This design comes from an exercise in tuning for small area on the open sky130 flow, not from production work.
RTL that was checked went through simulation tests only; none was proved equivalent to the original.
Some runs may be left out. An edit can pass the tests and still lose a function that they never use.
Only the layout flow was run in runs 2 to 6; the RTL was not checked for function there.

### design.v
package params_pkg;
  parameter int COEFF_WIDTH    = 16;  
  parameter int DATA_WIDTH     = 12;  
  parameter int OUTPUT_WIDTH   = 16;  
  parameter int PIPELINE_DEPTH = 5;   
  parameter int NUM_TAPS       = 16;  
  parameter int INPUT_FRAC     = 11;  
  parameter int COEFF_FRAC     = 14;  
  parameter int OUTPUT_FRAC    = 14;  
  parameter int ACC_WIDTH      = 32;  
  localparam int PROD_WIDTH = DATA_WIDTH + COEFF_WIDTH;  
  localparam int SHIFT_RIGHT = (INPUT_FRAC + COEFF_FRAC) - OUTPUT_FRAC;  
  typedef logic signed [DATA_WIDTH-1:0]    in_t;
  typedef logic signed [COEFF_WIDTH-1:0]  coeff_t;
  typedef logic signed [PROD_WIDTH-1:0]   prod_t;
  typedef logic signed [ACC_WIDTH-1:0]    acc_t;
  typedef logic signed [OUTPUT_WIDTH-1:0] out_t;
  localparam logic [NUM_TAPS*COEFF_WIDTH-1:0] COEFF_ROM = {
    -16'sd28,
    -16'sd1014,
    -16'sd1589,
    -16'sd1638,
    -16'sd1153,
    -16'sd261,
    16'sd790,
    16'sd1710,
    16'sd2177,
    16'sd2110,
    16'sd1594,
    16'sd845,
    16'sd184,
    -16'sd179,
    -16'sd226,
    -16'sd116
  };
endpackage
import params_pkg::*;
module algorithm_core (
  input  logic                 clk,
  input  logic                 rst_n,
  input  logic                 s_valid,
  output logic                 s_ready,
  input  params_pkg::in_t      s_data,
  output logic                 m_valid,
  input  logic                 m_ready,
  output params_pkg::out_t     m_data
);
  assign s_ready = 1'b1;
  logic signed [DATA_WIDTH-1:0] samples [0:NUM_TAPS-1];
  logic valid_pipe [0:PIPELINE_DEPTH];
  logic signed [PROD_WIDTH-1:0] prods_comb [0:NUM_TAPS-1];
  params_pkg::acc_t prod_ext_comb [0:NUM_TAPS-1];
  params_pkg::acc_t stage_prod_reg   [0:NUM_TAPS-1];  
  params_pkg::acc_t stage_sum8_reg   [0:8-1];        
  params_pkg::acc_t stage_sum4_reg   [0:4-1];        
  params_pkg::acc_t stage_sum2_reg   [0:2-1];        
  params_pkg::acc_t stage_final_reg;                 
  genvar i;
  generate
    for (i = 0; i < NUM_TAPS; i++) begin : PROD_COMB
      always_comb begin
        prods_comb[i] = $signed(samples[i]) * $signed(COEFF_ROM[i*COEFF_WIDTH +: COEFF_WIDTH]);
        prod_ext_comb[i] = $signed({{(ACC_WIDTH-PROD_WIDTH){prods_comb[i][PROD_WIDTH-1]}}, prods_comb[i]});
      end
    end
  endgenerate
  integer idx;
  always_ff @(posedge clk or negedge rst_n) begin
    if (!rst_n) begin
      for (idx = 0; idx < NUM_TAPS; idx = idx + 1) begin
        samples[idx] <= '0;
      end
      for (idx = 0; idx <= PIPELINE_DEPTH; idx = idx + 1) begin
        valid_pipe[idx] <= 1'b0;
      end
      for (idx = 0; idx < NUM_TAPS; idx = idx + 1) begin
        stage_prod_reg[idx] <= '0;
      end
      for (idx = 0; idx < 8; idx = idx + 1) begin
        stage_sum8_reg[idx] <= '0;
      end
      for (idx = 0; idx < 4; idx = idx + 1) begin
        stage_sum4_reg[idx] <= '0;
      end
      for (idx = 0; idx < 2; idx = idx + 1) begin
        stage_sum2_reg[idx] <= '0;
      end
      stage_final_reg <= '0;
    end else begin
      if (s_valid && s_ready) begin
        for (idx = NUM_TAPS-1; idx >= 1; idx = idx - 1) begin
          samples[idx] <= samples[idx-1];
        end
        samples[0] <= s_data;
      end
      valid_pipe[0] <= s_valid & s_ready;
      for (idx = 0; idx < PIPELINE_DEPTH; idx = idx + 1) begin
        valid_pipe[idx+1] <= valid_pipe[idx];
      end
      for (idx = 0; idx < NUM_TAPS; idx = idx + 1) begin
        stage_prod_reg[idx] <= prod_ext_comb[idx];
      end
      for (idx = 0; idx < 8; idx = idx + 1) begin
        stage_sum8_reg[idx] <= stage_prod_reg[2*idx] + stage_prod_reg[2*idx + 1];
      end
      for (idx = 0; idx < 4; idx = idx + 1) begin
        stage_sum4_reg[idx] <= stage_sum8_reg[2*idx] + stage_sum8_reg[2*idx + 1];
      end
      for (idx = 0; idx < 2; idx = idx + 1) begin
        stage_sum2_reg[idx] <= stage_sum4_reg[2*idx] + stage_sum4_reg[2*idx + 1];
      end
      stage_final_reg <= stage_sum2_reg[0] + stage_sum2_reg[1];
    end
  end
  logic signed [ACC_WIDTH-1:0] shifted_acc;
  always_comb begin
    if (SHIFT_RIGHT >= 0)
      shifted_acc = $signed(stage_final_reg) >>> SHIFT_RIGHT;
    else
      shifted_acc = $signed(stage_final_reg) <<< (-SHIFT_RIGHT);
  end
  assign m_data  = params_pkg::out_t'(shifted_acc[OUTPUT_WIDTH-1:0]);
  assign m_valid = valid_pipe[PIPELINE_DEPTH];
endmodule
import params_pkg::*;
module algorithm_top (
  input  logic                 clk,
  input  logic                 rst_n,
  input  logic                 s_valid,
  output logic                 s_ready,
  input  params_pkg::in_t      s_data,
  output logic                 m_valid,
  input  logic                 m_ready,
  output params_pkg::out_t     m_data
);
  algorithm_core u_core (
    .clk      (clk),
    .rst_n    (rst_n),
    .s_valid  (s_valid),
    .s_ready  (s_ready),
    .s_data   (s_data),
    .m_valid  (m_valid),
    .m_ready  (m_ready),
    .m_data   (m_data)
  );
endmodule
### run.sh
#!/bin/bash
# synth_recipe.tcl (not shown) runs the flow's synth.tcl, then flattens the netlist and writes it again
# the make line also repeats each setting of config.mk as NAME=value (left out here)
make -C /OpenROAD-flow-scripts/flow DESIGN_CONFIG=/design/flow/config.mk WORK_HOME=/design/flow/orfs CLKGATE_MAP_FILE= SYNTH_SCRIPT=/design/flow/synth_recipe.tcl finish
### config.mk
export PLATFORM = sky130hd
export DESIGN_NAME = algorithm_top
export DESIGN_NICKNAME = algorithm_top
export VERILOG_FILES = /design/flow/design.v
export SDC_FILE = /design/flow/constraint.sdc
export NUM_CORES = 4
export LEC_CHECK = 0
export CAP_MARGIN = 20
export CORE_MARGIN = 2
export CORE_UTILIZATION = 40
export SLEW_MARGIN = 20
### constraint.sdc
create_clock -name core_clock -period 6.0 [get_ports {clk}]
set_input_delay 1.2000 -clock core_clock [delete_from_list [all_inputs] [get_ports {clk}]]
set_output_delay 1.2000 -clock core_clock [all_outputs]
set_load 0.01 [all_outputs]
Figure 1. Where the registers sit (run 1).
(1 px per um) Other sequential cells in the stronger grey, the rest of the logic in the fainter grey.
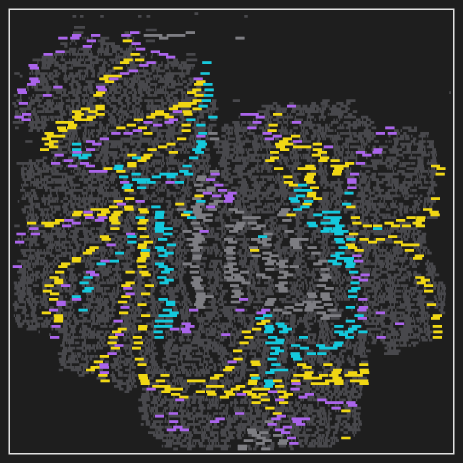
Key: `u_core.samples` = purple [flops 192, where widely spread]; `u_core.stage_prod_reg` = yellow [flops 348, where widely spread]; `u_core.stage_sum8_reg` = cyan [flops 191]

Figure 2. Worst path highlighted (run 1).
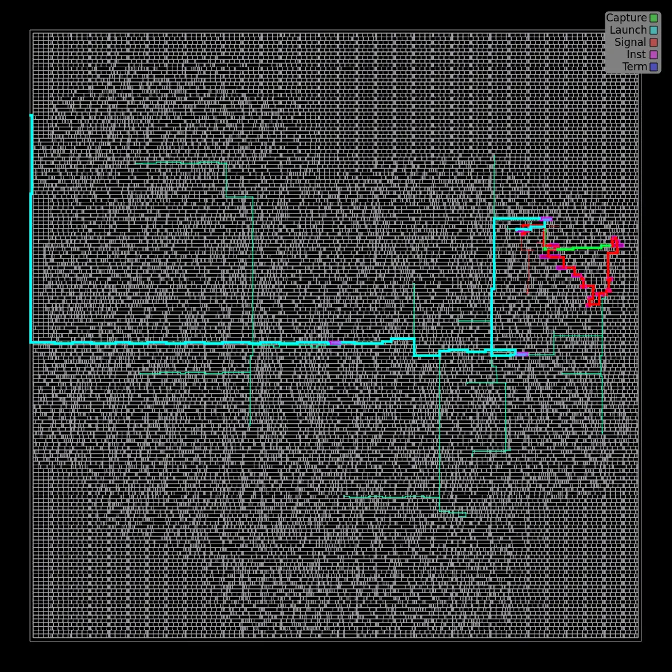
fin cells: 10200
fin util: 44.0%
final setup margin: 507 ps
setup TNS: 0 ps

Figure 3. Metal 2 (run 1).
(1 px per um) Cells faint in the background.
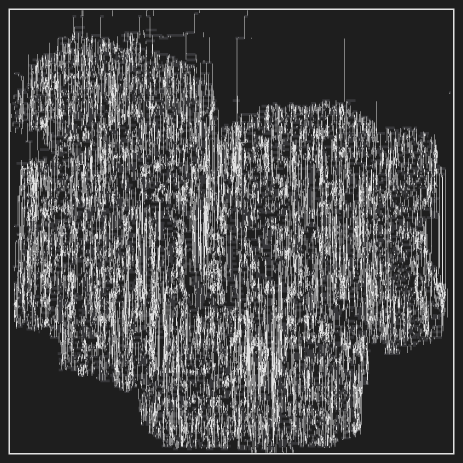
7981 nets have wire on it. The longest straight run is 211 um. The layer holds 48% of the routed length. The layer carries 82.0 mm of wire.
WL final: 170000 um
met2 usage: 29.9%

Figure 4. Clock wires, drivers and flops (run 1).
(1 px per um)
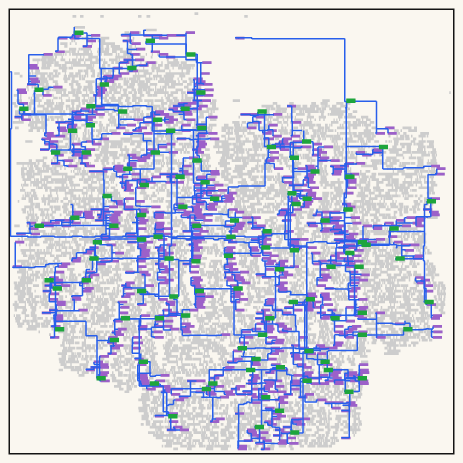
Key: clock drivers = green [count 107]; clock wires = blue [length 13400 um]; flip-flops = purple [count 909]
There are 108 routed clock nets.
Clock Skews: 53.2 ps
Clock Latency Late Sink: 760 ps

==> flow_summary_export.csv, run 1 <==
group,metric,value,unit
run_status,status,"no timing/DRC/antenna violations",
worst_hold_path,hold_depth,0,
synthesis,synth_ff_type,"dfrtp_1",
finish,fill_cells,18200,
cts,post-cts-setup-buffers,0,
critical_path,reg2reg_slack,510,ps
placement,gp_congestion,0.872,
finish,diodes,3,
cts,cts_resized,0,
finish,largest_reg_flops,348,
finish,area_growth,9.70,%
critical_path,arrival,6190,ps
grt,grt_first_pass_wirelength,278000,um
die,floorplan.initialDensity,40.1,%
finish,final.clkbuf_count,143,
flow_run,maxCapViolCount,0,
grt,grt_max_degree,158,
critical_path,critPathRequiredTime,6700,ps
grt,antenna_found_initial,12,
critical_path,crit_family,"adder cells",
grt,grt_overflow,0,
finish,multiInputCombCellCount,5159,
drt,ant_nets,0,
drt,drc,0,
synthesis,synth_top_cell_by_area,"dfrtp_1",
drt,drtIter0Drc,2177,
synthesis,syn_inst,7508,
placement,placed_cells,10000,
finish,dominant_cells,"multi-input gates",
critical_path,cp_common_cell,"fa_1",
critical_path,crit_path_end_kind,"register",
die,nWellTaps,2526,
placement,dp_worst_setup_slack,515,ps
critical_path,cp_max_fo,6,
finish,drive_gt1_share,4.45,%
drt,dr_total_vias,51100,
placement,portBuffers,31,
cts,cts.sinks,909,
finish,seqCellArea,22700,um2
timing,worst_pin_slew,932,ps
cts,h-tree-depth,3,
placement,hpwl,137000,um
finish,stdcell_area,84500,um2
finish,multiInputGateArea,48900,um2
critical_path,path_cells,"inv_1 -> fa_1 -> inv_1 -> fa_1 -> fa_1 -> fa_1 -> inv_1 -> fa_1 -> inv_1 -> ha_1 -> a21o_1 -> a21o_1 -> a21o_1 -> and3_1 -> a221o_1 -> o41a_1 -> nor4b_1 -> a211o_1",
finish,final_cell_mix,"1374 x ha_1, 1372 x inv_1, 909 x dfrtp_1, 569 x fa_1, 434 x xnor2_1",
critical_path,cp_slowest_cell,"fa_1",
drt,wl_per_cell,16.6,um
timing,setup_viol,0,
timing,clock.fmax,182,MHz
timing,relSlewSlack,37.9,%
die,num_rows,161,
cts,root_buffer,"clkbuf_16",
die,io_pins,34,
critical_path,r2r_cells,18,
synthesis,ys_types,90,
cts,clk_pin_slew,60,ps
finish,clock_area_share,4.65,%
synthesis,synth_warnings,9,
synthesis,synth_top_cells_by_area,"dfrtp_1 30%, ha_1 22%, fa_1 15%",
finish,n_all_buffers,62,
critical_path,crit_cells,18,
finish,design.seq.count,909,
finish,final_common_cell,"ha_1",
timing,slew_violations,0,
die,core-area,192000,um2
finish,multi_input_area_share,57.9,%
finish,nets,9570,
grt,first_global_vias,52600,
timing,period_needed,5490,ps
drt,viasPerCell,4.99,
timing,hold_slack,344,ps
synthesis,ys_seq_elements,909,
timing,hold_viol,0,
die,die_h,443,um
critical_path,startpoint_type,"register",
synthesis,synth_edf_count,0,
cts,clockBufferDepth,3,
timing,grt_setup_unrepaired,"no",
finish,n_all_inverters,1372,
critical_path,r2r_start,"u_core.samples[10][6]$_DFFE_PN0P_",
synthesis,netlist.area_leader.share,29.5,%
worst_hold_path,hp-start,"u_core.valid_pipe[3]$_DFF_PN0_",
drt,dr.pass1.iters,7,
die,fp.dieW,443,um
synthesis,syn_nets,9467,
cts,cts_tree,"built",
synthesis,synth_async_sr_flop_share,100,%
synthesis,syn_area,77100,um2
finish,seq_area_share,26.9,%
die,dieArea,196000,um2
critical_path,crit_start,"u_core.samples[10][6]$_DFFE_PN0P_",
cts,cts_buffers,107,
synthesis,ys_seq_area_share,29.5,%
cts,hold_buffers,0,
finish,buf_share,0.758,%
timing,min_period_over_period,91.5,%
placement,dpl_cell_area,80600,um2
synthesis,avgSynthCellArea,10.3,um2
worst_hold_path,min_path_type,"reg2reg",
critical_path,cp_num_buf_inv,4,
grt,grt_use_total,17.6,%
critical_path,criticalPathCategory,"reg2reg",
critical_path,slowest_delay,570,ps
[run 1: worst register-to-register path: stages, from the launching register on]
cell and delay (ps):
dfrtp_1 460, inv_1 200, fa_1 570, inv_1 60, fa_1 550, fa_1 430
fa_1 490, inv_1 50, fa_1 470, inv_1 40, ha_1 320, a21o_1 180
a21o_1 180, a21o_1 180, and3_1 170, a221o_1 280, o41a_1 380, nor4b_1 280
a211o_1 140
[run 1: cell usage after synthesis, types with 7 or more instances]
master,count
ha_1,1374
inv_1,1372
dfrtp_1,909
fa_1,569
xnor2_1,434
a21oi_1,392
nand2_1,347
o21ai_0,318
nor2_1,294
a21o_1,191
xor2_1,152
nand3_1,99
nor3_1,96
nor2b_1,81
o21bai_1,80
mux2_2,69
clkbuf_1,59
nand2b_1,59
o21a_1,51
o21ai_1,51
a31oi_1,46
and3_1,41
a211oi_1,40
nand4_1,32
or3_1,32
o31ai_1,27
o211ai_1,21
or2_2,20
and2_1,16
o41ai_1,15
a31o_2,14
a21boi_1,13
o2111ai_1,13
a211o_1,12
a41oi_1,12
mux2i_1,11
buf_1,8
a2111oi_0,7
o31a_1,7
[run 1: per-layer routing]
metal	GRT usage [%]	routed length, um	vias to the layer above
met5	0	0	-
met4	4.82	4430	0
met3	1.97	4420	202
met2	29.9	82000	544
met1	23.7	79400	25100
li1	-	-	25200
[run 1: worst paths after layout]
check	end
worst max register to register	u_core.stage_prod_reg[10][21]$_DFF_PN0_
worst min-delay path	u_core.valid_pipe[4]$_DFF_PN0_
worst max-delay path	u_core.stage_prod_reg[10][21]$_DFF_PN0_
max in group asynchronous	u_core.stage_prod_reg[12][9]$_DFF_PN0_
min in group asynchronous	u_core.stage_prod_reg[0][16]$_DFF_PN0_
worst min register to register	u_core.valid_pipe[4]$_DFF_PN0_
[run 1: cell families after synthesis]
family          after synthesis  synth area share, %
fa+ha+maj                  1943                 37.1
buf+inv                    1440                 7.02
compound gates             1403                 11.6
simple gates               1146                 6.98
flops                       909                 29.5
xor+xnor                    586                 6.66
mux                          80                 1.15
other cells                   1              0.00487
## Run 2: large edit since run 1, in outline
design.v: 146 -> 1664 lines; modules unchanged: 0
  algorithm_core: edited, 87 -> 1607 lines
  algorithm_top: edited, 21 -> 21 lines
==> module algorithm_top as of run 2 <==
module algorithm_top (
  input  logic        clk,
  input  logic        rst_n,
  input  logic        s_valid,
  output logic        s_ready,
  input  logic [11:0] s_data,
  output logic        m_valid,
  input  logic        m_ready,
  output logic [15:0] m_data
);
  algorithm_core u_core (
    .clk      (clk),
    .rst_n    (rst_n),
    .s_valid  (s_valid),
    .s_ready  (s_ready),
    .s_data   (s_data),
    .m_valid  (m_valid),
    .m_ready  (m_ready),
    .m_data   (m_data)
  );
endmodule
Figure 5. Metal 2 (run 2).
(2 px per um) Cells faint in the background.
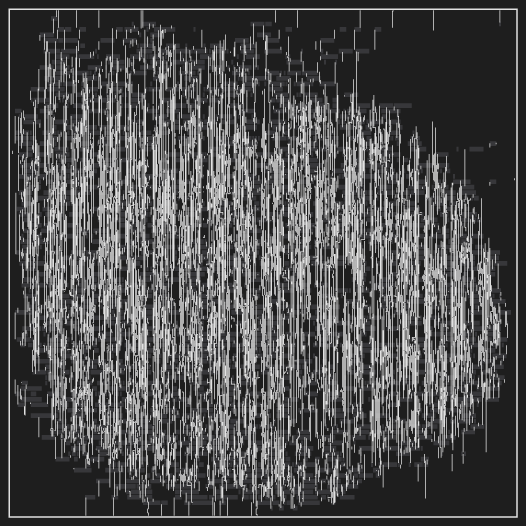
The layer carries 41.9 mm of wire. The wires run mostly vertical. The layer holds 46% of the routed length. 3007 nets have wire on it.

Figure 6. Signal wires by layer (run 2).
(3 px per um) Only two layers are drawn.
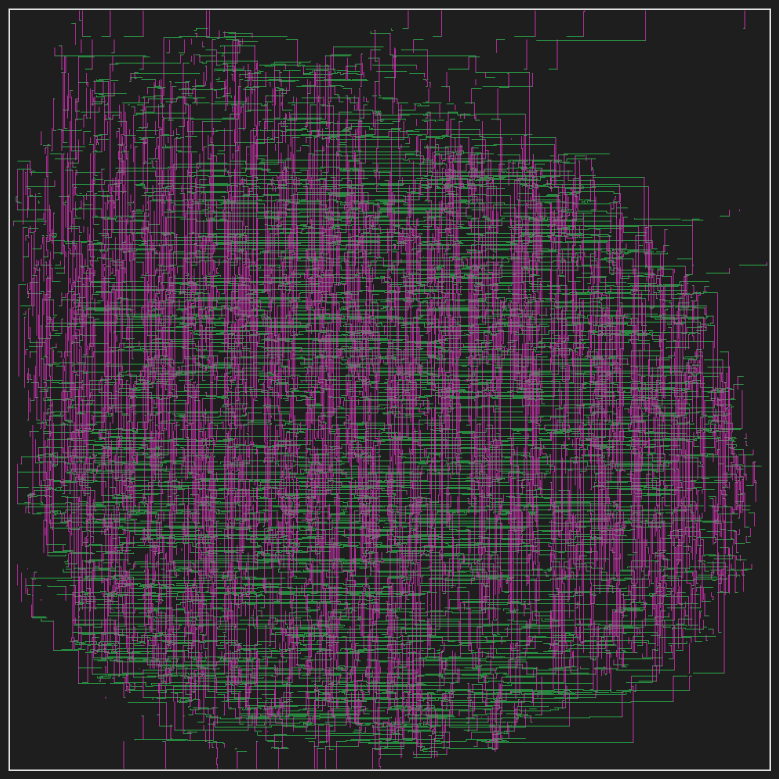
Key: metal 1 = green [wire length 35.4 mm]; metal 2 = magenta [wire length 41.9 mm]

Figure 7. Worst path highlighted (run 2).
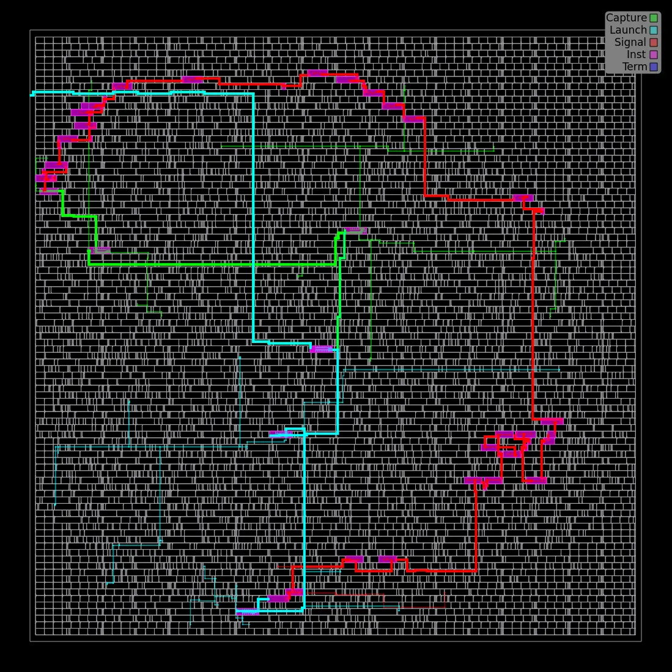
fin util: 48.9%
setup TNS: -33220 ps
fin cells: 3512
Period minus WS final: 9770 ps
final setup margin: -3770 ps

==> run 2 against run 1 <==
Compared with the run above:
- now fails the layout checks on setup timing
- clock skew down 31 ps
- sequential share of layout area down 12 points
==> flow_summary_export.csv, run 2 <==
group,metric,value,unit
run_status,status,"finished with violations",
run_status,so.violations,"setup timing",
synthesis,yosysMostFrequentCell,"inv_1",
drt,ant_nets,0,
finish,final_cell_mix,"863 x inv_1, 681 x fa_1, 375 x buf_4, 181 x nand2_1, 149 x dfxtp_1",
synthesis,syn_nets,3074,
synthesis,yosys.area_share.simple,2.88,%
grt,grt_use_total,30.4,%
die,floorplan.initialDensity,40.4,%
critical_path,slowest_delay,560,ps
grt,grt_overflow,0,
timing,hold_viol,0,
die,fp.dieW,253,um
drt,drtIter0Drc,1462,
timing,relSlewSlack,26.0,%
synthesis,synth_commonest_cells,"915 x inv_1, 733 x fa_1, 196 x dfxtp_1",
drt,finalWirelength,91100,um
grt,first_global_vias,19300,
timing,setup_viol,15,
timing,min_period_over_period,163,%
critical_path,criticalPathCategory,"reg2reg",
critical_path,critPathRequiredTime,6500,ps
critical_path,crit_path_end_kind,"register",
timing,postLayoutSetupSlackWorst,-3770,ps
finish,diodes,0,
finish,fill_cells,5702,
drt,drc,0,
synthesis,ys_types,25,
placement,portBuffers,31,
drt,viasPerCell,4.81,
timing,slew_violations,0,
finish,seqCellArea,4470,um2
synthesis,ys_seq_elements,211,
finish,drive_gt1_share,21.7,%
die,dieArea,64100,um2
synthesis,synth_top_cell_by_area,"fa_1",
finish,largest_reg_flops,16,
timing,clock.fmax,102,MHz
die,die_h,253,um
drt,dr.pass1.iters,6,
finish,final_common_cell,"inv_1",
cts,cts_tree,"built",
synthesis,ys_seq_area_share,17.6,%
cts,hold_buffers,0,
synthesis,synth_edf_count,12,
finish,nets,3465,
timing,worst_pin_slew,1110,ps
grt,grt_first_pass_wirelength,133000,um
timing,grt_setup_unrepaired,"yes",
critical_path,arrival,10280,ps
synthesis,synth_mux_area_share,0,%
synthesis,synth-adder-area-share,60.0,%
die,io_pins,34,
synthesis,synth_top_cells_by_area,"fa_1 59%, dfxtp_1 16%, inv_1 14%",
timing,hold_slack,344,ps
synthesis,yosys.area_share.xor_xnor,0,%
grt,antenna_found_initial,0,
die,core-area,61500,um2
synthesis,syn_inst,2307,
critical_path,cp_common_cell,"fa_2",
flow_run,maxCapViolCount,0,
cts,cts_buffers,30,
cts,clock_latency,610,ps
synthesis,avgSynthCellArea,10.8,um2
synthesis,synth_async_sr_flop_share,1.42,%
die,num_rows,91,
placement,gp_congestion,1.05,
grt,grt_max_degree,133,
timing,fin_skew,22.4,ps
worst_hold_path,min_path_type,"reg2reg",
finish,area_growth,21.2,%
critical_path,cp_slowest_cell,"fa_1",
cts,cts.sinks,211,
synthesis,netlist.area_leader.share,59.1,%
cts,h-tree-depth,1,
cts,root_buffer,"clkbuf_16",
cts,clk_pin_slew,60,ps
placement,dp_worst_setup_slack,-4000,ps
drt,dr_total_vias,16900,
synthesis,synth_top_family_by_area,"adder cells",
critical_path,cp_max_fo,3,
placement,hpwl,81000,um
synthesis,synth-compound-area-share,4.45,%
finish,multiInputGateArea,16900,um2
drt,wl_per_cell,25.9,um
synthesis,synth_ff_type,"dfxtp_1",
critical_path,startpoint_type,"register",
synthesis,synth_warnings,1,
synthesis,syn_area,24800,um2
cts,clockBufferDepth,3,
## run 2: cell count changes after synthesis, moves of 166 or more
cell / change
inv_1: -457
a21oi_1: -391
a21o_1: -191
nor2_1: -294
xnor2_1: -434
ha_1: -1356
dfrtp_1: -907
dfxtp_1: +196
o21ai_0: -267
nand2_1: -166
## run 2: layout make-up
cell class                 count  share of cell area [%]
sequential                   211                    14.8
clock buffer                  44                    2.91
multi-input combinational   1126                    56.3
inverter                     915                    11.4
tap                          790                    3.28
timing repair buffer         414                    10.9
clock inverter                12                   0.345
## run 2: stage by stage
stage          area, um2  std cells
6_report           30100       3512
5_1_grt            30100       3512
4_1_cts            30000       3508
3_5_place_dp       28900       3449
3_3_place_gp       28900       3449
2_1_floorplan      25000       2307
## run 2: kinds of logic (layout without fill, tap and decap cells)
logic type / Yosys count / in the layout
other: 1 / 1
AOI/OAI and AO/OA: 188 / 188
and+or+nand+nor: 185 / 185
DFF: 211 / 211
adders and majority gates: 752 / 752
buffers and inverters: 970 / 1385
## run 2: worst max-delay path: cells and delay by family (launching register included)
kind	cells	cell delay, ps
adders and majority gates	24	8150
buffers and inverters	13	750
DFF	1	370
and+or+nand+nor	1	230
AOI/OAI and AO/OA	1	130
## run 2: what timing repair did
action | in CTS | in global routing
pin swaps | 15 | 11
gates resized for setup | 54 | 30
endpoints found under the setup margin | 15 | 15
buffers inserted | 3 | 5
endpoints found under the hold margin | 0 | 0
## run 2: routing by layer
| layer | up-vias | GRT usage [%] | wire length, um |
|---|---|---|---|
| met4 | 0 | 17.2 | 6500 |
| met5 | - | 0 | 0 |
| met1 | 8866 | 39.9 | 35400 |
| met2 | 680 | 48.2 | 41900 |
| li1 | 7143 | - | - |
| met3 | 187 | 4.70 | 7270 |
## run 2: final timing paths
path	slack, ps	endpoint	cells past startpoint	startpoint
max	-3770	u_core.y_q[14]$_DFF_P_	39	u_core.h2[5]$_DFF_P_
min	340	u_core.v2_q$_DFF_PN0_	0	u_core.v1_q$_DFF_PN0_
max reg2reg	-3770	u_core.y_q[14]$_DFF_P_	39	u_core.h2[5]$_DFF_P_
min reg2reg	340	u_core.v2_q$_DFF_PN0_	0	u_core.v1_q$_DFF_PN0_
max in group asynchronous	5020	u_core.clr_q$_DFFE_PN1P_	1	rst_n
min in group asynchronous	770	u_core.v2_q$_DFF_PN0_	1	rst_n
==> run 3, diff against run 2 <==
==> flow/run.sh (new file) <==
#!/bin/bash
set -e
bash standard.sh > standard.log 2>&1
==> standard.sh (new file) <==
#!/bin/bash
# synth_recipe.tcl (not shown) runs the flow's synth.tcl, then flattens the netlist and writes it again
# the make line also repeats each setting of config.mk as NAME=value (left out here)
make -C /OpenROAD-flow-scripts/flow DESIGN_CONFIG=/design/flow/config.mk WORK_HOME=/design/flow/orfs CLKGATE_MAP_FILE= SYNTH_SCRIPT=/design/flow/synth_recipe.tcl "${@:-finish}"
removed: run.sh
Figure 8. Clock wires, drivers and flops (run 3).
(1.5 px per um)
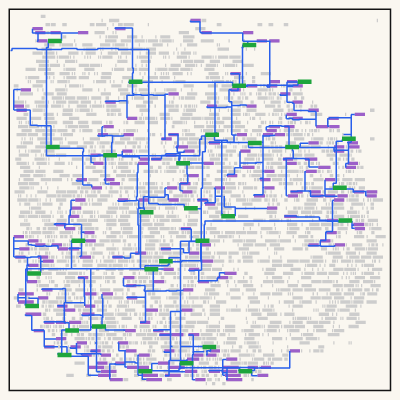
Key: clock wires = blue [length 4140 um]; flip-flops = purple [count 211]; clock drivers = green [count 30]
There are 31 routed clock nets. Position of the flops: widely spread.
Clock Skews: 22.4 ps
Clock Latency Late Sink: 610 ps

Figure 9. Gate-type map (run 3).
(2 px per um)
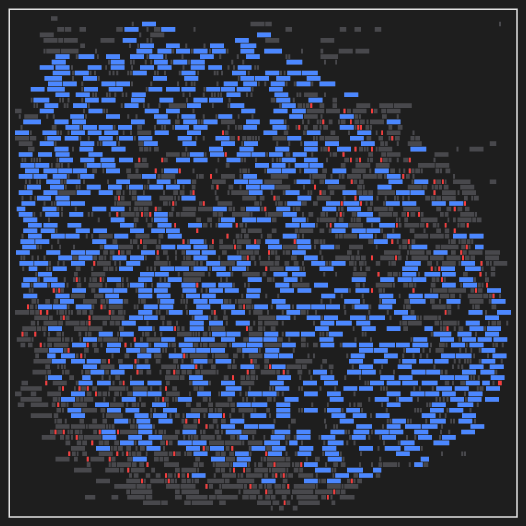
Key: adder and majority cells = blue [cells 752, most used fa_1, where widely spread]; NAND gates = red [cells 182, most used nand2_1, where widely spread]

Figure 10. Congestion heat map (run 3).
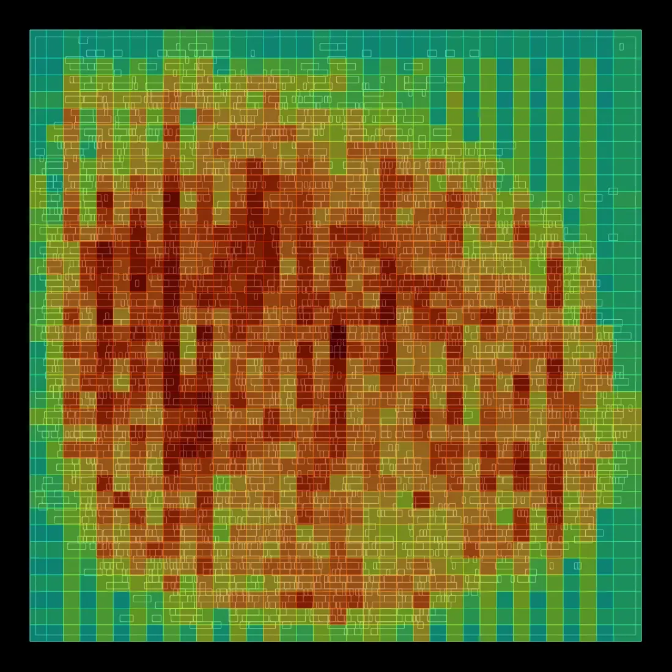
met1 GRT Util: 39.9%
gr busiest metal: met2

==> run 3 against run 2 <==
Compared with the run above:
- the layout still fails its checks (setup timing)
- critical path depth did not move
- worst hold slack did not move
- sequential share of layout area unchanged
- maximum frequency stayed put
- synthesized cell count did not move
- wire length is the same
- register-to-register slack barely moved
- synthesized area stayed put
==> flow_summary_export.csv, run 3 <==
group,metric,value,unit
run_status,status,"finished with violations",
run_status,so.violations,"setup timing",
drt,drc,0,
critical_path,slowest_delay,560,ps
critical_path,arrival,10280,ps
timing,relSlewSlack,26.0,%
critical_path,critPathRequiredTime,6500,ps
critical_path,startpoint_type,"register",
synthesis,synth_ff_type,"dfxtp_1",
die,floorplan.initialDensity,40.4,%
cts,clk_pin_slew,60,ps
grt,antenna_found_initial,0,
drt,finalWirelength,91100,um
drt,viasPerCell,4.81,
die,die_h,253,um
critical_path,criticalPathCategory,"reg2reg",
finish,clock_area_share,3.25,%
die,num_rows,91,
finish,diodes,0,
finish,multiInputCombCellCount,1126,
finish,nets,3465,
synthesis,ys_seq_area_share,17.6,%
finish,fill_cells,5702,
synthesis,ys_types,25,
synthesis,synth_top_cells_by_area,"fa_1 59%, dfxtp_1 16%, inv_1 14%",
timing,worst_pin_slew,1110,ps
synthesis,synth_warnings,1,
synthesis,netlist.area_leader.share,59.1,%
die,dieArea,64100,um2
timing,min_period_over_period,163,%
finish,multi_input_area_share,56.3,%
grt,grt_overflow,0,
finish,seq_area_share,14.8,%
finish,final_common_cell,"inv_1",
placement,gp_congestion,1.05,
synthesis,synth_top_cell_by_area,"fa_1",
timing,hold_slack,344,ps
finish,drive_gt1_share,21.7,%
critical_path,cp_slowest_cell,"fa_1",
finish,n_all_inverters,915,
critical_path,cp_common_cell,"fa_2",
finish,seqCellArea,4470,um2
drt,dr.pass1.iters,6,
critical_path,crit_path_end_kind,"register",
timing,setup_viol,15,
die,fp.dieW,253,um
cts,root_buffer,"clkbuf_16",
timing,grt_setup_unrepaired,"yes",
placement,hpwl,81000,um
cts,h-tree-depth,1,
critical_path,cp_num_buf_inv,13,
critical_path,cp_max_fo,3,
drt,wl_per_cell,25.9,um
finish,final.clkbuf_count,44,
critical_path,crit_family,"adder cells",
synthesis,syn_area,24800,um2
die,core-area,61500,um2
cts,cts.sinks,211,
finish,final_cell_mix,"863 x inv_1, 681 x fa_1, 375 x buf_4, 181 x nand2_1, 149 x dfxtp_1",
cts,clockBufferDepth,3,
drt,dr_total_vias,16900,
drt,drtIter0Drc,1462,
cts,hold_buffers,0,
drt,ant_nets,0,
finish,multiInputGateArea,16900,um2
grt,grt_use_total,30.4,%
die,nWellTaps,790,
cts,cts_buffers,30,
finish,area_growth,21.2,%
synthesis,yosysMostFrequentCell,"inv_1",
finish,largest_reg_flops,16,
grt,grt_max_degree,133,
synthesis,syn_nets,3074,
timing,tns,-33220,ps
finish,buf_share,10.9,%
cts,cts_tree,"built",
finish,dominant_cells,"multi-input gates",
die,io_pins,34,
timing,postLayoutSetupSlackWorst,-3770,ps
synthesis,ys_seq_elements,211,
synthesis,synth_edf_count,12,
finish,n_all_buffers,414,
synthesis,synth_async_sr_flop_share,1.42,%
synthesis,avgSynthCellArea,10.8,um2
timing,slew_violations,0,
synthesis,syn_inst,2307,
worst_hold_path,min_path_type,"reg2reg",
timing,hold_viol,0,
synthesis,synth_commonest_cells,"915 x inv_1, 733 x fa_1, 196 x dfxtp_1",
grt,first_global_vias,19300,
flow_run,maxCapViolCount,0,
timing,period_needed,9770,ps
timing,clock.fmax,102,MHz
grt,grt_first_pass_wirelength,133000,um
finish,design.seq.count,211,
placement,portBuffers,31,
run 3: layer usage:
metal	up-vias	part of all wire [%]	global-route usage, %
met2	680	46	48.2
met5	-	0	0
li1	7143	-	-
met4	0	7.1	17.2
met3	187	8.0	4.70
met1	8866	39	39.9
run 3: final timing paths:
path,from,to,slack (ps),cells past startpoint
worst max-delay path,u_core.h2[5]$_DFF_P_,u_core.y_q[14]$_DFF_P_,-3770,39
worst min-delay path,u_core.v1_q$_DFF_PN0_,u_core.v2_q$_DFF_PN0_,340,0
min in group asynchronous,rst_n,u_core.v2_q$_DFF_PN0_,770,1
worst max register to register,u_core.h2[5]$_DFF_P_,u_core.y_q[14]$_DFF_P_,-3770,39
max in group asynchronous,rst_n,u_core.clr_q$_DFFE_PN1P_,5020,1
worst min register to register,u_core.v1_q$_DFF_PN0_,u_core.v2_q$_DFF_PN0_,340,0
run 3: metrics by stage:
stage	area, um2	worst slack, ps	instances	utilization [%]
after floorplan	25000	-3330	2307	-
after global placement	28900	-3990	3449	47.0
after detailed placement	28900	-4000	3449	47.0
after CTS	30000	-3860	3508	48.8
after global routing	30100	-4070	3512	48.9
final	30100	-3770	3512	48.9
run 3: repair_timing:
action                                  4_1_cts  5_1_grt
endpoints found under the setup margin       15       15
gates resized for setup                      54       30
buffers inserted                              3        5
pin swaps                                    15       11
run 3: worst register-to-register path, delay by kind of cell (launching register included):
kind	cells	cell delay, ps
adder cells (fa/ha/maj)	24	8160
AND/OR/NAND/NOR	1	230
flip-flops	1	370
AO/OA/AOI/OAI	1	130
buffers and inverters	13	760
run 3: cell families (layout without fill, tap and decap cells):
group                    after synthesis  count (layout)  share of synthesized area [%]
AND/OR/NAND/NOR                      185             185                           2.88
flip-flops                           211             211                           17.6
AO/OA/AOI/OAI                        188             188                           4.45
other                                  1               1                         0.0151
buffers and inverters                970            1385                           15.0
adder cells (fa/ha/maj)              752             752                           60.0
## Run 4: large edit since run 3, in outline
design.v: 1664 -> 1710 lines; modules unchanged: 1
  algorithm_core: edited, 1607 -> 1653 lines
==> run.sh (new file) <==
#!/bin/bash
# synth_recipe.tcl (not shown) runs the flow's synth.tcl, then flattens the netlist and writes it again
# the make line also repeats each setting of config.mk as NAME=value (left out here)
make -C /OpenROAD-flow-scripts/flow DESIGN_CONFIG=/design/flow/config.mk WORK_HOME=/design/flow/orfs CLKGATE_MAP_FILE= SYNTH_SCRIPT=/design/flow/synth_recipe.tcl finish
removed: flow/run.sh
removed: standard.sh
Figure 11. Clock wires, drivers and flops (run 4).
(1.5 px per um)
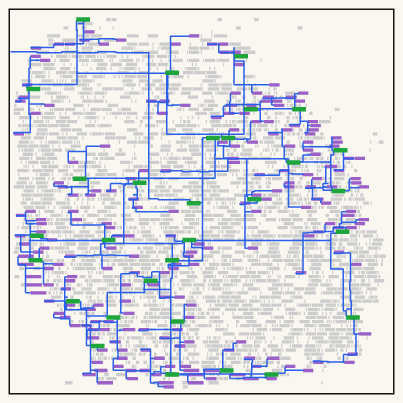
Key: clock wires = blue [length 4060 um]; clock drivers = green [count 30]; flip-flops = purple [count 219]
Position of the flops: widely spread. There are 31 routed clock nets.

Figure 12. Gate-type map (run 4).
(2 px per um)
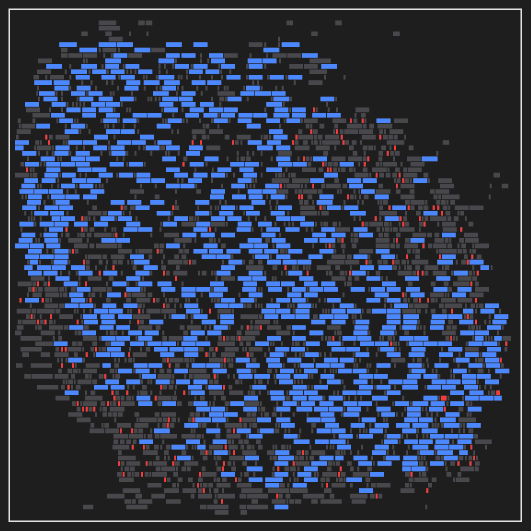
Key: adder and majority cells = blue [cells 753, most used fa_1, where widely spread]; NAND gates = red [cells 185, most used nand2_1]

Figure 13. Congestion heat map (run 4).
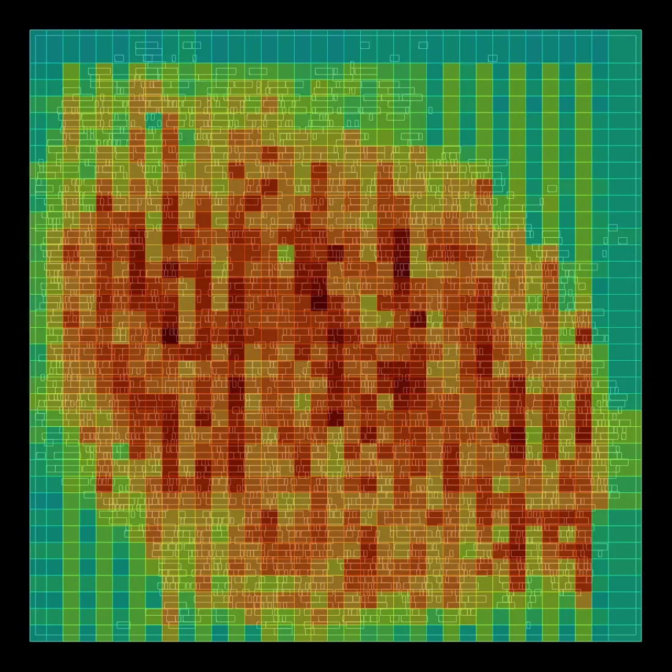
met1 GRT Util: 37.6%
met2 usage: 46.5%
met3 usage: 5.58%
per-cell routed wire length: 25.0 um

==> run 4 against run 3 <==
Compared with the run above:
- the layout still fails its checks (setup timing)
- synthesized cell count grew 2.6%
- global-route usage shrank 1.4 points
- worst hold slack gained 1.4 ps
- die area grew 1.7%
- non-clock buffer count shrank 72
==> flow_summary_export.csv, run 4 <==
group,metric,value,unit
run_status,status,"finished with violations",
run_status,so.violations,"setup timing",
cts,root_buffer,"clkbuf_16",
timing,relSlewSlack,30.7,%
timing,postLayoutSetupSlackWorst,-296,ps
grt,grt_use_total,29.0,%
critical_path,slowest_delay,580,ps
cts,cts_buffers,30,
cts,hold_buffers,0,
die,fp.dieW,255,um
critical_path,startpoint_type,"register",
synthesis,synth_top_cell_by_area,"fa_1",
finish,final_cell_mix,"920 x inv_1, 679 x fa_1, 300 x buf_4, 183 x nand2_1, 180 x o22ai_1",
grt,grt_max_degree,182,
synthesis,ys_types,24,
grt,grt_first_pass_wirelength,130000,um
drt,ant_nets,0,
die,die_h,255,um
finish,area_growth,18.8,%
finish,diodes,0,
finish,fill_cells,5862,
synthesis,synth_warnings,1,
synthesis,synth_async_sr_flop_share,1.37,%
critical_path,cp_slowest_cell,"dfxtp_1",
finish,nets,3440,
placement,portBuffers,31,
grt,first_global_vias,19200,
synthesis,yosysMostFrequentCell,"inv_1",
timing,fin_skew,19.7,ps
timing,clock.fmax,159,MHz
synthesis,syn_area,25300,um2
synthesis,syn_inst,2368,
timing,hold_slack,346,ps
die,floorplan.initialDensity,40.3,%
drt,dr.pass1.iters,8,
synthesis,netlist.area_leader.share,58.1,%
synthesis,syn_nets,3135,
flow_run,maxCapViolCount,0,
timing,hold_viol,0,
cts,clockBufferDepth,3,
drt,viasPerCell,4.82,
timing,min_period_over_period,105,%
drt,dr_total_vias,17100,
die,num_rows,92,
critical_path,criticalPathCategory,"reg2reg",
die,core-area,62700,um2
placement,gp_congestion,1.03,
cts,cts_tree,"built",
critical_path,reg2reg_slack,-300,ps
finish,multiInputGateArea,17000,um2
timing,grt_setup_unrepaired,"yes",
finish,seqCellArea,4600,um2
critical_path,critPathRequiredTime,6490,ps
synthesis,ys_seq_area_share,17.9,%
synthesis,synth_ff_type,"dfxtp_1",
drt,finalWirelength,88400,um
grt,grt_overflow,0,
synthesis,synth_edf_count,12,
cts,cts.sinks,219,
finish,drive_gt1_share,18.7,%
critical_path,cp_num_buf_inv,3,
timing,setup_viol,3,
finish,final_common_cell,"inv_1",
timing,slew_violations,0,
die,dieArea,65200,um2
die,io_pins,34,
critical_path,cp_max_fo,3,
grt,busiest_layer,"met2",
timing,worst_pin_slew,1040,ps
synthesis,synth_top_cells_by_area,"fa_1 58%, dfxtp_1 16%, inv_1 14%",
critical_path,crit_path_end_kind,"register",
critical_path,crit_family,"adder cells",
synthesis,avgSynthCellArea,10.7,um2
drt,drc,0,
cts,clk_pin_slew,60,ps
timing,period_needed,6300,ps
synthesis,synth_commonest_cells,"953 x inv_1, 733 x fa_1, 204 x dfxtp_1",
critical_path,cp_common_cell,"fa_1",
placement,hpwl,77500,um
grt,antenna_found_initial,1,
critical_path,path_cells,"fa_1 -> inv_1 -> fa_1 -> fa_1 -> fa_1 -> fa_1 -> fa_1 -> inv_2 -> fa_1 -> fa_2 -> fa_2 -> nand4b_1 -> a21oi_2 -> o31a_1 -> ha_2 -> inv_2 -> fa_1",
cts,clock_latency,620,ps
synthesis,ys_seq_elements,219,
worst_hold_path,min_path_type,"reg2reg",
drt,drtIter0Drc,1589,
cts,h-tree-depth,1,
critical_path,arrival,6790,ps
timing,tns,-576,ps
## run 4: cell count changes after synthesis, sizes merged, moves of 2 or more
cell    delta
buf       +12
inv       +38
o22ai     +54
o21ai     -56
dfxtp      +8
nand2      +2
clkbuf     +2
## run 4: metrics by stage
stage	setup slack, ps	util, %	area (um2)	cells
6_report	-296	47.8	30000	3543
5_1_grt	-429	47.8	30000	3543
4_1_cts	-312	47.6	29800	3540
3_5_place_dp	-436	45.8	28700	3481
3_3_place_gp	-438	45.8	28700	3481
2_1_floorplan	10.5	-	25300	2368
## run 4: final timing paths
kind / cells after the start / end / startpoint
min in group asynchronous: 1 / u_core.v2_q$_DFF_PN0_ / rst_n
hold reg to reg: 0 / u_core.v2_q$_DFF_PN0_ / u_core.v1_q$_DFF_PN0_
setup / recovery: 17 / u_core.s871_q$_DFF_P_ / u_core.h13[4]$_DFF_P_
setup reg to reg: 17 / u_core.s871_q$_DFF_P_ / u_core.h13[4]$_DFF_P_
hold / removal: 0 / u_core.v2_q$_DFF_PN0_ / u_core.v1_q$_DFF_PN0_
max in group asynchronous: 1 / u_core.clr_q$_DFFE_PN1P_ / rst_n
## run 4: cells by family (layout without fill, tap and decap cells)
kind of cell / after synthesis / count (layout) / share of synthesized area [%]
DFF: 219 / 219 / 17.9
other: 1 / 1 / 0.0148
and+or+nand+nor: 188 / 188 / 2.84
buffers and inverters: 1022 / 1351 / 15.6
adders and majority gates: 753 / 753 / 59.1
AOI/OAI and AO/OA: 185 / 185 / 4.60
## run 4: repair_timing
| action | CTS | global route |
|---|---|---|
| setup buffers | 3 | 3 |
| gates resized for setup | 60 | 63 |
| setup endpoints to repair | 10 | 9 |
| pin swaps | 28 | 40 |
## run 4: final cells by class
cell class	count	area share, %
clock inverter	17	0.625
tap	846	3.53
clock buffer	39	2.75
inverter	953	11.9
multi-input combinational	1127	56.7
timing repair buffer	342	9.13
sequential	219	15.3
## run 4: metal layers
layer | up-vias | share of wire [%]
li1 | 7168 | -
met1 | 8977 | 38
met2 | 728 | 47
met3 | 196 | 8.3
met4 | 2 | 6.3
met5 | - | 0.012
==> run 5, diff against run 4 <==
==> flow/run.sh (new file) <==
#!/bin/bash
# Own layout flow: the standard synthesis, then a netlist clean-up that removes
# inverters around full adders (flow/netopt.py), then the standard layout steps.
set -euo pipefail
HERE=$(pwd)
R=$HERE/orfs/results/sky130hd/algorithm_top/base
bash standard.sh synth > synth_std.log 2>&1
cp $R/1_2_yosys.v $HERE/1_2_yosys.std.v
python3 flow/netopt.py $HERE/1_2_yosys.std.v $R/1_2_yosys.v > netopt.log 2>&1
rm -f $R/1_synth.odb $R/1_synth.sdc
bash standard.sh synth > synth_odb.log 2>&1
bash standard.sh > layout.log 2>&1
==> flow/netopt.py (new file) <==
#!/usr/bin/env python3
"""Post-synthesis netlist clean-up for a yosys-written flat sky130hd netlist.

Full adders are self-dual: FA(~a,~b,~c) = ~FA(a,b,c) on both outputs.  Synthesis
leaves many inverters around the fa cells; this script chooses, for each fa cell,
whether to run it on the true or the complemented signals so that the number of
inverters needed is smallest, then rebuilds the inverters (at most one per signal).
Registers and ports are not touched."""
import re, sys, random
from collections import defaultdict

SA_STEPS = 3000000
INV = re.compile(r'sky130_fd_sc_hd__(inv|clkinv)_\d+$')
FA = re.compile(r'sky130_fd_sc_hd__fa_\d+$')
OUTPINS = {'X', 'Y', 'Q', 'Q_N', 'SUM', 'COUT', 'HI', 'LO'}

def parse(path):
    txt = open(path).read()
    m = re.search(r'^(.*?\);\n)(.*?)\nendmodule', txt, re.S)
    header, body = m.group(1), m.group(2)
    decls, cells, others = [], [], []
    # split body into statements ending in ';'
    for st in re.finditer(r'\s*(.*?;)', body, re.S):
        s = st.group(1).strip()
        if not s: continue
        if re.match(r'(input|output|inout|wire)\b', s):
            decls.append(s)
            continue
        mm = re.match(r'(sky130_fd_sc_hd__\w+)\s+(\\\S+\s|\S+)\s*\((.*)\)\s*;$', s, re.S)
        if mm:
            pins = {}
            for p in re.finditer(r'\.(\w+)\(\s*((?:\\\S+\s)|[^()\s]+)\s*\)', mm.group(3)):
                pins[p.group(1)] = p.group(2).strip()
            cells.append([mm.group(1), mm.group(2).strip(), pins])
        else:
            others.append(s)
    return header, decls, cells, others

def main(inp, outp, seed=1):
    header, decls, cells, others = parse(inp)
    if others:
        print("netopt: unhandled statements, leaving netlist unchanged:", others[:3], file=sys.stderr)
        open(outp, 'w').write(open(inp).read()); return
    driver = {}
    for ci, (t, n, pins) in enumerate(cells):
        for p, net in pins.items():
            if p in OUTPINS: driver[net] = (ci, p)
    # resolve inverter chains: net -> (base net, parity)
    base = {}
    def res(net):
        if net in base: return base[net]
        d = driver.get(net)
        if d and INV.match(cells[d[0]][0]):
            b, p = res(cells[d[0]][2]['A'])
            base[net] = (b, p ^ 1)
        else:
            base[net] = (net, 0)
        return base[net]
    ports_out = set()
    for s in decls:
        mm = re.match(r'output\s+(\[(\d+):(\d+)\]\s+)?(\S+);', s)
        if mm:
            if mm.group(1):
                for i in range(int(mm.group(3)), int(mm.group(2)) + 1): ports_out.add(f"{mm.group(4)}[{i}]")
            else: ports_out.add(mm.group(4))
    fa_ids = [ci for ci, c in enumerate(cells) if FA.match(c[0])]
    isfa = set(fa_ids)
    # consumers: list of (cell, pin, base, parity)
    uses = defaultdict(list)   # base -> list of (ci, pin, parity)
    for ci, (t, n, pins) in enumerate(cells):
        if INV.match(t): continue
        for p, net in pins.items():
            if p in OUTPINS: continue
            b, par = res(net)
            uses[b].append((ci, p, par))
    # output ports fed by inverters are consumers too
    port_use = {}
    for pn in ports_out:
        b, par = res(pn)
        if b != pn:
            uses[b].append((None, pn, par))
    # frozen fa: outputs that are ports
    frozen = set()
    for ci in fa_ids:
        for p in ('SUM', 'COUT'):
            if cells[ci][2].get(p) in ports_out: frozen.add(ci)
    flip = defaultdict(int)
    def dflip(b):
        d = driver.get(b)
        return flip[d[0]] if d and d[0] in isfa else 0
    def cost_base(b):
        fd = dflip(b)
        need = False
        for (ci, p, par) in uses[b]:
            fc = flip[ci] if ci in isfa else 0
            if fd ^ par ^ fc: return 1
        return 0
    # bases touching each fa
    touch = defaultdict(set)
    for b, us in uses.items():
        d = driver.get(b)
        if d and d[0] in isfa: touch[d[0]].add(b)
        for (ci, p, par) in us:
            if ci in isfa: touch[ci].add(b)
    def total():
        return sum(cost_base(b) for b in uses)
    c0 = total()
    rng = random.Random(seed)
    improved = True; it = 0
    while improved and it < 50:
        improved = False; it += 1
        order = fa_ids[:]; rng.shuffle(order)
        for ci in order:
            if ci in frozen: continue
            bs = touch[ci]
            before = sum(cost_base(b) for b in bs)
            flip[ci] ^= 1
            after = sum(cost_base(b) for b in bs)
            if after < before: improved = True
            elif after == before and rng.random() < 0.3: pass
            else: flip[ci] ^= 1
    # simulated annealing on top of the greedy result
    import math
    cur = total()
    best = cur; bestflip = dict(flip)
    movable = [ci for ci in fa_ids if ci not in frozen]
    steps = SA_STEPS
    for k in range(steps):
        T = 2.0 * (1 - k / steps) + 0.05
        ci = rng.choice(movable)
        bs = touch[ci]
        before = sum(cost_base(b) for b in bs)
        flip[ci] ^= 1
        after = sum(cost_base(b) for b in bs)
        dlt = after - before
        if dlt <= 0 or rng.random() < math.exp(-dlt / T):
            cur += dlt
            if cur < best: best = cur; bestflip = dict(flip)
        else:
            flip[ci] ^= 1
    flip.clear(); flip.update(bestflip)
    c1 = total()
    # rebuild
    new_cells = []
    invnet = {}
    extra_wires = []
    cnt = [0]
    def inverted(b):
        if b not in invnet:
            cnt[0] += 1
            nn = f"_netopt_inv{cnt[0]}_"
            extra_wires.append(nn)
            new_cells.append(['sky130_fd_sc_hd__inv_1', f"_netopt_i{cnt[0]}_", {'A': b, 'Y': nn}])
            invnet[b] = nn
        return invnet[b]
    for ci, (t, n, pins) in enumerate(cells):
        if INV.match(t):
            # keep inverters that drive an output port directly (rebuilt below)
            continue
        fc = flip[ci] if ci in isfa else 0
        np_ = {}
        for p, net in pins.items():
            if p in OUTPINS:
                np_[p] = net; continue
            b, par = res(net)
            if dflip(b) ^ par ^ fc: np_[p] = inverted(b)
            else: np_[p] = b
        new_cells.append([t, n, np_])
    # output ports that were driven by inverters
    for pn in ports_out:
        b, par = res(pn)
        if b == pn: continue
        if dflip(b) ^ par:
            cnt[0] += 1
            new_cells.append(['sky130_fd_sc_hd__inv_1', f"_netopt_i{cnt[0]}_", {'A': b, 'Y': pn}])
        else:
            cnt[0] += 1
            new_cells.append(['sky130_fd_sc_hd__buf_1', f"_netopt_b{cnt[0]}_", {'A': b, 'X': pn}])
    ninv_old = sum(1 for c in cells if INV.match(c[0]))
    ninv_new = sum(1 for c in new_cells if INV.match(c[0]))
    print(f"netopt: fa={len(fa_ids)} flipped={sum(flip[c] for c in fa_ids)} cost {c0}->{c1} inverters {ninv_old}->{ninv_new}", file=sys.stderr)
    used = set()
    for t, n, pins in new_cells:
        used.update(pins.values())
    out = [header.rstrip('\n')]
    for s in decls:
        mm = re.match(r'wire\s+(\[\d+:\d+\]\s+)?(\\\S+\s|\S+)\s*;', s)
        if mm and not mm.group(1):
            nm = mm.group(2).strip()
            if nm not in used and nm not in ports_out: continue
        out.append("  " + s)
    for w in extra_wires: out.append(f"  wire {w};")
    for t, n, pins in new_cells:
        pl = ",\n".join(f"    .{p}({v}{' ' if v.startswith(chr(92)) else ''})" for p, v in pins.items())
        nn = n + (' ' if n.startswith('\\') else '')
        out.append(f"  {t} {nn} (\n{pl}\n  );")
    out.append("endmodule")
    open(outp, 'w').write("\n".join(out) + "\n")

if __name__ == "__main__":
    main(sys.argv[1], sys.argv[2])
==> standard.sh (new file) <==
#!/bin/bash
# synth_recipe.tcl (not shown) runs the flow's synth.tcl, then flattens the netlist and writes it again
# the make line also repeats each setting of config.mk as NAME=value (left out here)
make -C /OpenROAD-flow-scripts/flow DESIGN_CONFIG=/design/flow/config.mk WORK_HOME=/design/flow/orfs CLKGATE_MAP_FILE= SYNTH_SCRIPT=/design/flow/synth_recipe.tcl "${@:-finish}"
removed: run.sh
Figure 14. Gate-type map (run 5).
(2 px per um)
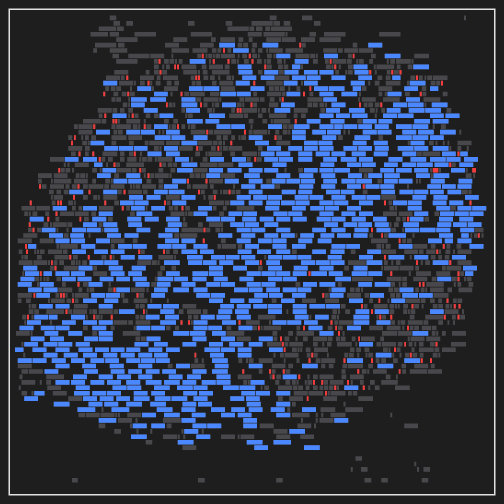
Key: adder and majority cells = blue [cells 753, most used fa_1]; NAND gates = red [cells 185, most used nand2_1]
most common cell after layout, fill and taps aside: fa_1
fraction of area in multi-input gates: 61.9%
fin cells: 2793

Figure 15. Clock wires, drivers and flops (run 5).
(1.5 px per um)
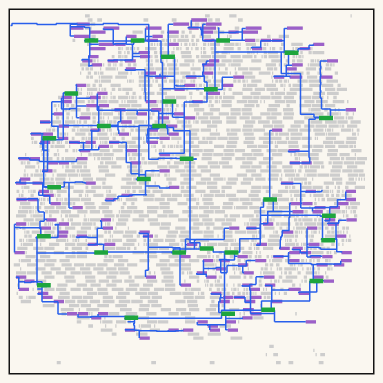
Key: flip-flops = purple [count 219]; clock wires = blue [length 3920 um]; clock drivers = green [count 28]
Position of the flops: widely spread.

Figure 16. Signal wires by layer (run 5).
(3 px per um) Only two layers are drawn.
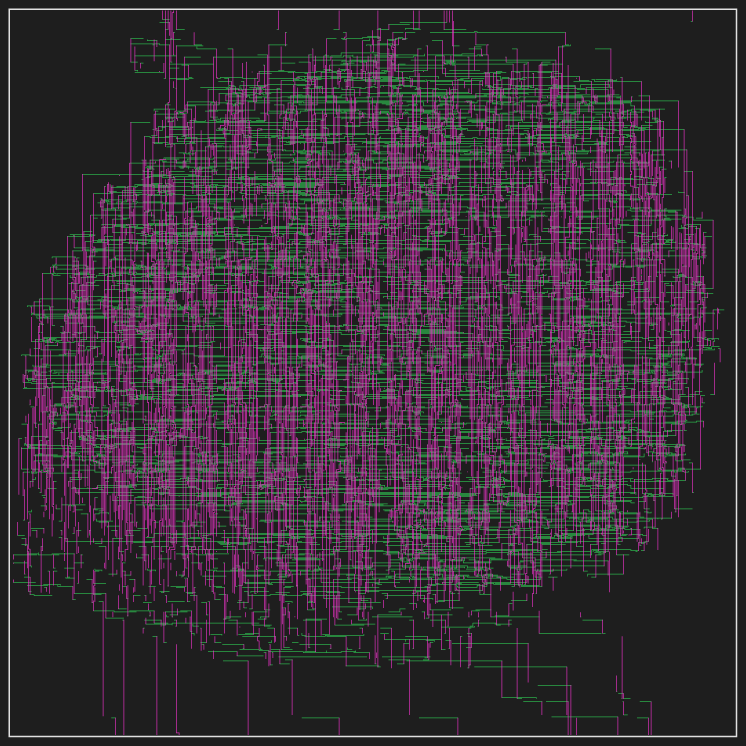
Key: metal 1 = green [wire length 29.2 mm]; metal 2 = magenta [wire length 37.1 mm]

==> run 5 against run 4 <==
Compared with the run above:
- still fails the layout checks on setup timing
- design area shrank 7.7%
- highest routed layer unchanged
- setup slack gained 74 ps
- sequential cell count is the same
- cell count shrank 21%
- critical path type unchanged
- die area shrank 10%
- clock skew shrank 1.6 ps
- maximum frequency grew 1.2%
- critical endpoint unchanged
- core utilization grew 1.5 points
==> flow_summary_export.csv, run 5 <==
group,metric,value,unit
cts,clock_latency,580,ps
synthesis,synth_warnings,1,
grt,antenna_found_initial,0,
cts,cts.sinks,219,
die,dieArea,58500,um2
die,fp.dieW,242,um
finish,area_growth,22.3,%
timing,setup_viol,2,
drt,ant_nets,0,
drt,wl_met2,37100,um
synthesis,syn_inst,1672,
worst_hold_path,min_path_type,"reg2reg",
grt,grt_max_degree,151,
timing,worst_pin_slew,1110,ps
cts,h-tree-depth,1,
finish,final_cell_mix,"627 x fa_1, 342 x buf_4, 224 x inv_1, 183 x nand2_1, 180 x o22ai_1",
critical_path,arrival,6740,ps
placement,portBuffers,31,
drt,wl_met3,7880,um
finish,nets,2782,
finish,fin_util,49.3,%
die,floorplan.initialDensity,40.3,%
timing,grt_setup_unrepaired,"yes",
critical_path,cp_max_fo,4,
synthesis,syn_area,22600,um2
die,io_pins,34,
timing,min_period_over_period,104,%
cts,cts_buffers,28,
drt,dr_total_vias,14700,
grt,first_global_vias,16800,
cts,root_buffer,"clkbuf_16",
grt,grt_overflow,0,
timing,fin_skew,18.1,ps
grt,grt_first_pass_wirelength,117000,um
drt,highest_layer,"met5",
drt,viasPerCell,5.26,
run_status,status,"finished with violations",
critical_path,critPathRequiredTime,6520,ps
drt,wl_met1,29200,um
die,num_rows,87,
drt,dr.pass1.iters,8,
flow_run,maxCapViolCount,0,
critical_path,startpoint_type,"register",
placement,gp_congestion,1.11,
cts,hold_buffers,0,
drt,finalWirelength,81200,um
synthesis,avgSynthCellArea,13.5,um2
timing,period_needed,6220,ps
cts,clk_pin_slew,60,ps
cts,clockBufferDepth,3,
die,die_h,242,um
drt,wl_per_cell,29.1,um
timing,relSlewSlack,26.1,%
finish,drive_gt1_share,29.6,%
grt,grt_use_total,28.8,%
drt,drc,0,
die,core-area,56200,um2
timing,postLayoutSetupSlackWorst,-222,ps
critical_path,criticalPathCategory,"reg2reg",
placement,hpwl,71600,um
timing,slew_violations,0,
finish,fill_cells,4997,
finish,diodes,0,
run_status,so.violations,"setup timing",
critical_path,crit_path_end_kind,"register",
timing,clock.fmax,161,MHz
synthesis,syn_nets,2439,
drt,drtIter0Drc,1490,
cts,cts_tree,"built",
placement,placed_cells,2734,
timing,hold_viol,0,
[run 5: timing repair]
action,4_1_cts,5_1_grt
gates resized for setup,105,38
setup endpoints to repair,10,7
pin swaps,32,15
buffers inserted,4,3
[run 5: worst max-delay path, stage by stage (launching register included)]
cell and delay (ps):
dfxtp_2 390, buf_4 200, fa_1 470, fa_1 500
fa_1 580, fa_1 450, fa_1 500, fa_1 520
fa_1 430, fa_2 360, fa_2 580, nand4b_1 130
a21oi_2 130, o31a_1 250, ha_4 170, fa_1 420
inv_1 70
[run 5: worst paths after layout]
path / from / endpoint / slack [ps] / cells past startpoint
max: u_core.h4[5]$_DFF_P_ / u_core.s871_q$_DFF_P_ / -220 / 16
min: u_core.v1_q$_DFF_PN0_ / u_core.v2_q$_DFF_PN0_ / 350 / 0
max reg2reg: u_core.h4[5]$_DFF_P_ / u_core.s871_q$_DFF_P_ / -220 / 16
min reg2reg: u_core.v1_q$_DFF_PN0_ / u_core.v2_q$_DFF_PN0_ / 350 / 0
max in group asynchronous: rst_n / u_core.clr_q$_DFFE_PN1P_ / 4980 / 1
min in group asynchronous: rst_n / u_core.v2_q$_DFF_PN0_ / 800 / 1
[run 5: cell type report]
cell class | count | area [um2] | area share [%]
clock buffers | 40 | 837 | 3.02
clock inverters | 12 | 124 | 0.447
inverters | 255 | 962 | 3.47
multi-input cells | 1127 | 17100 | 61.9
flip-flops and latches | 219 | 4600 | 16.6
well taps | 756 | 946 | 3.41
repair buffers | 384 | 3100 | 11.2
[run 5: metal layers]
layer / vias to the layer above / GRT usage [%]
met5: - / 1.55
met4: 2 / 19.7
met3: 230 / 6.33
met2: 806 / 44.0
met1: 7812 / 36.7
li1: 5853 / -
[run 5: through the flow]
| step | TNS [ps] | hold WS [ps] | worst slack [ps] | cell area (um2) |
|---|---|---|---|---|
| detailed placement | -2330 | 341 | -644 | 26400 |
| global placement | -2330 | 339 | -708 | 26400 |
| CTS | -375 | 354 | -205 | 27600 |
| finish | -402 | 352 | -222 | 27700 |
| floorplan | 0 | 331 | 0.842 | 22700 |
| global route | -787 | 365 | -331 | 27700 |
==> run 6, diff against run 5 <==
--- a/config.mk
+++ b/config.mk
@@ -9,3 +9,4 @@
 export CORE_MARGIN = 2
 export CORE_UTILIZATION = 40
+export GPL_TIMING_DRIVEN = 0
 export SLEW_MARGIN = 20
Figure 17. Metal 2 (run 6).
(2 px per um) Cells faint in the background.
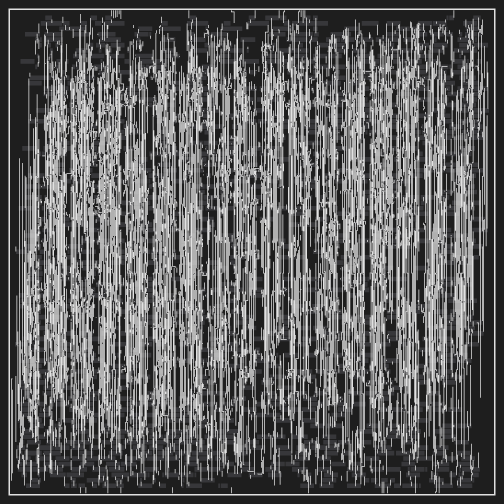
2292 nets have wire on it. The wires run mostly vertical. The layer holds 44% of the routed length. The longest straight run is 131 um. The layer carries 53.4 mm of wire.

Figure 18. Worst path highlighted (run 6).
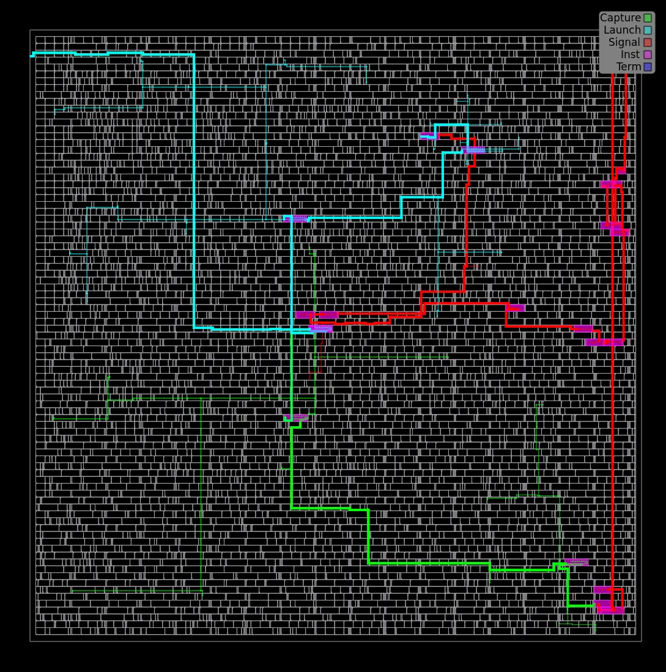
fin cells: 2634
setup TNS: -980 ps
Period minus WS final: 6490 ps
final setup margin: -486 ps

Figure 19. Gate-type map (run 6).
(2 px per um)
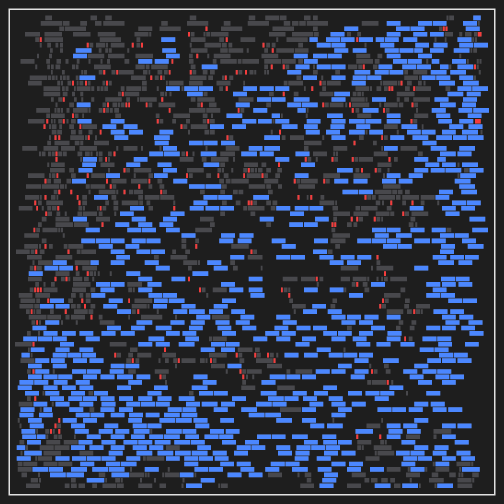
Key: NAND gates = red [cells 185, most used nand2_1]; adder and majority cells = blue [cells 753, most used fa_1, where widely spread]

==> run 6 against run 5 <==
Compared with the run above:
- the layout still fails its checks (setup timing)
- sequential share of layout area rose by 1.3 points
- core utilization fell by 1.8 points
- cell count shrank 5.7%
- wire length is 49% higher
- die area is the same
- via count rose by 6.2%
- non-clock buffer count is 162 lower
==> flow_summary_export.csv, run 6 <==
group,metric,value,unit
run_status,status,"finished with violations",
run_status,so.violations,"setup timing",
grt,first_global_vias,16700,
timing,setup_viol,4,
cts,cts.sinks,219,
synthesis,avgSynthCellArea,13.5,um2
timing,worst_pin_slew,1300,ps
die,dieArea,58500,um2
critical_path,startpoint_type,"register",
drt,drtIter0Drc,2157,
grt,grt_max_degree,16,
placement,portBuffers,31,
critical_path,cp_max_fo,4,
drt,wl_per_cell,45.8,um
finish,area_growth,17.8,%
cts,root_buffer,"clkbuf_16",
timing,grt_setup_unrepaired,"yes",
drt,dr.pass1.iters,6,
synthesis,syn_inst,1672,
die,io_pins,34,
grt,antenna_found_initial,6,
finish,fill_cells,5097,
grt,grt_overflow,0,
cts,cts_tree,"built",
critical_path,crit_path_end_kind,"register",
finish,drive_gt1_share,28.0,%
cts,clock_latency,610,ps
cts,cts_buffers,29,
synthesis,synth_warnings,1,
die,fp.dieW,242,um
drt,dr_total_vias,15600,
finish,fin_util,47.5,%
die,num_rows,87,
placement,gp_congestion,1.06,
timing,postLayoutSetupSlackWorst,-486,ps
timing,fin_skew,15.0,ps
placement,dp_worst_setup_slack,-1250,ps
drt,viasPerCell,5.93,
timing,clock.fmax,154,MHz
drt,drc,0,
drt,finalWirelength,121000,um
cts,clk_pin_slew,70,ps
drt,ant_nets,0,
timing,hold_viol,0,
placement,hpwl,98900,um
cts,h-tree-depth,1,
critical_path,critPathRequiredTime,6560,ps
die,core-area,56200,um2
finish,final_cell_mix,"630 x fa_1, 183 x nand2_1, 180 x o22ai_1, 172 x inv_1, 120 x buf_4",
grt,grt_use_total,42.0,%
timing,min_period_over_period,108,%
synthesis,syn_area,22600,um2
critical_path,arrival,7050,ps
die,floorplan.initialDensity,40.3,%
grt,grt_first_pass_wirelength,158000,um
placement,placed_cells,2459,
timing,relSlewSlack,13.4,%
finish,nets,2621,
worst_hold_path,min_path_type,"reg2reg",
die,die_h,242,um
cts,hold_buffers,0,
synthesis,syn_nets,2439,
finish,final_common_cell,"fa_1",
timing,slew_violations,0,
cts,clockBufferDepth,3,
flow_run,maxCapViolCount,0,
critical_path,criticalPathCategory,"reg2reg",
-- run 6: per-layer routing --
layer / vias up / GRT usage (%) / share of wire, %
met2: 1170 / 63.6 / 44
met3: 327 / 12.0 / 11
met5: - / 0 / 0.032
li1: 5535 / - / -
met4: 6 / 22.8 / 7.2
met1: 8573 / 55.1 / 38
-- run 6: final cells by class --
class                   count  area (um2)  area share (%)
diodes                      2        5.00          0.0188
plain buffers              71         367            1.37
clock buffers              42         835            3.13
clock inverters            11         126           0.474
inverters                 255        1150            4.32
multi-input cells        1127       17100            64.2
flip-flops and latches    219        4790            18.0
well taps                 756         946            3.54
repair buffers            151        1330            4.97
-- run 6: final timing paths --
path / start / end / slack (ps) / cells past startpoint
min in group asynchronous: rst_n / u_core.v2_q$_DFF_PN0_ / 770 / 1
hold / removal: u_core.v1_q$_DFF_PN0_ / u_core.v2_q$_DFF_PN0_ / 350 / 0
hold reg to reg: u_core.v1_q$_DFF_PN0_ / u_core.v2_q$_DFF_PN0_ / 350 / 0
setup / recovery: u_core.h7[1]$_DFF_P_ / u_core.s871_q$_DFF_P_ / -490 / 15
max in group asynchronous: rst_n / u_core.clr_q$_DFFE_PN1P_ / 5010 / 1
setup reg to reg: u_core.h7[1]$_DFF_P_ / u_core.s871_q$_DFF_P_ / -490 / 15
-- run 6: through the flow --
step	TNS, ps	hold slack [ps]	instance area [um2]
2_1_floorplan	0	331	22700
3_3_place_gp	-6940	334	24000
3_5_place_dp	-6800	343	24000
4_1_cts	-1140	358	26400
5_1_grt	-1480	369	26700
6_report	-980	351	26700
-- run 6: timing repair --
action                                  4_1_cts  5_1_grt
endpoints found under the setup margin       14        7
pin swaps                                    25       26
resized for setup                           262       52
setup buffers                               105       15
-- run 6: worst max-delay path, cell delays in order, from the launching register on --
cell      delay, ps
dfxtp_1         620
fa_1            520
fa_1            580
fa_1            480
fa_1            570
fa_1            430
fa_1            570
fa_1            450
fa_2            380
fa_2            580
nand4b_1        130
a21oi_1         140
o31a_2          310
ha_4            180
fa_1            410
inv_1            60
--- run 7: outline of the changes from run 6 ---
design.v: 1710 -> 1750 lines; modules unchanged: 1
  algorithm_core: edited, 1653 -> 1693 lines
==> flow/run.sh (replaced) <==
#!/bin/bash
# Own layout flow: the standard synthesis, then a netlist clean-up (flow/netopt.py:
# history-register input muxes as a22o cells, fewer inverters around full adders),
# then the standard layout steps with a leaner clock tree.
set -euo pipefail
HERE=$(pwd)
R=$HERE/orfs/results/sky130hd/algorithm_top/base
CTS="CTS_ARGS=-sink_clustering_enable -repair_clock_nets -dont_use_dummy_load -sink_clustering_size 20 -sink_clustering_max_diameter 40 -buf_list sky130_fd_sc_hd__clkbuf_8 -root_buf sky130_fd_sc_hd__clkbuf_16"
bash standard.sh synth > synth_std.log 2>&1
cp $R/1_2_yosys.v $HERE/1_2_yosys.std.v
python3 flow/netopt.py $HERE/1_2_yosys.std.v $R/1_2_yosys.v > netopt.log 2>&1
rm -f $R/1_synth.odb $R/1_synth.sdc
bash standard.sh synth > synth_odb.log 2>&1
bash standard.sh "$CTS" finish > layout.log 2>&1
--- a/flow/netopt.py
+++ b/flow/netopt.py
@@ -19,5 +19,5 @@
     m = re.search(r'^(.*?\);\n)(.*?)\nendmodule', txt, re.S)
     header, body = m.group(1), m.group(2)
-    decls, cells, others = [], [], []
+    decls, cells, others, assigns = [], [], [], []
     # split body into statements ending in ';'
     for st in re.finditer(r'\s*(.*?;)', body, re.S):
@@ -34,12 +34,83 @@
             cells.append([mm.group(1), mm.group(2).strip(), pins])
         else:
-            others.append(s)
-    return header, decls, cells, others
+            ma = re.match(r'assign\s+(\\\S+\s|[^=\s]+)\s*=\s*(\\\S+\s|[^;\s]+)\s*;$', s)
+            if ma:
+                assigns.append([ma.group(1).strip(), ma.group(2).strip()])
+            else:
+                others.append(s)
+    return header, decls, cells, others, assigns
+
+HMUX = True
+FLOP = re.compile(r'sky130_fd_sc_hd__(dfxtp|dfrtp|dfstp|edfxtp|dfxbp|dfrbp|dfsbp|sdf\w*|df\w*)_\d+$')
+
+def hmux(cells):
+    """Rebuild the input logic of history registers h1..h15 as a22o(ld, prev, hld, self)."""
+    byname = {n: ci for ci, (t, n, p) in enumerate(cells)}
+    hq = {}
+    for ci, (t, n, p) in enumerate(cells):
+        m = re.match(r'\\u_core\.h(\d+)\[(\d+)\]\$_DFF_P_$', n)
+        if m and t.startswith('sky130_fd_sc_hd__dfxtp'):
+            hq[(int(m.group(1)), int(m.group(2)))] = ci
+    clr = [ci for ci, (t, n, p) in enumerate(cells) if n.startswith('\\u_core.clr_q$')]
+    if len(hq) != 15 * 12 or len(clr) != 1:
+        print(f"netopt: hmux pattern not found ({len(hq)} regs, {len(clr)} clr), skipped", file=sys.stderr)
+        return cells
+    clrq = cells[clr[0]][2]['Q']
+    for i in range(16):
+        for j in range(12):
+            if i >= 1 and (i, j) not in hq: return cells
+    qn = {k: cells[ci][2]['Q'] for k, ci in hq.items()}
+    h0 = {}
+    for ci, (t, n, p) in enumerate(cells):
+        m = re.match(r'\\u_core\.h0\[(\d+)\]\$', n)
+        if m: h0[int(m.group(1))] = p['Q']
+    if len(h0) != 12:
+        print("netopt: h0 not found, hmux skipped", file=sys.stderr); return cells
+    for j in range(12): qn[(0, j)] = h0[j]
+    new = [list(c) for c in cells]
+    new.append(['sky130_fd_sc_hd__nor2b_1', '_hm_ld_', {'A': clrq, 'B_N': 's_valid', 'Y': '_hm_ld_n_'}])
+    new.append(['sky130_fd_sc_hd__inv_1', '_hm_hld_', {'A': 's_valid', 'Y': '_hm_hld_n_'}])
+    for (i, j), ci in hq.items():
+        d = f"_hm_d_{i}_{j}_"
+        new[ci][2] = dict(new[ci][2]); new[ci][2]['D'] = d
+        new.append(['sky130_fd_sc_hd__a22o_1', f"_hm_m_{i}_{j}_", {'A1': '_hm_ld_n_', 'A2': qn[(i - 1, j)], 'B1': '_hm_hld_n_', 'B2': qn[(i, j)], 'X': d}])
+    # dead-code elimination of combinational cells
+    ports = PORTS_OUT
+    while True:
+        used = set(ports)
+        for t, n, p in new:
+            for k, v in p.items():
+                if k not in OUTPINS: used.add(v)
+        keep = []
+        removed = 0
+        for c in new:
+            t, n, p = c
+            outs = [v for k, v in p.items() if k in OUTPINS]
+            if not FLOP.match(t) and outs and not any(o in used for o in outs) and not t.startswith('sky130_fd_sc_hd__conb'):
+                removed += 1; continue
+            keep.append(c)
+        new = keep
+        if not removed: break
+    print(f"netopt: hmux rebuilt {len(hq)} register inputs; cells {len(cells)} -> {len(new)}", file=sys.stderr)
+    return new
+
+PORTS_OUT = set()
 
 def main(inp, outp, seed=1):
-    header, decls, cells, others = parse(inp)
+    header, decls, cells, others, assigns = parse(inp)
     if others:
         print("netopt: unhandled statements, leaving netlist unchanged:", others[:3], file=sys.stderr)
         open(outp, 'w').write(open(inp).read()); return
+    global PORTS_OUT
+    po = set()
+    for s_ in decls:
+        mm = re.match(r'output\s+(\[(\d+):(\d+)\]\s+)?(\S+);', s_)
+        if mm:
+            if mm.group(1):
+                for i in range(int(mm.group(3)), int(mm.group(2)) + 1): po.add(f"{mm.group(4)}[{i}]")
+            else: po.add(mm.group(4))
+    PORTS_OUT = po | set(a_[1] for a_ in assigns)
+    if HMUX:
+        cells = hmux(cells)
     driver = {}
     for ci, (t, n, pins) in enumerate(cells):
@@ -80,6 +151,13 @@
         if b != pn:
             uses[b].append((None, pn, par))
-    # frozen fa: outputs that are ports
+    for a_ in assigns:
+        b, par = res(a_[1])
+        uses[b].append((None, 'assign', par))
+    # frozen fa: outputs that are ports or assign sources
     frozen = set()
+    for a_ in assigns:
+        b, par = res(a_[1])
+        d = driver.get(b)
+        if d and d[0] in isfa: frozen.add(d[0])
     for ci in fa_ids:
         for p in ('SUM', 'COUT'):
@@ -177,4 +255,9 @@
             cnt[0] += 1
             new_cells.append(['sky130_fd_sc_hd__buf_1', f"_netopt_b{cnt[0]}_", {'A': b, 'X': pn}])
+    new_assigns = []
+    for lhs, rhs in assigns:
+        b, par = res(rhs)
+        if dflip(b) ^ par: new_assigns.append((lhs, inverted(b)))
+        else: new_assigns.append((lhs, b))
     ninv_old = sum(1 for c in cells if INV.match(c[0]))
     ninv_new = sum(1 for c in new_cells if INV.match(c[0]))
@@ -183,4 +266,6 @@
     for t, n, pins in new_cells:
         used.update(pins.values())
+    for lhs, rhs in new_assigns:
+        used.add(lhs); used.add(rhs)
     out = [header.rstrip('\n')]
     for s in decls:
@@ -195,4 +280,6 @@
         nn = n + (' ' if n.startswith('\\') else '')
         out.append(f"  {t} {nn} (\n{pl}\n  );")
+    for lhs, rhs in new_assigns:
+        out.append(f"  assign {lhs}{' ' if lhs.startswith(chr(92)) else ''} = {rhs}{' ' if rhs.startswith(chr(92)) else ''};")
     out.append("endmodule")
     open(outp, 'w').write("\n".join(out) + "\n")
Figure 20. Clock wires, drivers and flops (run 7).
(1.5 px per um)
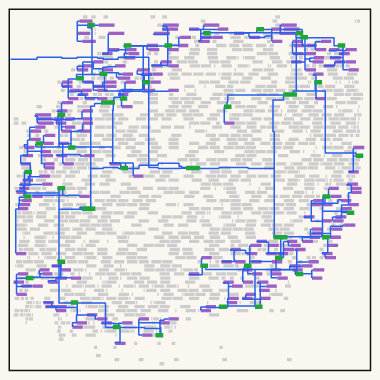
Key: clock wires = blue [length 3400 um]; flip-flops = purple [count 225]; clock drivers = green [count 41]
There are 42 routed clock nets.
Clock Latency Late Sink: 560 ps

Figure 21. Metal 2 (run 7).
(2 px per um) Cells faint in the background.
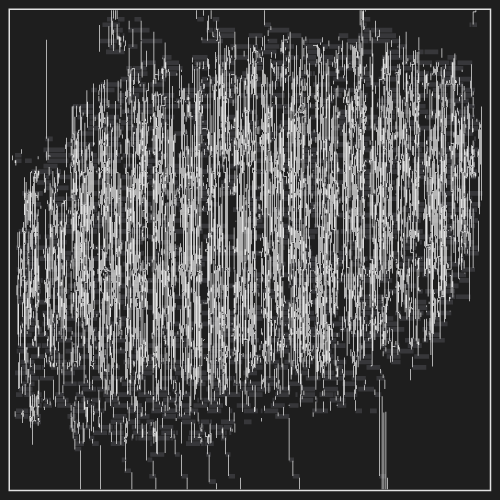
2004 nets have wire on it. The layer holds 50% of the routed length. The longest straight run is 80.2 um. The wires run mostly vertical. The layer carries 36.7 mm of wire.
met2 usage: 44.8%
vias: 12500
WL final: 73700 um

Figure 22. Gate-type map (run 7).
(2 px per um)
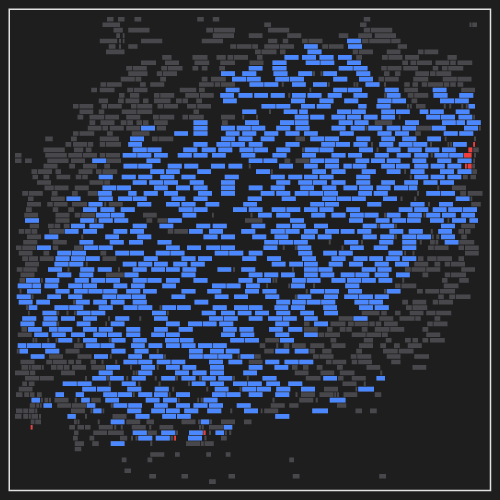
Key: NAND gates = red [cells 8, most used nand2_1]; adder and majority cells = blue [cells 757, most used fa_1]
fraction of area in multi-input gates: 69.3%
fin cells: 2221

==> run 7 against run 6 <==
Compared with the run above:
- global-route usage shrank 15 points
- worst hold slack gained 3.5 ps
- core utilization decreased by 3.3 points
- critical path depth is 5 lower
- wire length shrank 39%
- critical endpoint is now u_core.s753_q$_DFF_P_
- the run now finishes clean
- setup slack improved by 590 ps
- sequential cell count grew 6
- critical path type unchanged
==> flow_summary_export.csv, run 7 <==
group,metric,value,unit
grt,grt_use_total,27.3,%
cts,post-cts-setup-buffers,0,
timing,hold_slack,355,ps
timing,relSlewSlack,37.2,%
synthesis,synth_warnings,1,
synthesis,syn_area,22300,um2
flow_run,maxCapViolCount,0,
die,die_h,240,um
timing,fin_skew,68.4,ps
timing,grt_setup_unrepaired,"no",
critical_path,cp_common_cell,"fa_1",
critical_path,slowest_delay,810,ps
cts,cts_tree,"built",
worst_hold_path,min_path_type,"reg2reg",
timing,clock.fmax,170,MHz
timing,worst_pin_slew,938,ps
die,num_rows,86,
finish,drive_gt1_share,8.55,%
grt,grt_max_degree,126,
finish,diodes,0,
die,core-area,55100,um2
grt,first_global_vias,14200,
drt,drc,0,
drt,viasPerCell,5.61,
cts,clk_pin_slew,80,ps
drt,dr.pass1.iters,5,
critical_path,path_cells,"fa_1 -> fa_1 -> fa_1 -> fa_1 -> fa_1 -> fa_1 -> fa_1 -> fa_1 -> fa_1 -> fa_1",
critical_path,cp_max_fo,7,
die,dieArea,57600,um2
synthesis,avgSynthCellArea,16.0,um2
placement,dp_worst_setup_slack,-200,ps
grt,grt_first_pass_wirelength,105000,um
drt,wl_per_cell,33.2,um
critical_path,critPathRequiredTime,6380,ps
critical_path,startpoint_type,"register",
timing,min_period_over_period,98.3,%
timing,slew_violations,0,
timing,setup_viol,0,
die,floorplan.initialDensity,40.4,%
synthesis,syn_inst,1395,
timing,hold_viol,0,
timing,period_needed,5900,ps
drt,drtIter0Drc,1165,
critical_path,arrival,6280,ps
drt,ant_nets,0,
finish,final_cell_mix,"728 x fa_1, 180 x a22o_1, 167 x inv_1, 155 x dfxtp_1, 53 x dfxtp_2",
cts,cts_buffers,41,
finish,fill_cells,4999,
placement,hpwl,59900,um
grt,grt_overflow,0,
critical_path,cp_slowest_cell,"dfxtp_1",
cts,clockBufferDepth,3,
timing,postLayoutSetupSlackWorst,102,ps
critical_path,crit_path_end_kind,"register",
placement,gp_congestion,1.01,
cts,h-tree-depth,2,
cts,cts.sinks,225,
finish,area_growth,9.44,%
run_status,status,"no timing/DRC/antenna violations",
critical_path,criticalPathCategory,"reg2reg",
die,fp.dieW,240,um
grt,antenna_found_initial,0,
placement,portBuffers,31,
synthesis,syn_nets,2167,
cts,root_buffer,"clkbuf_16",
finish,final_common_cell,"fa_1",
finish,nets,2247,
die,io_pins,34,
## run 7: final timing paths
path / from / slack (ps) / endpoint / depth (start not counted)
worst max-delay path: u_core.h5[6]$_DFF_P_ / 100 / u_core.s753_q$_DFF_P_ / 10
worst min register to register: u_core.v1_q$_DFF_PN0_ / 350 / u_core.v2_q$_DFF_PN0_ / 0
worst min-delay path: u_core.v1_q$_DFF_PN0_ / 350 / u_core.v2_q$_DFF_PN0_ / 0
min in group asynchronous: rst_n / 870 / u_core.v2_q$_DFF_PN0_ / 1
max in group asynchronous: rst_n / 4920 / u_core.clr_q$_DFFE_PN1P_ / 1
worst max register to register: u_core.h5[6]$_DFF_P_ / 100 / u_core.s753_q$_DFF_P_ / 10
## run 7: through the flow
stage	setup TNS [ps]	utilization, %	cell area [um2]	instances
floorplan	0	-	22300	1395
global placement	-431700	42.7	23500	2174
detailed placement	-505	42.9	23700	2180
CTS	0	44.1	24300	2221
global route	0	44.2	24400	2221
finish	0	44.2	24400	2221
## run 7: cell type report
class | instances | area (um2) | area share [%]
clock buffer | 41 | 621 | 2.55
inverter | 168 | 638 | 2.62
multi-input combinational | 984 | 16900 | 69.3
tap | 748 | 936 | 3.84
sequential | 225 | 4710 | 19.4
buffer | 18 | 124 | 0.508
timing repair buffer | 37 | 445 | 1.83
## run 7: what timing repair did
action	in CTS	in global routing
resized for setup	26	35
setup endpoints to repair	6	6
hold buffers	0	0
## run 7: worst max-delay path, delay by kind of cell, from the launching register on
kind | cells | cell delay [ps]
flops | 1 | 810
fa+ha+maj | 10 | 4920
## run 7: layer usage
| layer | track usage [%] | vias up | share of wire (%) | routed length [um] |
|---|---|---|---|---|
| li1 | - | 4622 | - | - |
| met1 | 35.0 | 7088 | 37 | 27400 |
| met2 | 44.8 | 573 | 50 | 36700 |
| met3 | 4.88 | 184 | 7.2 | 5280 |
| met4 | 14.2 | 0 | 6.0 | 4390 |
| met5 | 0 | - | 0 | 0 |
==> run 8, diff against run 7 <==
==> flow/run.sh (replaced) <==
#!/bin/bash
# Own layout flow: the standard synthesis, then a netlist clean-up that removes
# inverters around full adders (flow/netopt.py), then the standard layout steps.
set -euo pipefail
HERE=$(pwd)
R=$HERE/orfs/results/sky130hd/algorithm_top/base
bash standard.sh synth > synth_std.log 2>&1
cp $R/1_2_yosys.v $HERE/1_2_yosys.std.v
python3 flow/netopt.py $HERE/1_2_yosys.std.v $R/1_2_yosys.v > netopt.log 2>&1
rm -f $R/1_synth.odb $R/1_synth.sdc
bash standard.sh synth > synth_odb.log 2>&1
bash standard.sh > layout.log 2>&1
--- a/flow/netopt.py
+++ b/flow/netopt.py
@@ -41,60 +41,4 @@
     return header, decls, cells, others, assigns
 
-HMUX = True
-FLOP = re.compile(r'sky130_fd_sc_hd__(dfxtp|dfrtp|dfstp|edfxtp|dfxbp|dfrbp|dfsbp|sdf\w*|df\w*)_\d+$')
-
-def hmux(cells):
-    """Rebuild the input logic of history registers h1..h15 as a22o(ld, prev, hld, self)."""
-    byname = {n: ci for ci, (t, n, p) in enumerate(cells)}
-    hq = {}
-    for ci, (t, n, p) in enumerate(cells):
-        m = re.match(r'\\u_core\.h(\d+)\[(\d+)\]\$_DFF_P_$', n)
-        if m and t.startswith('sky130_fd_sc_hd__dfxtp'):
-            hq[(int(m.group(1)), int(m.group(2)))] = ci
-    clr = [ci for ci, (t, n, p) in enumerate(cells) if n.startswith('\\u_core.clr_q$')]
-    if len(hq) != 15 * 12 or len(clr) != 1:
-        print(f"netopt: hmux pattern not found ({len(hq)} regs, {len(clr)} clr), skipped", file=sys.stderr)
-        return cells
-    clrq = cells[clr[0]][2]['Q']
-    for i in range(16):
-        for j in range(12):
-            if i >= 1 and (i, j) not in hq: return cells
-    qn = {k: cells[ci][2]['Q'] for k, ci in hq.items()}
-    h0 = {}
-    for ci, (t, n, p) in enumerate(cells):
-        m = re.match(r'\\u_core\.h0\[(\d+)\]\$', n)
-        if m: h0[int(m.group(1))] = p['Q']
-    if len(h0) != 12:
-        print("netopt: h0 not found, hmux skipped", file=sys.stderr); return cells
-    for j in range(12): qn[(0, j)] = h0[j]
-    new = [list(c) for c in cells]
-    new.append(['sky130_fd_sc_hd__nor2b_1', '_hm_ld_', {'A': clrq, 'B_N': 's_valid', 'Y': '_hm_ld_n_'}])
-    new.append(['sky130_fd_sc_hd__inv_1', '_hm_hld_', {'A': 's_valid', 'Y': '_hm_hld_n_'}])
-    for (i, j), ci in hq.items():
-        d = f"_hm_d_{i}_{j}_"
-        new[ci][2] = dict(new[ci][2]); new[ci][2]['D'] = d
-        new.append(['sky130_fd_sc_hd__a22o_1', f"_hm_m_{i}_{j}_", {'A1': '_hm_ld_n_', 'A2': qn[(i - 1, j)], 'B1': '_hm_hld_n_', 'B2': qn[(i, j)], 'X': d}])
-    # dead-code elimination of combinational cells
-    ports = PORTS_OUT
-    while True:
-        used = set(ports)
-        for t, n, p in new:
-            for k, v in p.items():
-                if k not in OUTPINS: used.add(v)
-        keep = []
-        removed = 0
-        for c in new:
-            t, n, p = c
-            outs = [v for k, v in p.items() if k in OUTPINS]
-            if not FLOP.match(t) and outs and not any(o in used for o in outs) and not t.startswith('sky130_fd_sc_hd__conb'):
-                removed += 1; continue
-            keep.append(c)
-        new = keep
-        if not removed: break
-    print(f"netopt: hmux rebuilt {len(hq)} register inputs; cells {len(cells)} -> {len(new)}", file=sys.stderr)
-    return new
-
-PORTS_OUT = set()
-
 def main(inp, outp, seed=1):
     header, decls, cells, others, assigns = parse(inp)
@@ -102,15 +46,4 @@
         print("netopt: unhandled statements, leaving netlist unchanged:", others[:3], file=sys.stderr)
         open(outp, 'w').write(open(inp).read()); return
-    global PORTS_OUT
-    po = set()
-    for s_ in decls:
-        mm = re.match(r'output\s+(\[(\d+):(\d+)\]\s+)?(\S+);', s_)
-        if mm:
-            if mm.group(1):
-                for i in range(int(mm.group(3)), int(mm.group(2)) + 1): po.add(f"{mm.group(4)}[{i}]")
-            else: po.add(mm.group(4))
-    PORTS_OUT = po | set(a_[1] for a_ in assigns)
-    if HMUX:
-        cells = hmux(cells)
     driver = {}
     for ci, (t, n, pins) in enumerate(cells):
Figure 23. Metal 2 (run 8).
(2 px per um) Cells faint in the background.
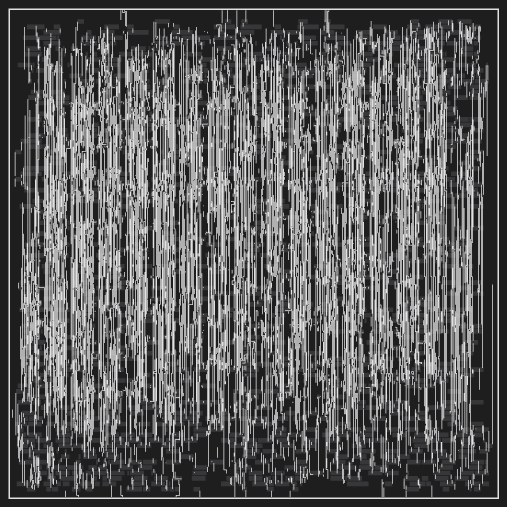
The wires run mostly vertical. The longest straight run is 132 um.

Figure 24. Gate-type map (run 8).
(2 px per um)
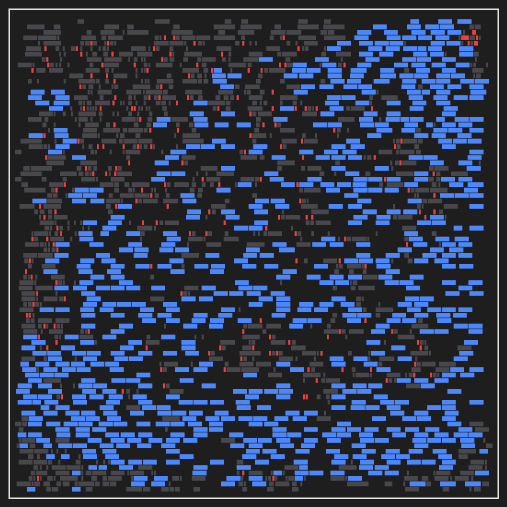
Key: adder and majority cells = blue [cells 757, most used fa_1, where widely spread]; NAND gates = red [cells 188, most used nand2_1, where widely spread]
fraction of area in multi-input gates: 65.7%
fin cells: 2612

Figure 25. Clock wires, drivers and flops (run 8).
(1.5 px per um)
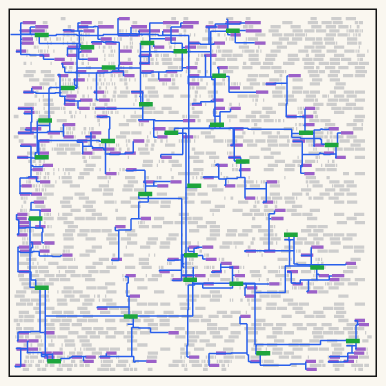
Key: clock wires = blue [length 4320 um]; flip-flops = purple [count 225]; clock drivers = green [count 30]
Position of the flops: widely spread. There are 31 routed clock nets.

==> run 8 against run 7 <==
Compared with the run above:
- still clean
- core utilization is 1.9 points higher
- first-iteration DRC count is 66% higher
- via count grew 23%
- clock skew is 41 ps lower
- wire length is 60% higher
- register-to-register slack got worse by 30 ps
- sequential cell count is the same
- maximum frequency shrank 0.53%
- critical path type unchanged
- critical endpoint is now u_core.c638_q$_DFF_P_
==> flow_summary_export.csv, run 8 <==
group,metric,value,unit
worst_hold_path,min_path_type,"reg2reg",
critical_path,arrival,6430,ps
critical_path,cp_common_cell,"fa_1",
grt,grt_use_total,40.9,%
critical_path,critPathRequiredTime,6500,ps
grt,grt_max_degree,17,
grt,grt_overflow,0,
finish,area_growth,13.5,%
cts,clockBufferDepth,3,
placement,portBuffers,31,
timing,hold_slack,347,ps
critical_path,crit_family,"adder cells",
drt,ant_nets,0,
flow_run,maxCapViolCount,0,
cts,cts_tree,"built",
drt,drc,0,
timing,min_period_over_period,98.8,%
die,dieArea,59400,um2
die,die_h,244,um
finish,final_cell_mix,"719 x fa_1, 216 x inv_1, 185 x nand2_1, 180 x o22ai_1, 127 x dfxtp_1",
synthesis,syn_area,23000,um2
synthesis,syn_nets,2481,
cts,cts.sinks,225,
timing,relSlewSlack,12.8,%
cts,root_buffer,"clkbuf_16",
critical_path,cp_slowest_cell,"fa_1",
critical_path,path_cells,"inv_1 -> fa_1 -> fa_1 -> fa_1 -> fa_1 -> fa_1 -> fa_1 -> fa_1 -> fa_1 -> fa_2 -> inv_1 -> o211ai_1 -> a21oi_4",
timing,clock.fmax,169,MHz
cts,cts_buffers,30,
critical_path,cp_max_fo,4,
die,fp.dieW,244,um
drt,dr_total_vias,15400,
cts,clock_latency,630,ps
finish,final_common_cell,"fa_1",
timing,setup_viol,0,
critical_path,crit_path_end_kind,"register",
drt,dr.pass1.iters,5,
finish,nets,2605,
drt,wl_per_cell,45.1,um
die,num_rows,87,
placement,gp_congestion,1.06,
grt,grt_first_pass_wirelength,156000,um
timing,slew_violations,0,
die,floorplan.initialDensity,40.6,%
run_status,status,"no timing/DRC/antenna violations",
finish,stdcell_area,26100,um2
die,core-area,56600,um2
critical_path,slowest_delay,590,ps
drt,viasPerCell,5.88,
timing,period_needed,5930,ps
synthesis,avgSynthCellArea,13.5,um2
drt,drtIter0Drc,1931,
placement,hpwl,98500,um
critical_path,startpoint_type,"register",
timing,hold_viol,0,
placement,placed_cells,2496,
finish,diodes,0,
die,io_pins,34,
synthesis,synth_warnings,1,
finish,fill_cells,5229,
timing,worst_pin_slew,1310,ps
critical_path,cp_num_buf_inv,2,
timing,tns,0,ps
placement,dpl_cell_area,24200,um2
synthesis,syn_inst,1709,
grt,antenna_found_initial,2,
grt,first_global_vias,16600,
cts,clk_pin_slew,60,ps
finish,drive_gt1_share,14.0,%
cts,h-tree-depth,1,
drt,finalWirelength,118000,um
timing,fin_skew,27.0,ps
timing,grt_setup_unrepaired,"no",
critical_path,criticalPathCategory,"reg2reg",
## run 8: layout make-up
class | count | area, um2 | share of cell area [%]
buffer | 74 | 337 | 1.29
clock buffer | 43 | 881 | 3.38
clock inverter | 12 | 143 | 0.547
inverter | 247 | 1040 | 3.98
multi-input combinational | 1163 | 17100 | 65.7
sequential | 225 | 4810 | 18.4
tap | 756 | 946 | 3.62
timing repair buffer | 92 | 793 | 3.04
## run 8: worst paths after layout
| kind | depth (start not counted) | start | slack, ps | to |
|---|---|---|---|---|
| max in group asynchronous | 1 | rst_n | 5020 | u_core.clr_q$_DFFE_PN1P_ |
| min | 0 | u_core.v1_q$_DFF_PN0_ | 350 | u_core.v2_q$_DFF_PN0_ |
| max | 13 | u_core.h12[5]$_DFF_P_ | 70 | u_core.c638_q$_DFF_P_ |
| min reg2reg | 0 | u_core.v1_q$_DFF_PN0_ | 350 | u_core.v2_q$_DFF_PN0_ |
| max reg2reg | 13 | u_core.h12[5]$_DFF_P_ | 70 | u_core.c638_q$_DFF_P_ |
| min in group asynchronous | 1 | rst_n | 760 | u_core.v1_q$_DFF_PN0_ |
## run 8: through the flow
step | utilization (%) | setup WS, ps
final | 46.1 | 70.1
after global routing | 46.1 | 12.5
after CTS | 45.6 | -10.5
after detailed placement | 42.8 | -846
after global placement | 42.8 | -908
after floorplan | - | 493
## run 8: repair_timing
item / in CTS / in global routing
buffers inserted: 39 / 22
hold buffers: 0 / 0
resized for setup: 107 / 50
setup endpoints to repair: 8 / 6
pin swaps: 0 / 4
## run 8: metal layers
metal  GRT usage (%)  share of wire (%)
met5               0              0.010
met3            11.0                 10
met2            59.6                 43
met4            24.4                7.6
met1            55.1                 39

[what the ideal ports hide]
The results above use ideal ports. As a check the final layouts listed here were re-extracted and re-timed, cells and wires unchanged. Step 1 (the two cells are an assumption about what drives the block):
set clk [get_ports {clk}]
set_driving_cell -lib_cell sky130_fd_sc_hd__clkbuf_16 $clk
set_driving_cell -lib_cell sky130_fd_sc_hd__buf_2 [delete_from_list [all_inputs] $clk]
Step 2 adds t to the input delays and takes it off the output delays; t is the mean of the earliest and latest rising clock arrival at the registers after step 1. Input paths then give back, and output paths get back, about the clock's delay inside the block. a / b / c = no drivers / after step 1 / after step 2; a / b = the first two.
run | t (ns) | setup slack, ns | hold slack, ns | worst slew at a driven data input, ns
run 1 | 0.811 | 0.507 / 0.507 / 0.507 | 0.344 / 0.344 / 0.344 | 0.05
run 2 | 0.657 | -3.774 / -3.774 / -3.774 | 0.344 / 0.344 / 0.344 | 0.05
run 3 | 0.657 | -3.774 / -3.774 / -3.774 | 0.344 / 0.344 / 0.344 | 0.05
run 4 | 0.666 | -0.296 / -0.296 / -0.296 | 0.346 / 0.346 / 0.346 | 0.05
run 5 | 0.629 | -0.222 / -0.222 / -0.222 | 0.352 / 0.352 / 0.352 | 0.05
run 6 | 0.667 | -0.486 / -0.486 / -0.486 | 0.351 / 0.351 / 0.351 | 0.07
run 7 | 0.575 | 0.102 / 0.102 / 0.102 | 0.355 / 0.355 / 0.355 | 0.03
run 8 | 0.677 | 0.070 / 0.070 / 0.070 | 0.347 / 0.347 / 0.347 | 0.05
